Background: an optimization exercise with open tools, aiming at small area, a short achievable clock period and few clock cycles. Do not read the settings as production practice. Where RTL was checked, it was by simulation tests only, not by an equivalence proof against the original. Not every run is shown, and edits may drop behaviour that the tests do not exercise. Function not checked in run 4: the RTL went through the layout flow alone. Power and IR drop assume default switching activity.

Figure 1. Port wiring (run 1).
Drawn at 2 px/um.
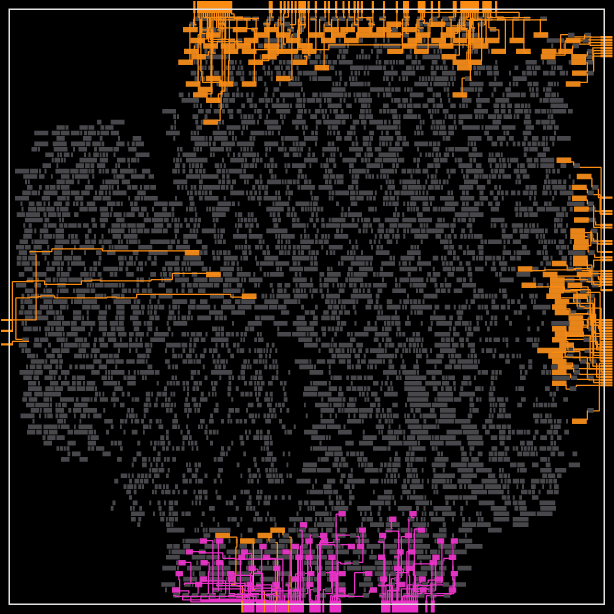
Figure 2. Cell area per tile (run 1).
Drawn at 1 px/um. The die is cut into 30 by 30 equal tiles; dark blue is low, red is high, 0 to 100% covered.
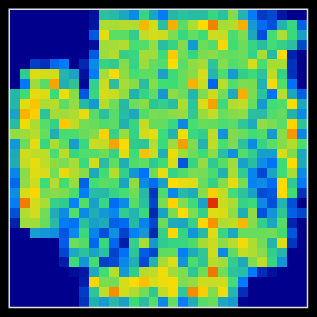
Figure 3. Worst path highlighted (run 1).
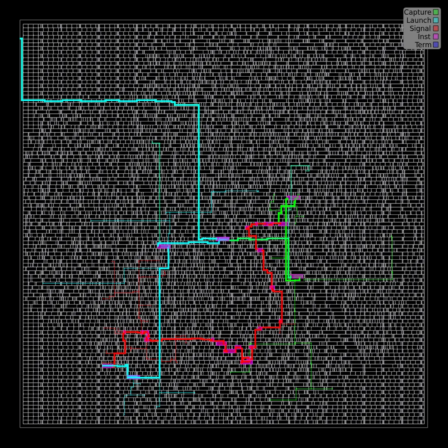
[flow/config.mk]
export PLATFORM = sky130hd
export DESIGN_NAME = md5
export DESIGN_NICKNAME = md5
export VERILOG_FILES = /design/flow/design.v
export SDC_FILE = /design/flow/constraint.sdc
export NUM_CORES = 4
export LEC_CHECK = 0
export CAP_MARGIN = 20
export CORE_MARGIN = 2
export CORE_UTILIZATION = 40
export SLEW_MARGIN = 20
[flow/constraint.sdc]
create_clock -name core_clock -period 8.5 [get_ports {clk}]
set_input_delay 1.7000 -clock core_clock [delete_from_list [all_inputs] [get_ports {clk}]]
set_output_delay 1.7000 -clock core_clock [all_outputs]
set_load 0.01 [all_outputs]
[flow/design.v]
`timescale 1ns / 1ps
module md5(
    input clk,
    input reset,
    input [0:8*8-1] input_num,
    input input_valid,
    output  [0:128-1] output_hash,
    output  output_valid
);
localparam [2:0] S_WAIT = 3'b000, S_CAL_F = 3'b001, S_ROTATE = 3'b010,S_ADD = 3'b011, S_DONE = 3'b100;  
localparam [0:32*64 -1] r ={
    32'd7, 32'd12, 32'd17, 32'd22, 32'd7, 32'd12, 32'd17, 32'd22, 32'd7, 32'd12, 32'd17, 32'd22, 32'd7, 32'd12, 32'd17, 32'd22,
    32'd5, 32'd9  , 32'd14, 32'd20, 32'd5,  32'd9 , 32'd14, 32'd20, 32'd5, 32'd9  , 32'd14, 32'd20, 32'd5,  32'd9 , 32'd14, 32'd20,
    32'd4, 32'd11, 32'd16, 32'd23, 32'd4, 32'd11, 32'd16, 32'd23, 32'd4, 32'd11, 32'd16, 32'd23, 32'd4, 32'd11, 32'd16, 32'd23,
    32'd6, 32'd10, 32'd15, 32'd21, 32'd6, 32'd10, 32'd15, 32'd21, 32'd6, 32'd10, 32'd15, 32'd21, 32'd6, 32'd10, 32'd15, 32'd21
};
localparam [0:32*64-1]k = {
    32'hd76aa478, 32'he8c7b756, 32'h242070db, 32'hc1bdceee,
    32'hf57c0faf, 32'h4787c62a, 32'ha8304613, 32'hfd469501,
    32'h698098d8, 32'h8b44f7af, 32'hffff5bb1, 32'h895cd7be,
    32'h6b901122, 32'hfd987193, 32'ha679438e, 32'h49b40821,
    32'hf61e2562, 32'hc040b340, 32'h265e5a51, 32'he9b6c7aa,
    32'hd62f105d, 32'h02441453, 32'hd8a1e681, 32'he7d3fbc8,
    32'h21e1cde6, 32'hc33707d6, 32'hf4d50d87, 32'h455a14ed,
    32'ha9e3e905, 32'hfcefa3f8, 32'h676f02d9, 32'h8d2a4c8a,
    32'hfffa3942, 32'h8771f681, 32'h6d9d6122, 32'hfde5380c,
    32'ha4beea44, 32'h4bdecfa9, 32'hf6bb4b60, 32'hbebfbc70,
    32'h289b7ec6, 32'heaa127fa, 32'hd4ef3085, 32'h04881d05,
    32'hd9d4d039, 32'he6db99e5, 32'h1fa27cf8, 32'hc4ac5665,
    32'hf4292244, 32'h432aff97, 32'hab9423a7, 32'hfc93a039,
    32'h655b59c3, 32'h8f0ccc92, 32'hffeff47d, 32'h85845dd1,
    32'h6fa87e4f, 32'hfe2ce6e0, 32'ha3014314, 32'h4e0811a1,
    32'hf7537e82, 32'hbd3af235, 32'h2ad7d2bb, 32'heb86d391
};
localparam [31:0] h0 = 32'h67452301;
localparam [31:0] h1 = 32'hefcdab89;
localparam [31:0] h2 = 32'h98badcfe;
localparam [31:0] h3 = 32'h10325476;
reg [31:0] a, b, c, d, f, g, temp, temp2,temp3;
reg cal_done, cal_start;
reg [0:512-1] msg;
integer shift_amt, idx;
reg [2:0] P, P_next;
wire finished;
reg [0:128-1]  output_temp;
assign output_valid = cal_done;
assign output_hash = {  output_temp[24+:8], output_temp[16+:8], output_temp[8+:8], output_temp[0+:8],
                        output_temp[56+:8], output_temp[48+:8], output_temp[40+:8], output_temp[32+:8],
                        output_temp[88+:8], output_temp[80+:8], output_temp[72+:8], output_temp[64+:8],
                        output_temp[120+:8], output_temp[112+:8], output_temp[104+:8], output_temp[96+:8]};
assign finished = (idx >= 64);
always @(posedge clk) begin
  if (reset) output_temp <=0;
  else output_temp <= {h0+a, h1+b, h2+c, h3+d};
end
always @(posedge clk) begin
    if (reset)begin
        cal_start <= 0;
        msg <= 0;
    end
    else if (input_valid == 1)begin
        msg[0:(8*8)-1] <= {input_num[8*3+:8],input_num[8*2+:8],input_num[8*1+:8],input_num[8*0+:8],
                                        input_num[8*7+:8],input_num[8*6+:8],input_num[8*5+:8],input_num[8*4+:8]};
        msg[(32*2)+:32] <= 32'd128;
        msg[(32*14)+:32] <= 32'd64;
        cal_start <=1;
    end
    else if (P == S_DONE)begin
        cal_start <=0;
    end
end
always @(posedge clk) begin
    if (reset)begin
        f <=0;
        g<=0;
    end
    else if(P == S_CAL_F && !finished) begin
        shift_amt <= r[(idx*32)+:32];
        if(idx<16)begin
            f  <= (b & c) | ((~b) & d);
            g <= idx;
        end
        else if (idx<32)begin
            f <= (d & b) | ((~d) & c);
            g <= (5*idx + 1) % 16;
        end
        else if (idx<48)begin
            f <= b ^ c ^ d;
            g <= (3*idx + 5) % 16;  
        end
        else if (idx<64)begin
            f <= c ^ (b | (~d));
            g <= (7*idx) % 16;
        end
    end
end
reg [63:0] sum;
always @(posedge clk) begin
    if (reset)begin
        temp <= 0;
    end
    else if(P == S_ROTATE && !finished)begin
        temp <=  a+ f+  k[(idx*32)+:32]+ msg[(g*32)+:32];
    end
end
reg [31:0] d_temp;
always @(posedge clk) begin
    if (reset)begin
        idx <= 0;
        a <= h0;
        b <= h1;
        c <= h2;
        d <= h3;
    end
    else if(P == S_ADD&& !finished) begin
        d<=c;
        c<=b;
        b<= b + (   (temp<<shift_amt) | (temp>>(32-shift_amt) )  );
        a<= d;
        idx <=idx +1;
    end
end
always @(posedge clk) begin
    if (reset) cal_done <= 0;
    else if(idx >= 64) cal_done <= 1;
end
always @(posedge clk) begin
  if (reset) P <= S_WAIT;
  else P <= P_next;
end
always @(*) begin
    case (P)
        S_WAIT:
            if(cal_start) P_next = S_CAL_F;
            else P_next = S_WAIT;
        S_CAL_F:
            P_next = S_ROTATE;
        S_ROTATE:
            P_next = S_ADD;
        S_ADD:
            if (idx <= 64) P_next = S_CAL_F;
            else P_next = S_DONE;
        S_DONE:
            P_next = S_WAIT;
        default:
            P_next = S_WAIT;
    endcase
end
endmodule
[flow/run.sh]
#!/bin/bash
# synth_recipe.tcl (not shown) runs the flow's synth.tcl, then flattens the netlist and writes it again
# the make line also repeats each setting of config.mk as NAME=value (left out here)
make -C /OpenROAD-flow-scripts/flow DESIGN_CONFIG=/design/flow/config.mk WORK_HOME=/design/flow/orfs CLKGATE_MAP_FILE= SYNTH_SCRIPT=/design/flow/synth_recipe.tcl finish
==> results list, run 1 <==
- For the combinational group, total power comes out at approximately 2.5 mW.
- After layout, the clock buffer instance count stands at 64.
* DRC Markers: 0
- In this run the critical register-to-register path is captured at temp[31].
- The worst setup path is launched from a flop.
- The worst register-to-register path has a setup slack of 1.46 ns.
- Antenna Diode Count: 0
* Multi-input gate area in the final layout: approximately 23000 um2
* Leading cell types by total area after synthesis: dfxtp_1 25%, ha_1 10%, a21oi_1 6.7%, nand2_1 6.2%, fa_1 5.3%
- Share of cells above drive strength 1: 7.18%
- Summed over all layers, the global routing overflow is 0.
- For this run, the slowest stage of the critical path takes about 0.78 ns.
* LEAKAGE: 16.2 nW
* Worst-case headroom to the max-slew limit: 29.9%
- After the first detailed-routing iteration, the DRC count stood at 2682.
* Clk cell area share: 4.78%
* Summed area of non-filler cells in the final layout: 38800 um2
* Vias in the first global route: around 30000
- The number of setup buffers added after CTS is 0.
- At the pin with the least slew margin, the transition time is 1.05 ns.
- Met1 Usage GRT: 34.7%
- In the finished design, the share of the clock period the worst path needs comes to 82.8%.
- Flip-flop count of the largest register, all copies and words added: 128
- Entering global routing, the biggest net connects 165 pins.
* Resized cells post-CTS: 0
- The clock arrives with approximately 0.06 ns of skew.
- Proportion of cell area occupied by registers: 22.5%
- Total of warnings raised by yosys: 1
* Maximum clock insertion buffer count: 3
- Routed length per instance: approximately 22 um
- Reported sequential group power: roughly 2.5 mW
- Synthesis produced 4359 cells.
- Cell count after placement: around 5400
- Clock latency on the worst-skew pair, taken at its later pin, is 0.67 ns.
- Int Pwr: 4.69 mW
- The sequential cells in the finished layout cover a total of approximately 8700 um2.
- Cells on Worst Hold Path: 2
- Worst reg2reg startpoint: idx[4]
* Yosys top cell by area: dfxtp_1
- Run status: finished clean
- The share of total power dissipated in sequential elements is 33.4%.
- Among all flip-flop cells after synthesis, the most frequent one is dfxtp_1.
- The root buffer cell chosen for the clock tree is clkbuf_16.
- Area share of xor/xnor cells in the synthesized design: 5.43%
- Mapped cell area: 34300 um2
- R2R cell count: 23
- In this run, synthesis inferred 5 flip-flops with an integrated enable.
* Final hold viol count: 0
- Busiest layer in global routing: met2
- Of the total synthesized cell area, the portion taken by AND, OR, NAND and NOR gates is roughly 17%.
- Measured along the x axis, the die boundary spans 297 um.
- # Max-Cap Violations: 0
* Number of inverters outside the clock class in the layout: 246
- Tightest Hold Check Type: flop to flop
- Once detailed placement completed, the half-perimeter wirelength came to approximately 90000 um.
- Areal power density over the cells: 191 nW/um2
- Summing the areas of all compound-gate instances in the mapped netlist gives 21.1% of the synthesized area.
- By count the netlist is led by 562 x nand2_1, 461 x a21oi_1, 456 x nor2_1.
* Seq cells: 433
- Crit path buffers/inverters: 3
- Placed standard-cell area: 37000 um2
- For this run, global-route usage on met3 was measured as 3.62%.
- Met1 wire length: a little over 50000 um
- Number of port buffers: between 150 and 200
- The number of antenna violations at the first check in global routing came to 6.
* Proportion of synthesized area in mux cells: 8.49%
* Area Growth Syn to Fin: 13.3%
* Fraction of area in multi-input gates: 60.3%
- Largest regs: output_temp (128), msg (65)
- Number of max-slew violations in the final report: 0
- 196 I/O pins were placed.
- Clock share of power: 32.6%
* Most flops, register: output_temp
- Along the worst path, the maximum fanout reaches 18.
- In this run, post-CTS hold repair placed 0 buffers.
Testbench counts for the RTL of run 1, summed over its fixed seeds: cycles 156,800.
-- Figure 1 (at the start) --
input_num -> magenta  # direction input, end cells 64, buffers 64, wire 2100 um
output_hash -> orange  # direction output, end cells 128, buffers 128, wire 3600 um

-- Figure 2 (at the start) --
fullest tile = 95%
nearly empty tiles = 14%
mean over tiles = 43%
tiles over 75% full = 4.3%

-- Figure 3 (at the start) --
clock period minus worst slack: 7.04 ns
Final Worst Setup Slack: 1.46 ns
fin cells: 5531
Post-Route Utilization: 45.7%
Setup TNS: 0 ns

--- run 2 (changed files replaced; the others as in run 1) ---
==> flow/design.v <==
`timescale 1ns / 1ps
module md5(
    input clk,
    input reset,
    input [0:8*8-1] input_num,
    input input_valid,
    output  [0:128-1] output_hash,
    output  output_valid
);
localparam [31:0] H0 = 32'h67452301;
localparam [31:0] H1 = 32'hefcdab89;
localparam [31:0] H2 = 32'h98badcfe;
localparam [31:0] H3 = 32'h10325476;
reg [31:0] ap, b, c, d;
reg [31:0] m0, m1;
reg [6:0] cnt;
reg pre, vld;
wire [31:0] w0 = {input_num[8*3+:8], input_num[8*2+:8], input_num[8*1+:8], input_num[8*0+:8]};
wire [31:0] w1 = {input_num[8*7+:8], input_num[8*6+:8], input_num[8*5+:8], input_num[8*4+:8]};
wire run = ~pre & ~vld;
wire rnd = run & ~cnt[6];
wire fin = run & cnt[6];
reg [31:0] f;
always @(*) begin
    case (cnt[5:4])
        2'd0: f = (b & c) | (~b & d);
        2'd1: f = (d & b) | (~d & c);
        2'd2: f = b ^ c ^ d;
        default: f = c ^ (b | ~d);
    endcase
end
wire [31:0] t = ap + f;
wire [31:0] t4 = {t[27:0], t[31:28]};
reg [1:0] lo;
always @(*) begin
    case ({cnt[5:4], cnt[1:0]})
        4'd0: lo = 3;  4'd1: lo = 3;  4'd2: lo = 3;  4'd3: lo = 2;
        4'd4: lo = 1;  4'd5: lo = 0;  4'd6: lo = 0;  4'd7: lo = 0;
        4'd8: lo = 0;  4'd9: lo = 2;  4'd10: lo = 2; 4'd11: lo = 3;
        4'd12: lo = 2; 4'd13: lo = 1; 4'd14: lo = 1; default: lo = 1;
    endcase
end
reg [31:0] tl;
always @(*) begin
    case (lo)
        2'd0: tl = t4;
        2'd1: tl = {t4[30:0], t4[31]};
        2'd2: tl = {t4[29:0], t4[31:30]};
        default: tl = {t4[28:0], t4[31:29]};
    endcase
end
reg [31:0] x;
always @(*) begin
    if (!rnd) x = 32'd0;
    else case (cnt[1:0])
        2'd0: x = tl;
        2'd1: x = {tl[26:0], tl[31:27]};
        2'd2: x = {tl[21:0], tl[31:22]};
        default: x = {tl[15:0], tl[31:16]};
    endcase
end
wire [31:0] y = fin ? ap : b;
wire [31:0] bn = y + x;
reg [31:0] kc;
always @(*) begin
    if (pre) kc = 32'h2e7d7303;
    else case (cnt)
        7'd0: kc = 32'he8c7b756;
        7'd1: kc = 32'h2420715b;
        7'd2: kc = 32'hc1bdceee;
        7'd3: kc = 32'hf57c0faf;
        7'd4: kc = 32'h4787c62a;
        7'd5: kc = 32'ha8304613;
        7'd6: kc = 32'hfd469501;
        7'd7: kc = 32'h698098d8;
        7'd8: kc = 32'h8b44f7af;
        7'd9: kc = 32'hffff5bb1;
        7'd10: kc = 32'h895cd7be;
        7'd11: kc = 32'h6b901122;
        7'd12: kc = 32'hfd987193;
        7'd13: kc = 32'ha67943ce;
        7'd14: kc = 32'h49b40821;
        7'd15: kc = 32'hf61e2562;
        7'd16: kc = 32'hc040b340;
        7'd17: kc = 32'h265e5a51;
        7'd18: kc = 32'he9b6c7aa;
        7'd19: kc = 32'hd62f105d;
        7'd20: kc = 32'h02441453;
        7'd21: kc = 32'hd8a1e681;
        7'd22: kc = 32'he7d3fbc8;
        7'd23: kc = 32'h21e1cde6;
        7'd24: kc = 32'hc3370816;
        7'd25: kc = 32'hf4d50d87;
        7'd26: kc = 32'h455a14ed;
        7'd27: kc = 32'ha9e3e905;
        7'd28: kc = 32'hfcefa478;
        7'd29: kc = 32'h676f02d9;
        7'd30: kc = 32'h8d2a4c8a;
        7'd31: kc = 32'hfffa3942;
        7'd32: kc = 32'h8771f681;
        7'd33: kc = 32'h6d9d6122;
        7'd34: kc = 32'hfde5384c;
        7'd35: kc = 32'ha4beea44;
        7'd36: kc = 32'h4bdecfa9;
        7'd37: kc = 32'hf6bb4b60;
        7'd38: kc = 32'hbebfbc70;
        7'd39: kc = 32'h289b7ec6;
        7'd40: kc = 32'heaa127fa;
        7'd41: kc = 32'hd4ef3085;
        7'd42: kc = 32'h04881d05;
        7'd43: kc = 32'hd9d4d039;
        7'd44: kc = 32'he6db99e5;
        7'd45: kc = 32'h1fa27cf8;
        7'd46: kc = 32'hc4ac56e5;
        7'd47: kc = 32'hf4292244;
        7'd48: kc = 32'h432aff97;
        7'd49: kc = 32'hab9423e7;
        7'd50: kc = 32'hfc93a039;
        7'd51: kc = 32'h655b59c3;
        7'd52: kc = 32'h8f0ccc92;
        7'd53: kc = 32'hffeff47d;
        7'd54: kc = 32'h85845dd1;
        7'd55: kc = 32'h6fa87e4f;
        7'd56: kc = 32'hfe2ce6e0;
        7'd57: kc = 32'ha3014314;
        7'd58: kc = 32'h4e0811a1;
        7'd59: kc = 32'hf7537e82;
        7'd60: kc = 32'hbd3af235;
        7'd61: kc = 32'h2ad7d33b;
        7'd62: kc = 32'heb86d391;
        7'd63: kc = 32'h67452301;
        7'd64: kc = 32'h10325476;
        7'd65: kc = 32'h98badcfe;
        7'd66: kc = 32'hefcdab89;
        default: kc = 32'd0;
    endcase
end
wire s0 = cnt == 7'd18 || cnt == 7'd40 || cnt == 7'd47;
wire s1 = cnt == 7'd0 || cnt == 7'd15 || cnt == 7'd35 || cnt == 7'd54;
wire [31:0] ms = pre ? w0 : ((s0 && !vld) ? m0 : ((s1 && !vld) ? m1 : 32'd0));
wire [31:0] pn = d + kc + ms;
always @(posedge clk) begin
    if (reset) begin
        pre <= 1'b1;
        vld <= 1'b0;
        cnt <= 7'd0;
        b <= H1;
        c <= H2;
        d <= H3;
    end else begin
        b <= bn;
        if (pre) begin
            if (input_valid) pre <= 1'b0;
        end else if (!vld) begin
            cnt <= cnt + 7'd1;
            c <= b;
            d <= c;
            if (cnt == 7'd66) vld <= 1'b1;
        end
    end
end
always @(posedge clk) begin
    if (!vld) ap <= pn;
end
always @(posedge clk) begin
    if (pre && input_valid) begin
        m0 <= w0;
        m1 <= w1;
    end
end
assign output_valid = vld;
assign output_hash = {d[7:0], d[15:8], d[23:16], d[31:24],
                      ap[7:0], ap[15:8], ap[23:16], ap[31:24],
                      b[7:0], b[15:8], b[23:16], b[31:24],
                      c[7:0], c[15:8], c[23:16], c[31:24]};
endmodule
==> flow/config.mk <==
export PLATFORM = sky130hd
export DESIGN_NAME = md5
export DESIGN_NICKNAME = md5
export VERILOG_FILES = /design/flow/design.v
export SDC_FILE = /design/flow/constraint.sdc
export NUM_CORES = 4
export LEC_CHECK = 0
export ABC_CLOCK_PERIOD_IN_PS = 3500
export CAP_MARGIN = 20
export CORE_MARGIN = 2
export CORE_UTILIZATION = 50
export SETUP_SLACK_MARGIN = 4.5
export SLEW_MARGIN = 20
==> run 2 against run 1 <==
Net effect:
- final cell count shrank 37%
- sequential share of layout area is 1.6 points lower
- design area fell by 30%
- combinational power increased to 2.7 times the previous value
- first-iteration DRC count rose by 1.9%
- largest power group unchanged
- register-to-register slack improved by 0.38 ns
- count of clock-buffer cells in the layout is 27 lower
- still clean
==> results list, run 2 <==
- Met1 Usage GRT: 52.4% (+18 points)
* Antenna Diode Count: 0 (unchanged)
* Clock latency reported for the late side of the worst-skew pair: 0.59 ns (-0.08 ns)
* Maximum ir drop on the vdd rail: 0.228 mV
- The detailed placer's ending HPWL is 62800 um (-30%).
- The number of clock buffers in the layout was 37 (-42%).
- Number of inverters outside the clock class in the layout: 103 (-58%)
- Pin count of the biggest net entering global routing: 73 (-56%)
* Synthesized-area fraction occupied by ao, oa, aoi and oai cells: 28.3% (+7.2 points)
- The starting DRC count in detailed routing is 2733 (+1.9%).
- The longest individual stage delay on the worst path was 0.56 ns (-0.22 ns).
- Resized cells post-CTS: 268 (+268)
- Mapped cell area: 20500 um2 (-40%)
- Number of hold-repair buffers added at the cts stage: 0 (unchanged)
- The number of warnings printed during yosys synthesis came to 1 (unchanged).
- The static power due to leakage is 10.5 nW (-35%).
- Proportion of synthesized area in mux cells: 4.40% (-4.1 points)
* Placed standard-cell area: 23000 um2 (-38%)
- Post-synth top flop: dfxtp_1
* Run status: finished clean
* Met1 wire length: 34600 um (-33%)
- The power share of the clock group is 12.4% (-20 points).
* Cell count after placement: 3251 (-40%)
- The post-detailed-route DRC marker count is 0 (unchanged).
* Final Total Pwr: 9.84 mW
- The share of final-layout standard cells stronger than drive strength 1 came to 22.0% (+15 points).
- Clk cell area share: 3.33% (-1.4 points)
- Busiest layer in global routing: met2
- edfxtp_1 takes more of the synthesized area than any other cell.
- The sequential portion of the cell area is 20.9% (-1.6 points).
- The count of max-cap constraint violations was 0 (unchanged).
- The maximum count of clock buffers along a single path is 3 (unchanged).
- Root Buffer Master: clkbuf_16
- The global-route congestion overflow total came to 0 (unchanged).
- Number of max-slew violations in the final report: 0 (unchanged)
* Reported sequential group power: 1.87 mW (-25%)
* Die X-Extent: 207 um (-30%)
- The worst path buffer plus inverter count is 3 (unchanged).
- Max FO, Critical Path: 7 (-11)
- The sequential group share of total power was 19.0% (-14 points).
- Post-synth top cells: 338 x nand2_1, 276 x a21oi_1, 275 x o21ai_0
- Synthesized instance count: 2672 (-39%)
* Terminus of the critical flop-to-flop path: b[24]
* Post-synthesis share of cell area spent on and, or, nand and nor gates: 18.7% (+1.6 points)
- Yosys attributes the largest share of cell area to edfxtp_1 14%, dfxtp_1 14%, ha_1 7.4%, a21oi_1 6.7%, o21ai_0 6.7%.
- Number of flops mapped to enable cells by yosys: 96 (+91)
- Setup TNS: 0 ns (unchanged)
* Seq cells: 235 (-46%)
- The share of the cycle needed by the critical path after routing is 78.3% (-4.5 points).
- The number of ports placed on the die boundary was 196 (unchanged).
- Area Growth Syn to Fin: 32.8%
* Areal power density over the cells: 361 nW/um2 (+89%)
- Worst reg2reg startpoint: cnt[5]
* Number of setup buffers added after CTS: 115 (+115)
- The multi-input gate share of total cell area came to 57.4% (-3.0 points).
- Cells on Worst Hold Path: 2 (unchanged)
- The area taken by multi-input logic gates was 15600 um2 (-33%).
- Maximum clock skew at final layout: 0.0211 ns (-0.0372 ns)
- The final hold violation count was 0 (unchanged).
* Final Worst Setup Slack: 1.84 ns (+0.383 ns)
* Tightest Hold Check Type: flop to flop
- The logic depth of the worst register-to-register path was 30 (+30%).
* Transition time at the pin with the least slew margin: 1.12 ns (+0.0695 ns)
- Clock period minus worst slack: 6.66 ns (-0.383 ns)
- The worst setup path is launched from a flop.
Testbench counts for the RTL of run 2, summed over its fixed seeds: cycles 55,200.
Figure 4. Port wiring (run 2).
Drawn at 4 px/um.
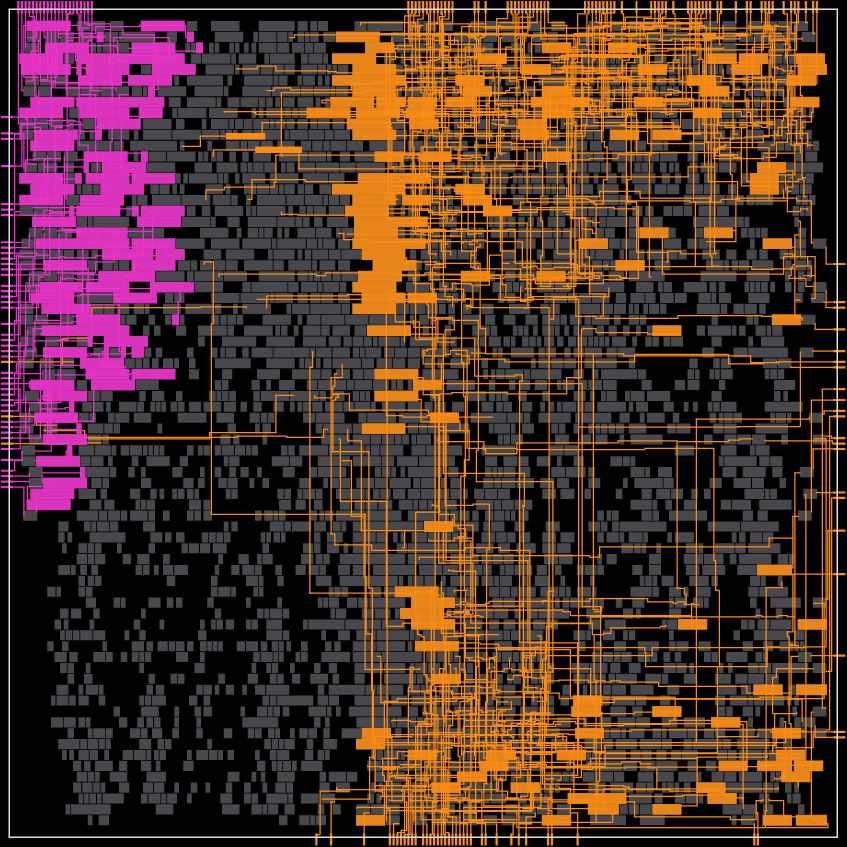
output_hash -> orange  # direction output, end cells 128, buffers 129, wire 18500 um
input_num -> magenta  # direction input, end cells 96, buffers 64, wire 2310 um

Figure 5. Cell area per tile (run 2).
Drawn at 2 px/um. The die is cut into 21 by 21 equal tiles; dark blue is low, red is high, 0 to 100% covered.
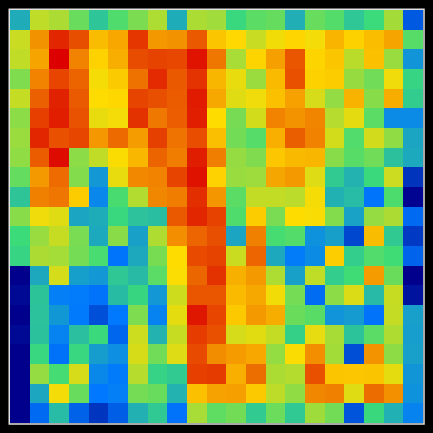
tiles over 75% full = 36%
fullest tile = 100%
emptiest ninth of the die = lower left
mean over tiles = 62%
nearly empty tiles = 2.3%

Figure 6. Worst path highlighted (run 2).
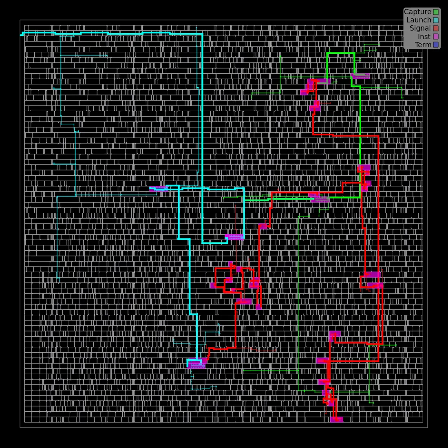
Post-Route Utilization: 67.1%
fin cells: 3461

## Run 3: what changed since run 2
==> flow/config.mk (replaced) <==
export PLATFORM = sky130hd
export DESIGN_NAME = md5
export DESIGN_NICKNAME = md5
export VERILOG_FILES = /design/flow/design.v
export SDC_FILE = /design/flow/constraint.sdc
export NUM_CORES = 4
export LEC_CHECK = 0
export CAP_MARGIN = 20
export CORE_MARGIN = 2
export CORE_UTILIZATION = 40
export SLEW_MARGIN = 20
==> run 3 against run 2 <==
Net effect:
- count of clock-buffer cells in the layout down 2
- largest cell class unchanged
- clock skew about the same
- worst hold slack worse by 0.00076 ns
- area after synthesis stayed put
- die area rose by 24%
- utilization decreased by 20 points
- clock power is 3% lower
- worst setup slack worse by 1.2 ns
- routed wire length is 7.8% lower
- fmax is 15% lower
- highest routed layer is now met4
- first-iteration DRC count decreased by 10%
- global-route usage is 10 points lower
==> results list, run 3 <==
- Pin count of the biggest net entering global routing: 67 (-8.2%)
- Final Total Pwr: 8.08 mW (-18%)
- Post-synth top cells: 338 x nand2_1, 276 x a21oi_1, 275 x o21ai_0
- The floorplan die width came to 231 um (+12%).
- The met1 capacity usage during global routing came to 43.6% (-8.8 points).
- The routed metal-1 wire length was 37500 um (+8.4%).
- Fin cells: 3471 (+0.29%)
* Largest stage delay on the critical path: 0.58 ns (+0.02 ns)
- Areal power density over the cells: 337 nW/um2 (-6.7%)
* Multi-input gate area in the final layout: 13800 um2 (-12%)
- The starting DRC count in detailed routing is 2449 (-10%).
- The number of warnings printed during yosys synthesis came to 1 (unchanged).
* Leading cell types by total area after synthesis: edfxtp_1 14%, dfxtp_1 14%, ha_1 7.4%, a21oi_1 6.7%, o21ai_0 6.7%
* Fraction of area in multi-input gates: 57.5% (+0.13 points)
* Setup TNS: 0 ns (unchanged)
* Synthesized-area fraction occupied by ao, oa, aoi and oai cells: 28.3% (unchanged)
- Clock period minus worst slack: 7.83 ns (+1.17 ns)
- The number of instances on the worst hold path was 2 (unchanged).
- The global-route congestion overflow total was 0 (unchanged).
- Among all flip-flop cells after synthesis, the most frequent one is dfxtp_1.
- Busiest layer in global routing: met2
- The number of antenna cells inserted was 1 (+1).
* LEAKAGE: 9.35 nW (-11%)
- Share of cells above drive strength 1: 7.24% (-15 points)
- Post-Route Utilization: 47.1% (-20 points)
- Final Worst Setup Slack: 0.673 ns (-1.17 ns)
- The endpoint identified for the worst register-to-register timing path is b[21].
* Fraction of the cycle the final worst path needs: 92.1% (+14 points)
- The placed cell area came to 23100 um2 (+0.25%).
* Number of hold-repair buffers added at the cts stage: 0 (unchanged)
- Proportion of synthesized area in mux cells: 4.40% (unchanged)
* Max FO, Critical Path: 33 (+26)
* Maximum ir drop on the vdd rail: 0.206 mV (-9.4%)
* Tightest Hold Check Type: flop to flop
* Run status: finished clean
* Clk cell area share: 3.72% (+0.39 points)
- The count of max-cap constraint violations came to 0 (unchanged).
- The post-synth design cell area came to 20500 um2 (unchanged).
* Number of inverters outside the clock class in the layout: 101 (-1.9%)
- DRC Markers: 0 (unchanged)
* Post-synthesis share of cell area spent on and, or, nand and nor gates: 18.7% (unchanged)
- Resized cells post-CTS: 0 (-100%)
- The largest total area in the synthesized netlist belongs to edfxtp_1.
- The area growth from synthesis to layout is 16.9%.
* Critical path launch point type: flop
* Final hold viol count: 0 (unchanged)
* Post-detailed-placement half-perimeter wirelength: 65000 um (+3.5%)
* Seq pwr share: 22.8% (+3.8 points)
- Number of setup buffers added after CTS: 0 (-100%)
- The sequential power is 1.84 mW (about the same).
- Maximum clock insertion buffer count: 3 (unchanged)
- Proportion of cell area occupied by registers: 23.6% (+2.7 points)
* Cell count after placement: 3418 (+5.1%)
Figure 7. Port wiring (run 3).
Drawn at 3 px/um.
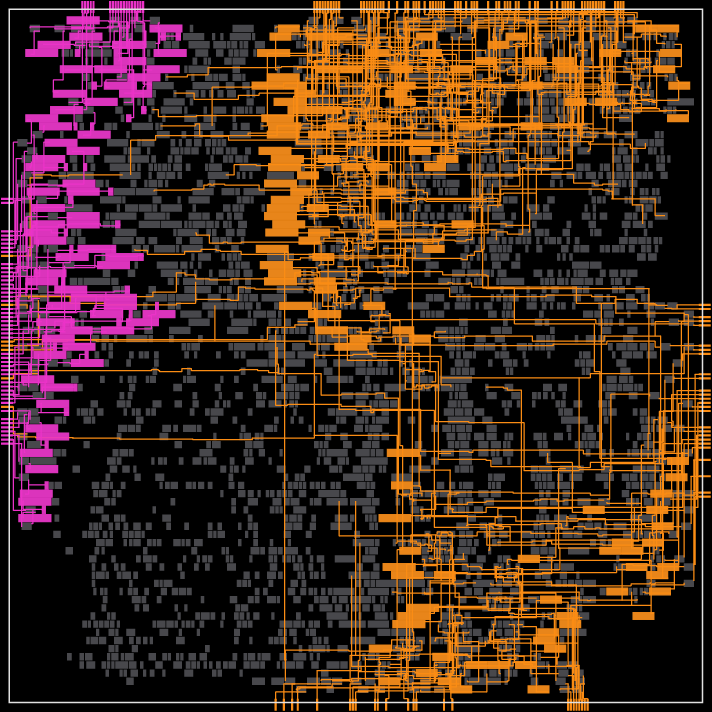
number of top-level design ports: 196
number of port buffers: 195

Figure 8. Cell area per tile (run 3).
Drawn at 1.5 px/um. The die is cut into 23 by 23 equal tiles; dark blue is low, red is high, 0 to 100% covered.
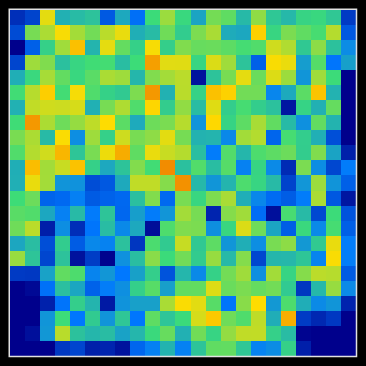
emptiest ninth of the die = lower left
tiles over 75% full = 3.6%
fullest tile = 84%
nearly empty tiles = 4.7%
mean over tiles = 44%

Figure 9. The clock network (run 3).
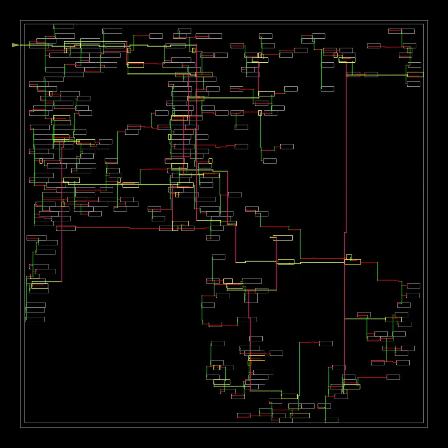
Clock buffer cells: 35
maximum clock skew at final layout: 0.0214 ns
Seq cells: 235
clock network power: 1.18 mW
number of buffers added by the clock tree synthesis step: 28

## Run 4: files that changed since run 3, shown whole
==> flow/design.v <==
`timescale 1ns / 1ps
module md5(
    input clk,
    input reset,
    input [0:8*8-1] input_num,
    input input_valid,
    output  [0:128-1] output_hash,
    output  output_valid
);
localparam [31:0] H1 = 32'hefcdab89;
localparam [31:0] H2 = 32'h98badcfe;
localparam [31:0] H3 = 32'h10325476;
localparam [31:0] AP0 = 32'hd76aa477;
reg [31:0] ap, b, c, d;
reg [31:0] m0, m1;
reg [6:0] cnt;
reg pre, vld;
reg fs0, fs1, fs2, fs3, fsm;    
reg [3:0] rlo;                  
reg [3:0] rhi;                  
wire run = ~pre & ~vld;
wire fin = run & cnt[6];
wire [31:0] f = ({32{fs0}} & ((b & c) | (~b & d)))
              | ({32{fs1}} & ((d & b) | (~d & c)))
              | ({32{fs2}} & (b ^ c ^ d))
              | ({32{fs3}} & (c ^ (b | ~d)))
              | ({32{fsm}} & m0);
wire [31:0] t = ap + f;
wire [31:0] t4 = {t[27:0], t[31:28]};
wire [31:0] tl = ({32{rlo[0]}} & t4)
               | ({32{rlo[1]}} & {t4[30:0], t4[31]})
               | ({32{rlo[2]}} & {t4[29:0], t4[31:30]})
               | ({32{rlo[3]}} & {t4[28:0], t4[31:29]});
wire [31:0] x = ({32{rhi[0]}} & tl)
              | ({32{rhi[1]}} & {tl[26:0], tl[31:27]})
              | ({32{rhi[2]}} & {tl[21:0], tl[31:22]})
              | ({32{rhi[3]}} & {tl[15:0], tl[31:16]});
wire [31:0] y = fin ? ap : (pre ? H1 : b);
wire [31:0] bn = y + x;
reg [31:0] kc;
always @(*) begin
    case (cnt)
        7'd0: kc = 32'he8c7b756;
        7'd1: kc = 32'h2420715b;
        7'd2: kc = 32'hc1bdceee;
        7'd3: kc = 32'hf57c0faf;
        7'd4: kc = 32'h4787c62a;
        7'd5: kc = 32'ha8304613;
        7'd6: kc = 32'hfd469501;
        7'd7: kc = 32'h698098d8;
        7'd8: kc = 32'h8b44f7af;
        7'd9: kc = 32'hffff5bb1;
        7'd10: kc = 32'h895cd7be;
        7'd11: kc = 32'h6b901122;
        7'd12: kc = 32'hfd987193;
        7'd13: kc = 32'ha67943ce;
        7'd14: kc = 32'h49b40821;
        7'd15: kc = 32'hf61e2562;
        7'd16: kc = 32'hc040b340;
        7'd17: kc = 32'h265e5a51;
        7'd18: kc = 32'he9b6c7aa;
        7'd19: kc = 32'hd62f105d;
        7'd20: kc = 32'h02441453;
        7'd21: kc = 32'hd8a1e681;
        7'd22: kc = 32'he7d3fbc8;
        7'd23: kc = 32'h21e1cde6;
        7'd24: kc = 32'hc3370816;
        7'd25: kc = 32'hf4d50d87;
        7'd26: kc = 32'h455a14ed;
        7'd27: kc = 32'ha9e3e905;
        7'd28: kc = 32'hfcefa478;
        7'd29: kc = 32'h676f02d9;
        7'd30: kc = 32'h8d2a4c8a;
        7'd31: kc = 32'hfffa3942;
        7'd32: kc = 32'h8771f681;
        7'd33: kc = 32'h6d9d6122;
        7'd34: kc = 32'hfde5384c;
        7'd35: kc = 32'ha4beea44;
        7'd36: kc = 32'h4bdecfa9;
        7'd37: kc = 32'hf6bb4b60;
        7'd38: kc = 32'hbebfbc70;
        7'd39: kc = 32'h289b7ec6;
        7'd40: kc = 32'heaa127fa;
        7'd41: kc = 32'hd4ef3085;
        7'd42: kc = 32'h04881d05;
        7'd43: kc = 32'hd9d4d039;
        7'd44: kc = 32'he6db99e5;
        7'd45: kc = 32'h1fa27cf8;
        7'd46: kc = 32'hc4ac56e5;
        7'd47: kc = 32'hf4292244;
        7'd48: kc = 32'h432aff97;
        7'd49: kc = 32'hab9423e7;
        7'd50: kc = 32'hfc93a039;
        7'd51: kc = 32'h655b59c3;
        7'd52: kc = 32'h8f0ccc92;
        7'd53: kc = 32'hffeff47d;
        7'd54: kc = 32'h85845dd1;
        7'd55: kc = 32'h6fa87e4f;
        7'd56: kc = 32'hfe2ce6e0;
        7'd57: kc = 32'ha3014314;
        7'd58: kc = 32'h4e0811a1;
        7'd59: kc = 32'hf7537e82;
        7'd60: kc = 32'hbd3af235;
        7'd61: kc = 32'h2ad7d33b;
        7'd62: kc = 32'heb86d391;
        7'd63: kc = 32'h67452301;
        7'd64: kc = 32'h10325476;
        7'd65: kc = 32'h98badcfe;
        7'd66: kc = 32'hefcdab89;
        default: kc = 32'd0;
    endcase
end
wire s0 = cnt == 7'd18 || cnt == 7'd40 || cnt == 7'd47;
wire s1 = cnt == 7'd0 || cnt == 7'd15 || cnt == 7'd35 || cnt == 7'd54;
wire [31:0] ms = ({32{s0}} & m0) | ({32{s1}} & m1);
wire [31:0] pn = d + kc + ms;
wire [6:0] cn = pre ? 7'd0 : cnt + 7'd1;
wire go = pre ? input_valid : run;
wire nr = go & ~cn[6];           
always @(posedge clk) begin
    if (reset) begin
        pre <= 1'b1;
        vld <= 1'b0;
        cnt <= 7'd0;
        fs0 <= 1'b0; fs1 <= 1'b0; fs2 <= 1'b0; fs3 <= 1'b0; fsm <= 1'b0;
        rlo <= 4'd0;
        rhi <= 4'd0;
    end else begin
        if (go) begin
            pre <= 1'b0;
            cnt <= cn;
            if (cnt == 7'd66) vld <= 1'b1;
        end
        if (go || vld) begin
            fsm <= nr & pre;
            fs0 <= nr & ~pre & (cn[5:4] == 2'd0);
            fs1 <= nr & (cn[5:4] == 2'd1);
            fs2 <= nr & (cn[5:4] == 2'd2);
            fs3 <= nr & (cn[5:4] == 2'd3);
            rhi <= nr ? (4'd1 << cn[1:0]) : 4'd0;
            case ({cn[5:4], cn[1:0]})
                4'd0, 4'd1, 4'd2, 4'd11: rlo <= 4'b1000;
                4'd3, 4'd9, 4'd10, 4'd12: rlo <= 4'b0100;
                4'd4, 4'd13, 4'd14, 4'd15: rlo <= 4'b0010;
                default: rlo <= 4'b0001;
            endcase
        end
    end
end
always @(posedge clk) begin
    b <= bn;
    if (pre) begin
        c <= H2;
        d <= H3;
        ap <= AP0;
    end else if (!vld) begin
        c <= b;
        d <= c;
        ap <= pn;
    end
end
always @(posedge clk) begin
    if (input_valid) begin
        m0 <= {input_num[8*3+:8], input_num[8*2+:8], input_num[8*1+:8], input_num[8*0+:8]};
        m1 <= {input_num[8*7+:8], input_num[8*6+:8], input_num[8*5+:8], input_num[8*4+:8]};
    end
end
assign output_valid = vld;
assign output_hash = {d[7:0], d[15:8], d[23:16], d[31:24],
                      ap[7:0], ap[15:8], ap[23:16], ap[31:24],
                      b[7:0], b[15:8], b[23:16], b[31:24],
                      c[7:0], c[15:8], c[23:16], c[31:24]};
endmodule
==> flow/config.mk <==
export PLATFORM = sky130hd
export DESIGN_NAME = md5
export DESIGN_NICKNAME = md5
export VERILOG_FILES = /design/flow/design.v
export SDC_FILE = /design/flow/constraint.sdc
export NUM_CORES = 4
export LEC_CHECK = 0
export CAP_MARGIN = 20
export CORE_MARGIN = 2
export CORE_UTILIZATION = 55
export SETUP_SLACK_MARGIN = 5
export SLEW_MARGIN = 20
==> run 4 against run 3 <==
Net effect:
- largest power group unchanged
- flip-flop and latch count is 11 higher
- still clean on timing, DRC and antenna
- non-clock buffer count is 243 higher
- count of clock-buffer cells in the layout is 3 higher
- worst setup slack better by 1.4 ns
- clock power is 17% higher
- design area is 22% higher
- critical endpoint is now b[30]
- via count is 19% higher
==> results list, run 4 <==
- RSZ-0062 raised after global routing: yes
- The floorplan die width came to 200 um (-13%).
- Met1 Usage GRT: 56.5% (+13 points)
* Resized cells post-CTS: 343 (+343)
* Multi-input gate area in the final layout: 16700 um2 (+21%)
- Area of the die: roughly 40000 um2
* Cells on Worst Hold Path: 2 (unchanged)
* Clk cell area share: 3.54% (-0.18 points)
* Most common library cell in the layout ignoring fill and taps: nand2_1
* Fraction of area in multi-input gates: 57.0% (-0.47 points)
* R2R cell count: 29
* Met2 WL post-DR: 43200 um
- After synthesis, the netlist uses 91 different library cells.
* Synthesized-area fraction occupied by ao, oa, aoi and oai cells: 32.9% (+4.6 points)
* Crit path buffers/inverters: 4
* Proportion of synthesized area in mux cells: 3.83% (-0.57 points)
- The power drawn by the clock network is 1.38 mW (+17%).
- Fraction of the cycle the final worst path needs: 75.9% (-16 points)
- Post-synthesis share of cell area spent on and, or, nand and nor gates: 16.3% (-2.4 points)
* GRT met2 Usage: 71.9%
* Final hold viol count: 0 (unchanged)
- Leading cell types by total area after synthesis: dfxtp_1 17%, edfxtp_1 9.1%, ha_1 7.4%, nand2_1 6.5%, o21ai_0 5.5%
- Sorting the synthesized cells by how often they occur yields 365 x nand2_1, 233 x o21ai_0, 219 x a21oi_1.
* Final Total Pwr: 8.18 mW (+1.3%)
* Proportion of cell area occupied by registers: 19.5% (-4.2 points)
* # Max-Cap Violations: 0 (unchanged)
* Mapped cell area: 21100 um2 (+2.6%)
- The tightest min-delay check is of the flop to flop type.
- The peak supply drop was 0.226 mV (+9.7%).
* Seq cells: 246 (+4.7%)
* Maximum clock insertion buffer count: 3 (unchanged)
- Synthesized instance count: 2682
* DRC Markers: 0 (unchanged)
- Layout buffer count excluding clock buffers: 497
- Clock latency reported for the late side of the worst-skew pair: 0.62 ns
- Commonest cells after routing, fill and taps aside: 344 x nand2_1, 223 x buf_4, 190 x clkdlybuf4s50_1
- The placed instance count came to 3206 (-6.2%).
- Met1 wire length: 34100 um (-9.1%)
* Power Combinational: 4.91 mW
- Run status: finished clean
- Critical path launch point type: flop
- Part of the Yosys area used for sequential elements: 26.4%
- The starting DRC count in detailed routing came to 4503 (+84%).
- Clock buffer cells: 38 (+8.6%)
- Tap Cells: 511
* Number of top-level design ports: 196 (unchanged)
* Seq pwr share: 23.2% (+0.4 points)
- Summed over its instances, the top area cell type makes up 17.3% of the synthesized netlist area.
* Switching part of the total: 45.2%
- Placed standard-cell area: 23600 um2 (+2.0%)
- Post-synth top flop: dfxtp_1
- Global routing consumed, over all layers together, a little under half of the routing resources.
- Pin count of the biggest net entering global routing: 70 (+4.5%)
- The longest individual stage delay on the worst path is 0.48 ns (-0.10 ns).
- In this run the standard cell core region covers 37700 um2.
- The count of buffers inserted at the top-level ports is 195 (unchanged).
- Number of setup buffers added after CTS: 191 (+191)
- Max FO, Critical Path: 5 (-85%)
* Number of inverters outside the clock class in the layout: 63 (-38%)
- After routing the design area is 29400 um2.
- Avg Cell Area, Syn: 7.85 um2
- Yosys top cell by area: dfxtp_1
- Critical path capture point type: flop
* Number of buffers added by the clock tree synthesis step: 30 (+7.1%)
- The sequential power came to 1.90 mW (+3%).
* Crit path kind: flop to flop
- Relative to the synthesized area, the layout overhead comes to 39.4%.
- The share of final-layout standard cells stronger than drive strength 1 came to 27.2% (+20 points).
* Residual overflow from global routing: 0 (unchanged)
- Number of flops mapped to enable cells by yosys: between 60 and 70
* Uppermost signal routing layer after detailed routing: met5
- Busiest layer in global routing: met2
- Terminus of the critical flop-to-flop path: b[30]
- Total of warnings raised by yosys: 1 (unchanged)
* Antenna Diode Count: 1 (unchanged)
- The final total negative setup slack is 0 ns (unchanged).
- The static power due to leakage is 11.2 nW (+20%).
* Number of hold-repair buffers added at the cts stage: 0 (unchanged)
* Areal power density over the cells: 279 nW/um2 (-17%)
- Vias in the first global route: 23400
- The synthesized netlist devotes 4.91% of its cell area to XOR and XNOR gates.
- The die is 200 um tall.
* Post-detailed-placement half-perimeter wirelength: 60800 um (-6.4%)
- Maximum clock skew at final layout: 0.0265 ns (+0.00510 ns)
* Worst-case headroom to the max-slew limit: between 30 and 40%
Figure 10. Worst path highlighted (run 4).
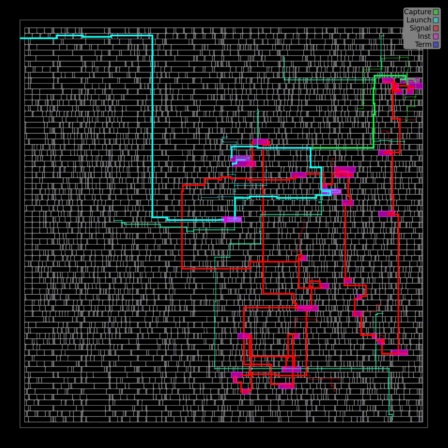
clock period minus worst slack: 6.45 ns
Final Worst Setup Slack: 2.05 ns
Post-Route Utilization: 77.9%
fin cells: 3538

Figure 11. Selected gate families (run 4).
Drawn at 2 px/um.
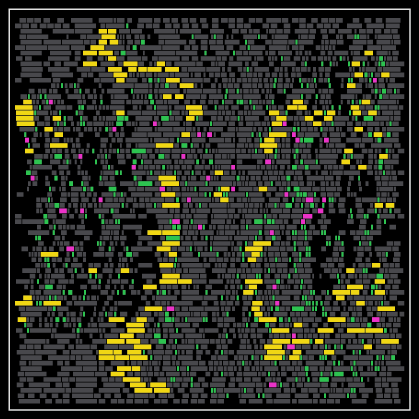
and/or cells -> magenta  # cells 41, most used and3_1
nand cells -> green  # cells 449, most used nand2_1, where widely spread
fa/ha/maj cells -> yellow  # cells 158, most used ha_1, where widely spread

Figure 12. Port wiring (run 4).
Drawn at 4 px/um.
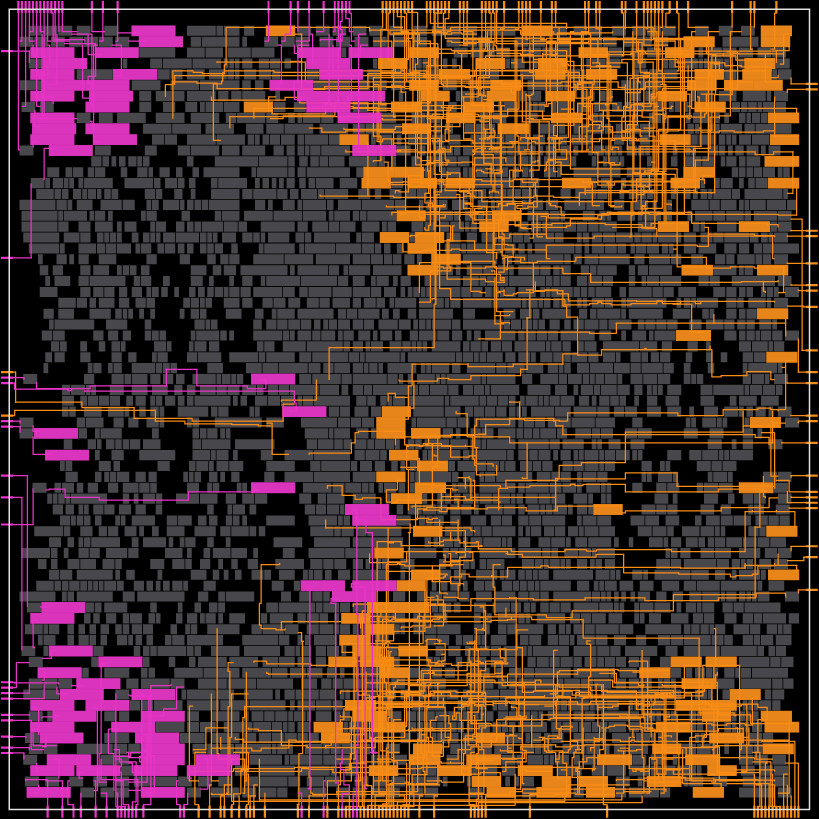
input_num -> magenta  # direction input, end cells 64, buffers 64, wire 1890 um
output_hash -> orange  # direction output, end cells 128, buffers 135, wire 16000 um

## Run 5: large edit since run 4, in outline
flow/design.v: 173 -> 757 lines; modules unchanged: 0
  md5: edited, 172 -> 756 lines
--- a/flow/config.mk
+++ b/flow/config.mk
@@ -9,4 +9,4 @@
 export CORE_MARGIN = 2
 export CORE_UTILIZATION = 55
-export SETUP_SLACK_MARGIN = 5
+export SETUP_SLACK_MARGIN = 3
 export SLEW_MARGIN = 20
==> run 5 against run 4 <==
Net effect:
- die area up 4.0%
- worst hold slack worse by 0.018 ns
- routed wire length down 3.6%
- area after synthesis up 4.0%
- non-clock buffer count down 153
- critical endpoint is now b[20]
- final cell count down 2.9%
- sequential power up 9%
- highest routed layer is now met4
- combinational power up about 40%
- worst setup slack better by 0.51 ns
- flip-flop and latch count up 23
==> results list, run 5 <==
- The run finished with no timing, DRC or antenna violations.
* Met2 WL post-DR: 42200 um (-2.2%)
- The number of buffers other than clock buffers in the final layout came to 344 (-31%).
- Proportion of cell area occupied by registers: 23.3% (+3.8 points)
* Post-synthesis share of cell area spent on and, or, nand and nor gates: 16.3% (+0.046 points)
* Fraction of the cycle the final worst path needs: 70.0% (-6.0 points)
- Busiest layer in global routing: met2
- Overall Global Routing Usage: 44.7% (-1.9 points)
- R2R cell count: 24 (-17%)
- The number of buffers inserted during clock tree synthesis came to 31 (+3.3%).
* Maximum clock insertion buffer count: 3 (unchanged)
* LEAKAGE: 10.9 nW (-2.8%)
- Final hold viol count: 0 (unchanged)
- Core area: 39500 um2 (+5.0%)
- The final sequential cell count came to 269 (+9.3%).
* Wire length of the first global-routing pass: 141000 um
- Clk cell area share: 3.80% (+0.26 points)
- The final total negative setup slack is 0 ns (unchanged).
* Number of flops mapped to enable cells by yosys: 96 (+50%)
- Number of setup buffers added after CTS: 88 (-54%)
* Met1 wire length: 35800 um (+5.1%)
* Switching part of the total: 47.6% (+2.4 points)
* Max FO, Critical Path: 5 (unchanged)
* GRT met2 Usage: 69.6% (-2.3 points)
- Die X-Extent: 204 um (+2.0%)
* Maximum clock skew at final layout: 0.0346 ns (+0.00808 ns)
- The largest net degree at the start of global routing is 95 (+36%).
- Vertical die dimension: 204 um (+2.0%)
- The area taken by multi-input logic gates is 15800 um2 (-5.8%).
- The post-detailed-route DRC marker count is 0 (unchanged).
* RSZ-0062 raised after global routing: yes
* Cell count after placement: 3260 (+1.7%)
- The fraction of synthesized cell area taken by the top area cell type is 15.8% (-1.5 points).
- Maximum ir drop on the vdd rail: 0.234 mV (+3.2%)
- Final hold slack: 0.513 ns
- The minimum clock period after layout was 5.95 ns (-0.506 ns).
* Area Growth Syn to Fin: 25.9%
- Leading cell types by total area after synthesis: dfxtp_1 16%, edfxtp_1 13%, ha_1 10%, o21ai_0 5.0%, nand2_1 4.9%
* Crit path buffers/inverters: 2 (-2)
- Critical path capture point type: flop
* Largest stage delay on the critical path: 0.44 ns (-0.04 ns)
* Antenna Diode Count: 1 (unchanged)
* Clock network power: 1.39 mW (about the same)
* Total of flip-flops plus latches after synthesis: between 200 and 300
- The worst slew slack as a fraction of its limit came to 24.6% (-12 points).
- Synthesized instance count: 2698 (+0.60%)
- The post-synth design cell area came to 21900 um2 (+4.0%).
- The endpoint identified for the worst register-to-register timing path is b[20].
* Slowest stage cell on the critical path: a2111o_1
- Number of inverters outside the clock class in the layout: 114 (+81%)
- Number of port buffers: 195 (unchanged)
- Part of the Yosys area used for sequential elements: 29.0% (+2.5 points)
- Area of the die: 41500 um2 (+4.0%)
- The portion of netlist area occupied by mux cells is 4.68% (+0.84 points).
* Synthesized-area fraction occupied by ao, oa, aoi and oai cells: 27.5% (-5.3 points)
- The post-CTS resize count was 250 (-27%).
- Uppermost signal routing layer after detailed routing: met4
- Of all the cell area in the finished design, non-clock buffers hold 11.8%.
* Number of distinct library cells after synthesis: 80 (-12%)
* Met3 track demand over resource: 8.76%
* Critical path launch point type: flop
- Clock latency reported for the late side of the worst-skew pair: 0.60 ns (-0.02 ns)
- The global-route congestion overflow total is 0 (unchanged).
* Dominant combinational cell family by area after synthesis: compound AO/OA/AOI/OAI gates
- The sequential group share of total power is 20.1% (-3.1 points).
* Commonest cells after routing, fill and taps aside: 279 x nand2_1, 248 x nor2_1, 194 x clkdlybuf4s50_1
* Row cnt: 73
- Final Total Pwr: 10.3 mW (+26%)
- Number of max-slew violations in the final report: 0
* Tap Cells: 525 (+2.7%)
- The share of final-layout standard cells stronger than drive strength 1 came to 17.5% (-9.7 points).
- Number of DRC markers in iteration 0: 3454 (-23%)
* Placed standard-cell area: 24100 um2 (+2.3%)
- The met1 capacity usage during global routing is 57.5% (+1.0 points).
- The power density of the placed cells is 374 nW/um2 (+34%).
- The power attributed to combinational cells was 6.86 mW (+40%).
- The sequential power came to 2.07 mW (+9%).
- The number of antenna violations at the first check in global routing came to 1.
* Critical path data arrival time: between 6 and 7 ns
- Summed area of non-filler cells in the final layout: 27600 um2 (-6.0%)
- The final critical-path setup slack came to 2.55 ns (+0.506 ns).
- The number of warnings printed during yosys synthesis is 1 (unchanged).
- The setup path with the least slack is of type flop to flop.
- The final standard cell utilization of the core came to 69.8% (-8.2 points).
- The count of hold-fix buffers inserted at cts came to 0 (unchanged).
- The via count of the first global-routing pass was 22800 (-2.6%).
* Clock buffer cells: 34 (-11%)
* Yosys top cell by area: dfxtp_1
* Post-synth top flop: dfxtp_1
- The number of instances on the worst hold path came to 2 (unchanged).
* Post-synth top cells: 286 x nand2_1, 264 x nor2_1, 220 x o21ai_0
- Area share of xor/xnor cells in the synthesized design: 3.92% (-0.99 points)
- The detailed placer's ending HPWL was 66900 um (+10%).
* Number of top-level design ports: 196 (unchanged)
* Avg Cell Area, Syn: 8.12 um2 (+3.4%)
- # Max-Cap Violations: 0 (unchanged)
* Tightest Hold Check Type: flop to flop
Testbench counts for the RTL of run 5, summed over its fixed seeds: cycles 55,200.
Figure 13. Selected gate families (run 5).
Drawn at 2 px/um.
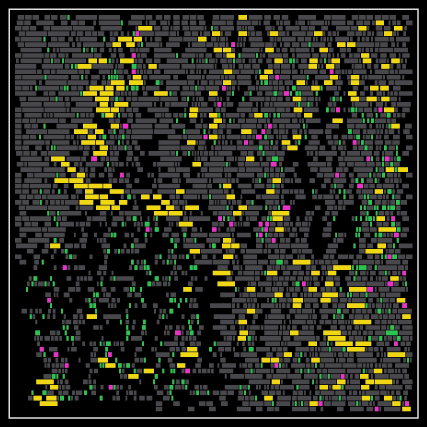
most common library cell in the layout ignoring fill and taps: nand2_1
fraction of area in multi-input gates: 57.1%
fin cells: 3437

Figure 14. Cell area per tile (run 5).
Drawn at 2 px/um. The die is cut into 20 by 20 equal tiles; dark blue is low, red is high, 0 to 100% covered.
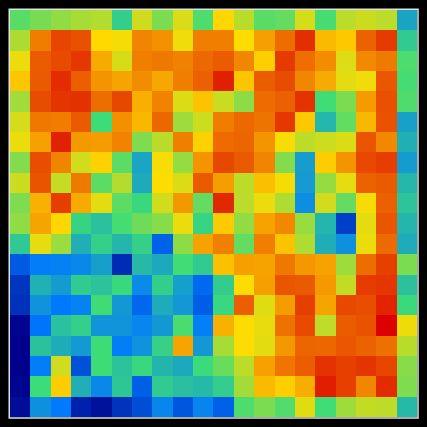
mean over tiles = 65%
nearly empty tiles = 1.0%
tiles over 75% full = 43%
emptiest ninth of the die = lower left
fullest tile = 100%

Figure 15. Port wiring (run 5).
Drawn at 4 px/um.
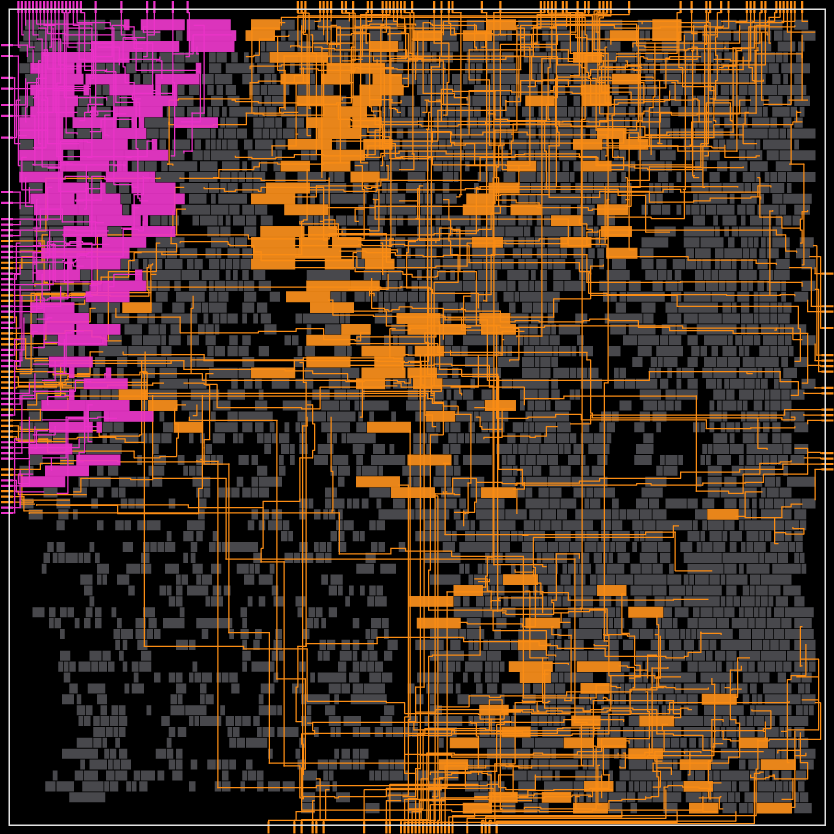
input_num -> magenta  # direction input, end cells 96, buffers 64, wire 2310 um
output_hash -> orange  # direction output, end cells 128, buffers 140, wire 17200 um

## Run 6: what changed since run 5
==> flow/flow/run.sh (new file) <==
#!/bin/bash
# The standard layout (standard.sh, with its standard synthesis), except that
# the input and output ports are buffered with sky130_fd_sc_hd__buf_1 instead of the
# larger cell buffer_ports picks by default. Every port still gets its own buffer.
set -euo pipefail
cd "$(dirname "${BASH_SOURCE[0]}")/.."
bash standard.sh "BUFFER_PORTS_ARGS=-buffer_cell sky130_fd_sc_hd__buf_1" finish > flow_make.log 2>&1
==> flow/standard.sh (new file) <==
#!/bin/bash
# synth_recipe.tcl (not shown) runs the flow's synth.tcl, then flattens the netlist and writes it again
# the make line also repeats each setting of config.mk as NAME=value (left out here)
make -C /OpenROAD-flow-scripts/flow DESIGN_CONFIG=/design/flow/config.mk WORK_HOME=/design/flow/orfs CLKGATE_MAP_FILE= SYNTH_SCRIPT=/design/flow/synth_recipe.tcl "${@:-finish}"
--- a/flow/config.mk
+++ b/flow/config.mk
@@ -5,8 +5,11 @@
 export SDC_FILE = /design/flow/constraint.sdc
 export NUM_CORES = 4
 export LEC_CHECK = 0
+export ABC_AREA = 1
 export CAP_MARGIN = 20
 export CORE_MARGIN = 2
 export CORE_UTILIZATION = 55
-export SETUP_SLACK_MARGIN = 3
+export CTS_BUF_LIST = sky130_fd_sc_hd__clkbuf_8
+export SETUP_SLACK_MARGIN = 3.5
 export SLEW_MARGIN = 20
+export TNS_END_PERCENT = 0
removed: flow/run.sh
==> run 6 against run 5 <==
Net effect:
- largest power group unchanged
- still clean
- synthesized cell count increased by 18%
- highest routed layer is now met5
- largest cell class unchanged
- area after synthesis is 0.63% higher
- critical path depth is 7 lower
==> results list, run 6 <==
* Maximum clock insertion buffer count: 3 (unchanged)
* Number of max-slew violations in the final report: 0 (unchanged)
- The largest fanout on the critical path came to 24 (+19).
- Most common library cell in the layout ignoring fill and taps: nand2_1
- Core area: 39600 um2 (+0.23%)
* Uppermost signal routing layer after detailed routing: met5
- Seq pwr share: 24.3% (+4.2 points)
- The fraction of synthesized cell area taken by the top area cell type is 15.7% (-0.099 points).
- Tap Cells: 525 (unchanged)
- The proportion of cell area spent on the clock network came to 3.90% (+0.10 points).
- Die X-Extent: 204 um (+0.31%)
- The die area was 41700 um2 (+0.61%).
- The root buffer cell chosen for the clock tree is clkbuf_8.
* Maximum ir drop on the vdd rail: 0.179 mV (-24%)
* Number of top-level design ports: 196 (unchanged)
- Clock network power: 1.30 mW (-6%)
- Number of setup buffers added after CTS: 14 (-84%)
- The power density of the placed cells is 357 nW/um2 (-4.6%).
* Clock latency reported for the late side of the worst-skew pair: 0.69 ns (+0.09 ns)
- The final total negative setup slack was 0 ns (unchanged).
- In this run the critical register-to-register path is captured at ap[26].
* Commonest cells after routing, fill and taps aside: 741 x nand2_1, 400 x inv_1, 254 x a21oi_1
- Number of antenna violations at the first check in global routing: 4 (+3)
* Share of cells above drive strength 1: 9.53% (-7.9 points)
* Cell count after placement: 3812 (+17%)
* Synthesized-area fraction occupied by ao, oa, aoi and oai cells: 19.3% (-8.2 points)
* Cells on Worst Hold Path: 2 (unchanged)
* Yosys top cell by area: dfxtp_1
- The number of synthesized flops with an enable pin came to 96 (unchanged).
- Largest stage delay on the critical path: 0.54 ns (+0.10 ns)
- The met1 capacity usage during global routing came to 57.4% (-0.10 points).
- In the post-synthesis netlist, the biggest area contributors are dfxtp_1 16%, edfxtp_1 13%, nand2_1 13%, ha_1 10%, inv_1 6.7%.
* Final Total Pwr: 8.91 mW (-14%)
- Met1 wire length: 35800 um (about the same)
* Crit path buffers/inverters: 3 (+1)
* Fraction of area in multi-input gates: 56.7% (-0.43 points)
- Tightest Hold Check Type: flop to flop
- The post-synth design cell area is 22100 um2 (+0.63%).
- Fin cells: 3928 (+14%)
* Minimum setup slack among reg-to-reg paths: 3.52 ns
- Kind of cell adding the most delay to the critical path: adder cells
* Clock period minus worst slack: 4.98 ns (-0.967 ns)
- The fraction of the yosys area taken by sequential cells was 28.8% (-0.18 points).
* Synthesized instance count: 3191 (+18%)
* Fraction of the cycle the final worst path needs: 58.6% (-11 points)
* Total of warnings raised by yosys: 1 (unchanged)
- Residual overflow from global routing: 0 (unchanged)
- The count of buffers inserted at the top-level ports was 195 (unchanged).
- Antenna Diode Count: 2 (+1)
* Summed area of non-filler cells in the final layout: 25000 um2 (-9.6%)
- The sequential power is 2.16 mW (+4%).
- Number of inverters outside the clock class in the layout: 412 (+260%)
- The global-route wire length before repair is 149000 um (+5.8%).
* Overall Global Routing Usage: 48.2% (+3.5 points)
- The post-detailed-route DRC marker count was 0 (unchanged).
- Post-synthesis share of cell area spent on and, or, nand and nor gates: 26.7% (+10 points)
- Met3 track demand over resource: 13.0% (+4.3 points)
* Maximum clock skew at final layout: 0.0485 ns (+0.0139 ns)
* Final RePlAce weighted congestion: about 1.1
- After detailed routing, the total wire length is 103000 um.
* GRT met2 Usage: 73.9% (+4.3 points)
- By count the netlist is led by 754 x nand2_1, 394 x inv_1, 267 x a21oi_1, 267 x nor2_1, 218 x o21ai_0.
- The slowest stage of the critical path belongs to the cell o21ai_0.
- The die height was 204 um (+0.31%).
- Among all flip-flop cells after synthesis, the most frequent one is dfxtp_1.
- Crit path kind: flop to flop
* Busiest layer in global routing: met2
- The starting DRC count in detailed routing is 4132 (+20%).
- The largest net degree at the start of global routing is 70 (-26%).
- Vias in the first global route: 24300 (+6.2%)
- The sequential portion of the cell area came to 25.7% (+2.5 points).
- The area taken by multi-input logic gates is 14200 um2 (-10%).
- The logic depth of the worst register-to-register path came to 17 (-29%).
- The critical path arrival was 5.41 ns (-1.02 ns).
* Resized cells post-CTS: 48 (-81%)
* Avg Cell Area, Syn: 6.91 um2 (-15%)
* Power Combinational: 5.45 mW (-21%)
* Total of flip-flops plus latches after synthesis: 269 (unchanged)
- LEAKAGE: 11.5 nW (+5.9%)
- The area growth from synthesis to layout is 13.2%.
- The worst slew slack as a fraction of its limit is 25.5% (+0.90 points).
* Row cnt: 73 (unchanged)
- Run status: finished clean
* Final hold viol count: 0 (unchanged)
- Placed standard-cell area: 23100 um2 (-4.2%)
- Dominant combinational cell family by area after synthesis: simple AND/OR/NAND/NOR gates
- Detailed routing placed a total of 13500 um of wire on met3.
* Number of distinct library cells after synthesis: 63 (-21%)
- The count of hold-fix buffers inserted at cts came to 0 (unchanged).
* Post-Route Utilization: 63.0% (-6.8 points)
- The detailed placer's ending HPWL is 77700 um (+16%).
- Area share of xor/xnor cells in the synthesized design: 2.54% (-1.4 points)
- Final hold slack: 0.518 ns (+0.00485 ns)
- RSZ-0062 raised after global routing: yes
* Critical path capture point type: flop
- Met2 WL post-DR: 44800 um (+6.0%)
* Switching part of the total: 54.5% (+6.9 points)
- The number of buffers other than clock buffers in the final layout came to 246 (-28%).
* Critical path launch point type: flop
- Non-clock buffer share: 4.68% (-7.1 points)
- The portion of netlist area occupied by mux cells was 0.0511% (-4.6 points).
- # Max-Cap Violations: 0 (unchanged)
- Final Worst Setup Slack: 3.52 ns (+0.967 ns)
Figure 16. Selected gate families (run 6).
Drawn at 2 px/um.
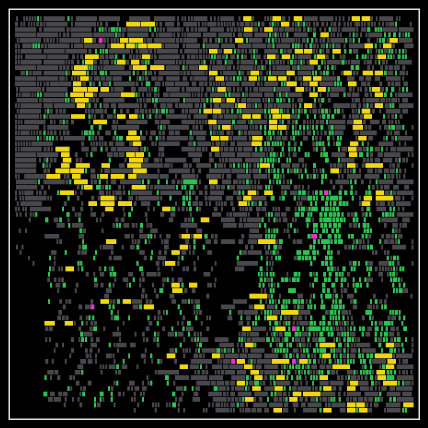
and/or cells -> magenta  # cells 7
nand cells -> green  # cells 1027, most used nand2_1, where widely spread
fa/ha/maj cells -> yellow  # cells 213, most used ha_1, where widely spread

Figure 17. The clock network (run 6).
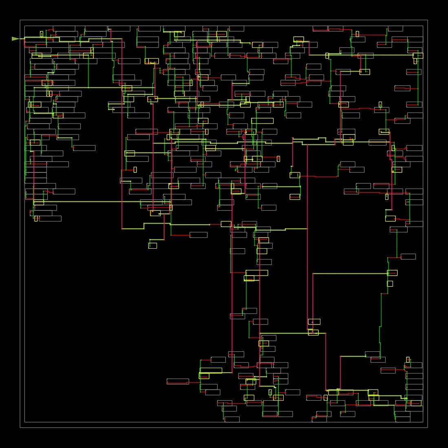
number of buffers added by the clock tree synthesis step: 46
Seq cells: 269
Clock buffer cells: 53

Figure 18. Port wiring (run 6).
Drawn at 4 px/um.
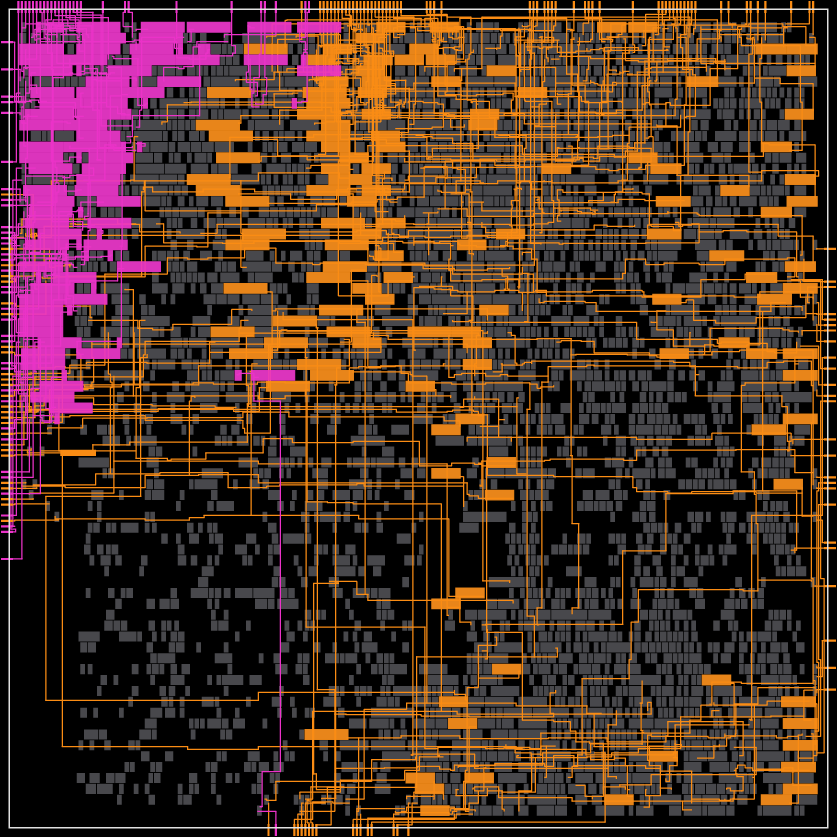
output_hash -> orange  # direction output, end cells 128, buffers 133, wire 16600 um
input_num -> magenta  # direction input, end cells 96, buffers 64, wire 2760 um

## Run 7: what changed since run 6
--- a/flow/design.v
+++ b/flow/design.v
@@ -705,7 +705,27 @@
 wire s0 = cnt == 7'd18 || cnt == 7'd40 || cnt == 7'd47;
 wire s1 = cnt == 7'd0 || cnt == 7'd15 || cnt == 7'd35 || cnt == 7'd54;
 wire [31:0] ms = pre ? w0 : (({32{s0}} & m0) | ({32{s1}} & m1));
-wire [31:0] pn = d + kc + ms;
+wire [31:0] cs = d ^ kc ^ ms;
+wire [31:0] cc = {(d[30:0] & kc[30:0]) | (d[30:0] & ms[30:0]) | (kc[30:0] & ms[30:0]), 1'b0};
+reg [31:0] pg, pp;
+integer l, j;
+always @(*) begin
+    pg = cs & cc;
+    pp = cs ^ cc;
+    for (l = 0; l < 5; l = l + 1)
+        for (j = 0; j < 32; j = j + 1)
+            if (((j + 1) % (1 << (l + 1))) == 0) begin
+                pg[j] = pg[j] | (pp[j] & pg[j - (1 << l)]);
+                pp[j] = pp[j] & pp[j - (1 << l)];
+            end
+    for (l = 3; l >= 0; l = l - 1)
+        for (j = 0; j < 32; j = j + 1)
+            if (((j + 1) % (1 << (l + 1))) == (1 << l) && j >= (1 << (l + 1))) begin
+                pg[j] = pg[j] | (pp[j] & pg[j - (1 << l)]);
+                pp[j] = pp[j] & pp[j - (1 << l)];
+            end
+end
+wire [31:0] pn = cs ^ cc ^ {pg[30:0], 1'b0};
 always @(posedge clk) begin
     if (reset) begin
         pre <= 1'b1;
==> flow/config.mk (replaced) <==
export PLATFORM = sky130hd
export DESIGN_NAME = md5
export DESIGN_NICKNAME = md5
export VERILOG_FILES = /design/flow/design.v
export SDC_FILE = /design/flow/constraint.sdc
export NUM_CORES = 4
export LEC_CHECK = 0
export CAP_MARGIN = 20
export CORE_MARGIN = 2
export CORE_UTILIZATION = 55
export SETUP_SLACK_MARGIN = 3
export SLEW_MARGIN = 20
==> run 7 against run 6 <==
Net effect:
- still clean
- count of clock-buffer cells in the layout is 10 lower
- area after synthesis is 3.7% lower
- clock skew is 0.029 ns lower
- fmax is 17% lower
- clock power is 12% higher
- sequential power is 4% lower
- worst setup slack worse by 0.99 ns
- sequential share of layout area is 0.79 points lower
- via count is 12% lower
- die area is 3.6% lower
- global-route usage is 6.8 points lower
- largest cell class unchanged
==> results list, run 7 <==
- Leaving out fill and tap cells, the most frequent cell in the layout is nand2_1.
* R2R cell count: 23 (+6)
- Number of inverters outside the clock class in the layout: 162 (-61%)
- The power attributed to combinational cells was 5.88 mW (+7.9%).
- Avg Cell Area, Syn: 8.23 um2 (+19%)
* Mapped cell area: 21200 um2 (-3.7%)
- The fraction of the yosys area taken by sequential cells was 29.9% (+1.1 points).
- The count of max-cap constraint violations is 0 (unchanged).
- The post-detailed-route DRC marker count is 0 (unchanged).
- Layout buffer count excluding clock buffers: 348 (+41%)
* Maximum ir drop on the vdd rail: 0.191 mV (+6.7%)
* Maximum clock skew at final layout: 0.0195 ns (-0.0290 ns)
* Post-Route WL: 87800 um (-15%)
* Clock period minus worst slack: 5.97 ns (+0.994 ns)
- Core area: 37800 um2 (-4.5%)
- After synthesis, the largest family of logic cells by area is compound AO/OA/AOI/OAI gates.
- Met1 Usage GRT: 54.5% (-2.9 points)
* Clock buffer cells: 43 (-19%)
* Multi-input gate area in the final layout: 14900 um2 (+5.1%)
* Number of buffers added by the clock tree synthesis step: 34 (-26%)
* Post-synth top flop: dfxtp_1
- The proportion of cell area spent on the clock network was 4.28% (+0.39 points).
- The via count of the first global-routing pass came to 21100 (-13%).
* Met1 wire length: 33900 um (-5.3%)
- LEAKAGE: 10.4 nW (-10%)
* Number of DRC markers in iteration 0: 3236 (-22%)
- The met3 usage is 7.82% (-5.2 points).
* Switching part of the total: 47.2% (-7.3 points)
- Number of max-slew violations in the final report: 0 (unchanged)
- Commonest cells after routing, fill and taps aside: 280 x nand2_1, 249 x nor2_1, 194 x buf_1
- Number of distinct library cells after synthesis: 74 (+17%)
- The largest total area in the synthesized netlist belongs to dfxtp_1.
- Seq pwr share: 22.1% (-2.2 points)
- Counting instances in the post-synthesis netlist gives the leading cell types as 285 x nand2_1, 265 x nor2_1, 199 x a21oi_1.
* Overall Global Routing Usage: 41.3% (-6.8 points)
- The placed instance count came to 3161 (-17%).
* Run status: finished clean
- Synthesized instance count: 2582 (-19%)
* Wire length of the first global-routing pass: 129000 um (-14%)
* Fraction of the cycle the final worst path needs: 70.3% (+12 points)
- The layer flagged by global routing as most heavily used is met2.
* Pin count of the biggest net entering global routing: 77 (+10%)
* Root Buffer Master: clkbuf_16
* Number of top-level design ports: 196 (unchanged)
- The worst path buffer plus inverter count is 0 (-3).
* Post-detailed-placement half-perimeter wirelength: 61100 um (-21%)
- The die height came to 201 um (-1.8%).
Testbench counts for the RTL of run 7, summed over its fixed seeds: cycles 55,200.
Figure 19. Port wiring (run 7).
Drawn at 4 px/um.
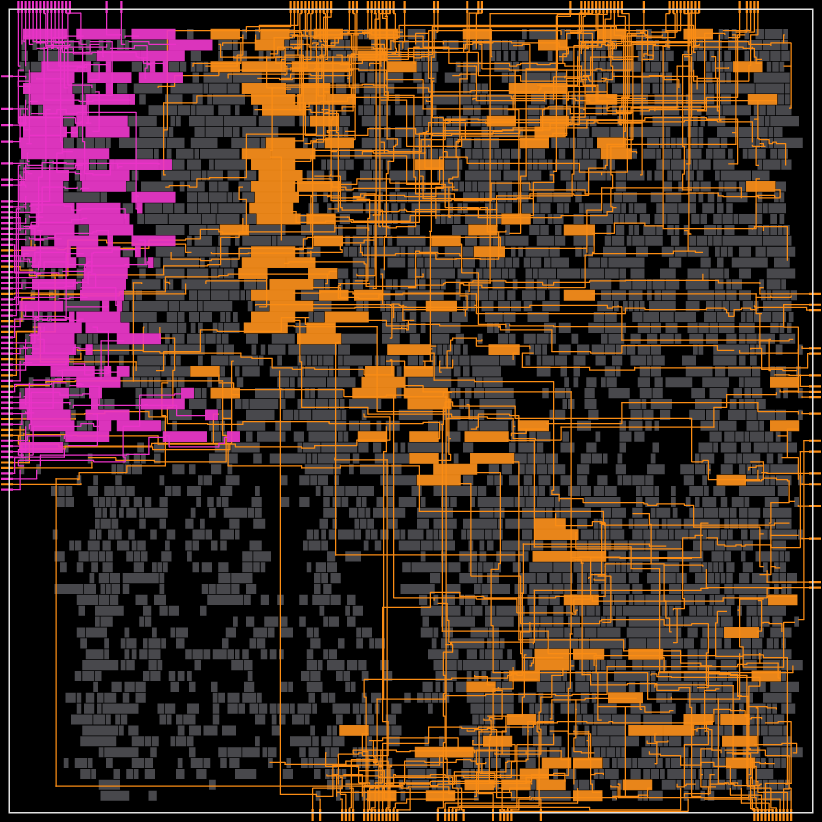

Figure 20. Selected gate families (run 7).
Drawn at 2 px/um.
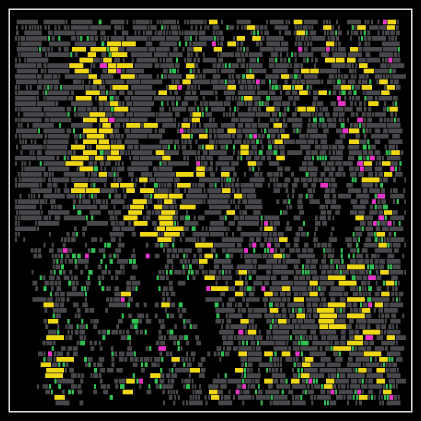
fraction of area in multi-input gates: 57.8%
fin cells: 3327

Figure 21. The clock network (run 7).
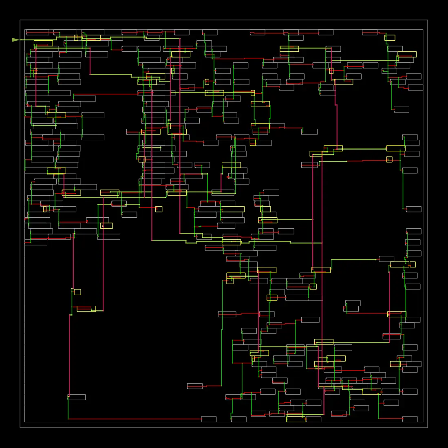
CTS sink cnt: 269
clock network power: 1.46 mW
clock latency reported for the late side of the worst-skew pair: 0.56 ns

## Run 8: what changed since run 7
--- a/flow/config.mk
+++ b/flow/config.mk
@@ -5,8 +5,11 @@
 export SDC_FILE = /design/flow/constraint.sdc
 export NUM_CORES = 4
 export LEC_CHECK = 0
+export ABC_AREA = 1
 export CAP_MARGIN = 20
 export CORE_MARGIN = 2
 export CORE_UTILIZATION = 55
+export CTS_BUF_LIST = sky130_fd_sc_hd__clkbuf_8
 export SETUP_SLACK_MARGIN = 3
 export SLEW_MARGIN = 20
+export TNS_END_PERCENT = 0
==> run 8 against run 7 <==
Net effect:
- via count up 10%
- critical endpoint is now ap[31]
- combinational power down 8.5%
- worst setup slack improved by 0.33 ns
==> results list, run 8 <==
- The minimum clock period after layout came to 5.65 ns (-0.329 ns).
- Number of setup buffers added after CTS: 28
* Adder-cell share of the synthesized area: between 10% and 20%
- Multi-input gate area in the final layout: 13600 um2 (-8.3%)
- The met1 capacity usage during global routing came to 57.7% (+3.3 points).
- In the final routed layout, each cell accounts on average for approximately 28 um.
- By area, the class that comes first in the final layout consists of multi-input gates.
* Number of DRC markers in iteration 0: 4489 (+39%)
* Wire length of the first global-routing pass: 148000 um (+15%)
- For this run, the leading register cell type out of synthesis is dfxtp_1.
* Uppermost signal routing layer after detailed routing: met5
- The sequential group share of total power is 25.0% (+2.9 points).
- The die height is 202 um (+0.97%).
- Met3 track demand over resource: 13.4% (+5.6 points)
- The count of max-cap constraint violations was 0 (unchanged).
- Cell seen most often among critical-path stages: nand2_1
* Maximum ir drop on the vdd rail: 0.201 mV (+5.5%)
* Vias in the first global route: 23800 (+13%)
- The clock network is responsible for between 10% and 20% of the overall power.
- Fin cells: 3751 (+13%)
- On the worst path, the slowest cell contributes a delay of 0.55 ns.
- The worst setup path is launched from a flop.
* Multi-input combinational cell count: 2202
- In the layout the commonest cells are 656 x nand2_1, 386 x inv_1, 219 x a21oi_1.
- Clock-pin slew was measured on the worst setup and hold paths at 0.07 ns.
- First-pass DRT Iterations: 10
- Initial cell density of the core: 55.9%
- Switching part of the total: 55.3% (+8.1 points)
- The number of buffers inserted during clock tree synthesis is 46 (+35%).
- The fraction of the yosys area taken by sequential cells is 29.3% (-0.58 points).
- Final hold viol count: 0
- By area, the combinational part of the netlist is dominated by simple AND/OR/NAND/NOR gates.
- There are 269 flip-flops and latches.
- Minimum setup slack among reg-to-reg paths: 2.85 ns
* Area Growth Syn to Fin: 13.6%
- The worst register-to-register path ends at ap[31].
* Number of flops mapped to enable cells by yosys: 96
- In this run the core area contains 72 standard-cell rows.
- Summed area of non-filler cells in the final layout: 24600 um2
- In this run the power spent charging and discharging nets is 4.87 mW.
- Post-synthesis share of cell area spent on and, or, nand and nor gates: 25.1%
- DRC Markers: 0 (unchanged)
- Share of cells above drive strength 1: 10.6%
- The setup skew after layout is 0.0339 ns (+0.0144 ns).
- The number of antenna violations at the first check in global routing came to 7.
* Post-synth top cells: 666 x nand2_1, 387 x inv_1, 225 x a21oi_1
- Along the worst path, the maximum fanout reaches 10.
- Met1 wire length: 34700 um (+2.5%)
- Avg Cell Area, Syn: 7.22 um2 (-12%)
* Number of top-level design ports: 196 (unchanged)
* Vias after detailed routing: approximately 25000
- The share of the cycle needed by the critical path after routing came to 66.4% (-3.9 points).
- Critical path capture point type: flop
- Headroom to the max-slew limit came out at about 30%.
- The synthesized design contains between 200 and 300 register bits.
- Data required, critical path: 8.88 ns
- The run finished with no timing, DRC or antenna violations.
- Measured along the x axis, the die boundary spans just over 200 um.
- The aggregate global-route resource usage is 48.6% (+7.3 points).
- Resized cells post-CTS: 74
* Number of distinct library cells after synthesis: 62 (-16%)
* Post-Route Utilization: 63.5%
* CTS sink cnt: 269 (unchanged)
* Synthesized instance count: 3000 (+16%)
- The largest net degree at the start of global routing came to 76 (-1.3%).
- Summing the areas of all compound-gate instances in the mapped netlist gives 19.0% of the synthesized area.
- Via density: about 6.7
- Cell count after placement: 3622 (+15%)
- Number of max-slew violations in the final report: 0 (unchanged)
* GRT met2 Usage: 74.1%
- Post-Route WL: 103000 um (+18%)
- Crit path buffers/inverters: 3 (+3)
- Clock buffer cells: 52 (+21%)
* Seq. cell area: 6380 um2
- Clock network power: 1.22 mW (-16%)
- The synthesized design spends more area on one cell type than any other, namely dfxtp_1.
* Mapped cell area: 21700 um2 (+2.0%)
* Number of inverters outside the clock class in the layout: 409 (+150%)
- The number of buffers other than clock buffers in the final layout is 269 (-23%).
- Counting instances, the worst hold path has a depth of 2.
* Clock latency reported for the late side of the worst-skew pair: 0.64 ns (+0.08 ns)
* Root Buffer Master: clkbuf_8
- Min-Delay Startpoint: c[0]
- Counting buffers and inverters, the worst setup path is 24 cells deep.
* Busiest layer in global routing: met2
* LEAKAGE: 11.2 nW (+8.3%)
* R2R cell count: 24 (+4.3%)
- The standard cell core area is 38700 um2 (+2.4%).
* Post-detailed-placement half-perimeter wirelength: 76700 um (+25%)
* Proportion of synthesized area in mux cells: 0.0520%
- The critical path ends at ap[31].
* Clk cell area share: 3.70% (-0.58 points)
- Total of fill cells in the finished design: 3260
- Tap Cells: slightly above 500
* Power Combinational: 5.38 mW (-8.5%)
* Fraction of area in multi-input gates: 55.4% (-2.4 points)
* Share of synthesized registers carrying an async set or reset: 0%
- Critical path data arrival time: a little over 6 ns
* Maximum clock insertion buffer count: 3
* Final nets: 3492
- Area of the die: 41000 um2
* Residual overflow from global routing: 0
- Leaving out fill and tap cells, the most frequent cell in the layout is nand2_1.
Figure 22. Cell area per tile (run 8).
Drawn at 2 px/um. The die is cut into 20 by 20 equal tiles; dark blue is low, red is high, 0 to 100% covered.
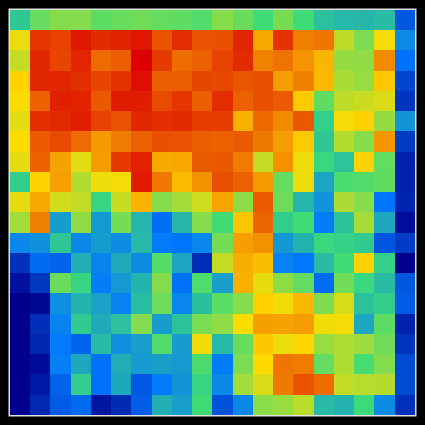
mean over tiles = 58%
emptiest ninth of the die = lower left
fullest tile = 100%
nearly empty tiles = 2.0%
tiles over 75% full = 35%

Figure 23. Port wiring (run 8).
Drawn at 4 px/um.
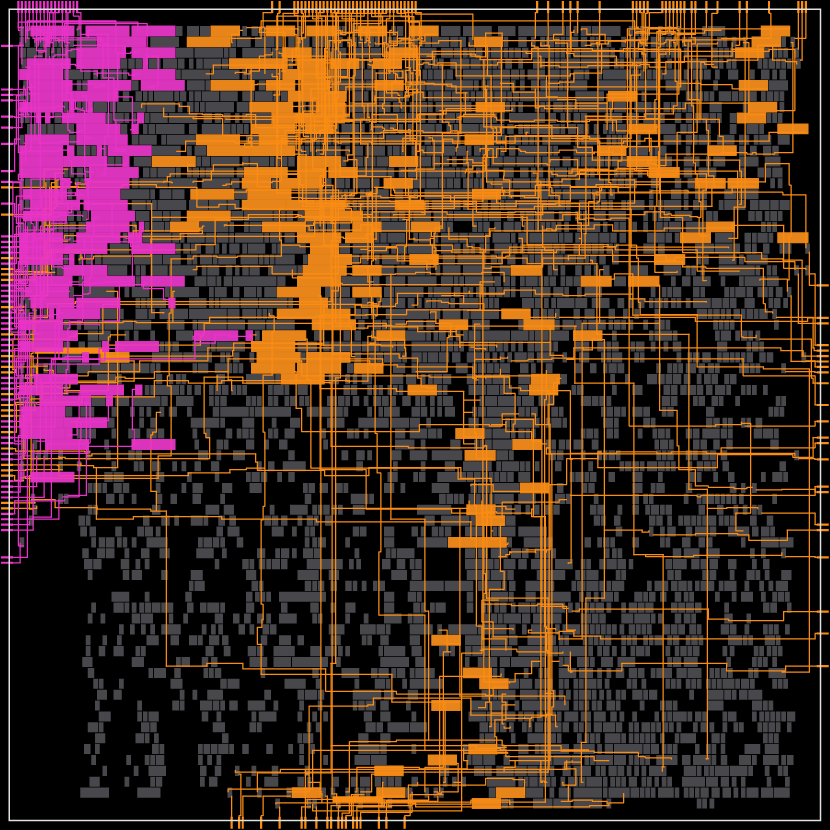
output_hash -> orange  # direction output, end cells 128, buffers 128, wire 17400 um
input_num -> magenta  # direction input, end cells 96, buffers 64, wire 2680 um

Figure 24. Selected gate families (run 8).
Drawn at 2 px/um.
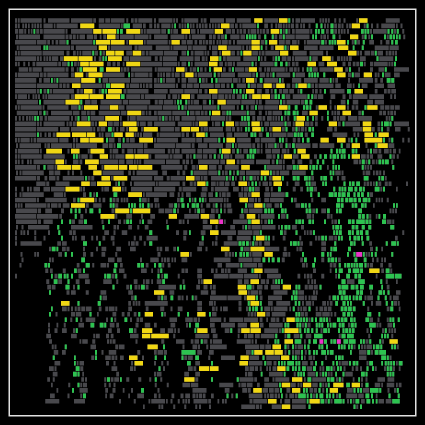
nand cells -> green  # cells 948, most used nand2_1, where widely spread
and/or cells -> magenta  # cells 4, most used and2_1
fa/ha/maj cells -> yellow  # cells 228, most used ha_1, where widely spread

--- run 9: outline of the changes from run 8 ---
flow/design.v: 777 -> 762 lines; modules unchanged: 0
  md5: edited, 776 -> 761 lines
--- a/flow/config.mk
+++ b/flow/config.mk
@@ -11,5 +11,5 @@
 export CORE_UTILIZATION = 55
 export CTS_BUF_LIST = sky130_fd_sc_hd__clkbuf_8
-export SETUP_SLACK_MARGIN = 3
+export SETUP_SLACK_MARGIN = 4
 export SLEW_MARGIN = 20
 export TNS_END_PERCENT = 0
==> run 9 against run 8 <==
Net effect:
- still clean
- worst setup slack gained 0.77 ns
- combinational power up 21%
- area after synthesis increased by 9.0%
- flip-flop and latch count up 34
- fmax rose by 16%
- largest cell class unchanged
- largest power group unchanged
==> results list, run 9 <==
* Maximum clock insertion buffer count: 3 (unchanged)
- Met1 Usage GRT: 59.6% (+1.9 points)
* Resized cells post-CTS: 112 (+51%)
- The average wire per cell in the routed design is 26.9 um (-2.5%).
* Clock share of power: 14.3% (+0.4 points)
- After synthesis, the largest family of logic cells by area is simple AND/OR/NAND/NOR gates.
* Cell count after placement: 4130 (+14%)
- The layout multi-input combinational cell count is 2488 (+13%).
- Most common library cell in the layout ignoring fill and taps: nand2_1
- The mean number of vias per cell was 6.64 (-0.41%).
- The count of max-cap constraint violations came to 0 (unchanged).
* Number of setup buffers added after CTS: 18 (-36%)
* Worst-case headroom to the max-slew limit: 20.7% (-9.1 points)
- The critical path ends at kc[14].
* Multi-input gate area in the final layout: 15600 um2 (+14%)
* Clock latency reported for the late side of the worst-skew pair: 0.71 ns (+0.07 ns)
* Min-Delay Startpoint: d[11]
* Wire length of the first global-routing pass: 163000 um (+10%)
* Vias after detailed routing: 28500 (+14%)
- Clock network power: 1.47 mW (+20%)
- The commonest cells after synthesis are 821 x nand2_1, 562 x inv_1, 317 x o21ai_0.
- Synthesized instance count: 3497 (+17%)
- The number of ports placed on the die boundary came to 196 (unchanged).
- The global-route congestion overflow total was 0 (unchanged).
- Max FO, Critical Path: 13 (+3)
- Tap Cells: 539 (+4.1%)
- The number of instances on the worst hold path is 2 (unchanged).
- GRT met2 Usage: 69.8% (-4.3 points)
- Clock tree synthesis selected as its root buffer the cell clkbuf_8.
- Overall Global Routing Usage: 49.3% (+0.67 points)
- The number of antenna violations at the first check in global routing came to 8 (+1).
- Clock buffer cells: 64 (+23%)
- The sequential group share of total power is 22.2% (-2.8 points).
- The filler cell count in the final layout was 3453 (+5.9%).
* Post-synth top flop: dfxtp_1
- Avg Cell Area, Syn: 6.75 um2 (-6.5%)
* Summed area of non-filler cells in the final layout: 27800 um2 (+13%)
* Vertical die dimension: 211 um (+4.3%)
- Post-Route WL: 115000 um (+12%)
- Terminus of the critical flop-to-flop path: kc[14]
* Number of flops mapped to enable cells by yosys: 64 (-33%)
* Critical path capture point type: flop
- The met3 usage came to 20.0% (+6.6 points).
- Number of inverters outside the clock class in the layout: 582 (+42%)
- Area of the die: 44600 um2 (+8.8%)
- Critical path data arrival time: 5.39 ns (-0.64 ns)
- The largest total area in the synthesized netlist belongs to dfxtp_1.
- Post-CTS clock slew at the launch and capture registers of the worst setup and hold paths: 0.07 ns (about the same)
- Vias in the first global route: 26100 (+9.6%)
- Adder-cell share of the synthesized area: 12.3% (-2.5 points)
* Number of buffers added by the clock tree synthesis step: 52 (+13%)
* R2R cell count: 14 (-42%)
- The power attributed to combinational cells came to 6.51 mW (+21%).
- The flow ran to the end and the layout has no timing, DRC or antenna violations.
- The number of synthesized register bits was 303 (+13%).
* LEAKAGE: 13.2 nW (+18%)
- The post-synth design cell area is 23600 um2 (+9.0%).
- Number of distinct library cells after synthesis: 62 (unchanged)
* Post-synthesis share of cell area spent on and, or, nand and nor gates: 26.2% (+1.1 points)
- The area of all sequential standard cells is 6810 um2 (+6.8%).
Testbench counts for the RTL of run 9, summed over its fixed seeds: cycles 55,200.
Figure 25. Worst path highlighted (run 9).
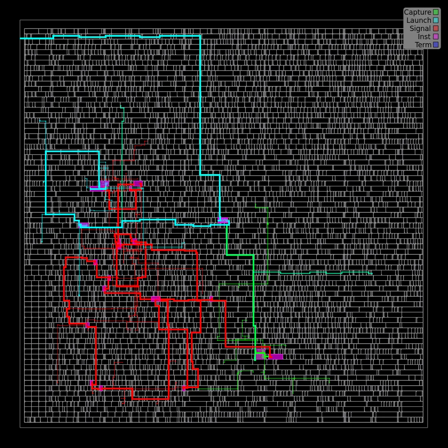
fin cells: 4295
clock period minus worst slack: 4.88 ns
Final Worst Setup Slack: 3.62 ns
Post-Route Utilization: 65.9%

Figure 26. Cell area per tile (run 9).
Drawn at 2 px/um. The die is cut into 21 by 21 equal tiles; dark blue is low, red is high, 0 to 100% covered.
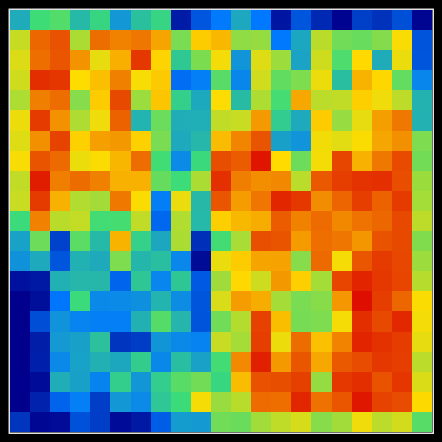
core area: 42100 um2
initial cell density of the core: 56.0%

Figure 27. Selected gate families (run 9).
Drawn at 2 px/um.
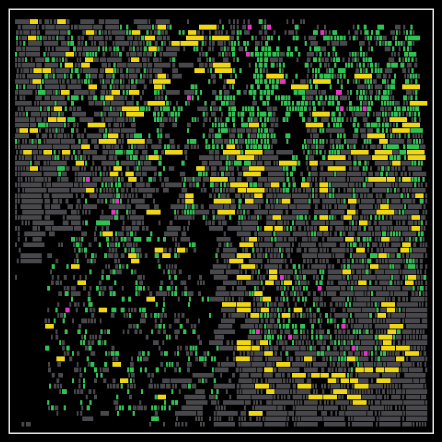
fraction of area in multi-input gates: 56.1%

-- afterwards: timing with drivers on the ports --
The flow's constraints put no driver on any port. The routed layouts listed below were extracted and timed again, unchanged, in two steps.
Step 1 sets driving cells, clkbuf_16 on the clock port and buf_2 on the other inputs (assumed; they add their load-dependent delay and slew).
Step 2 times the ports against the registers' clock, not the clock port: input delays grow and output delays shrink by t, the midpoint of the rising clock arrivals with the driver on.
a / b / c = ideal ports / drivers / drivers and shift; a / b = the first two.
| run | t, ns | setup slack, ns | worst setup path after step 2 | pins driven straight from the clock port |
|---|---|---|---|---|
| run 1 | 0.710 | 1.461 / 1.461 / 1.461 | register to register | 1 |
| run 2 | 0.645 | 1.843 / 1.843 / 1.843 | register to register | 1 |
| run 3 | 0.641 | 0.673 / 0.673 / 0.673 | register to register | 1 |
| run 4 | 0.671 | 2.046 / 2.046 / 2.046 | register to register | 1 |
| run 5 | 0.644 | 2.552 / 2.552 / 2.552 | register to register | 1 |
| run 6 | 0.726 | 3.519 / 3.519 / 3.519 | register to register | 1 |
| run 7 | 0.615 | 2.526 / 2.526 / 2.526 | register to register | 1 |
| run 8 | 0.685 | 2.855 / 2.855 / 2.855 | register to register | 1 |
| run 9 | 0.741 | 3.621 / 3.621 / 3.621 | register to register | 1 |
After both steps setup and hold are still met in every run listed.
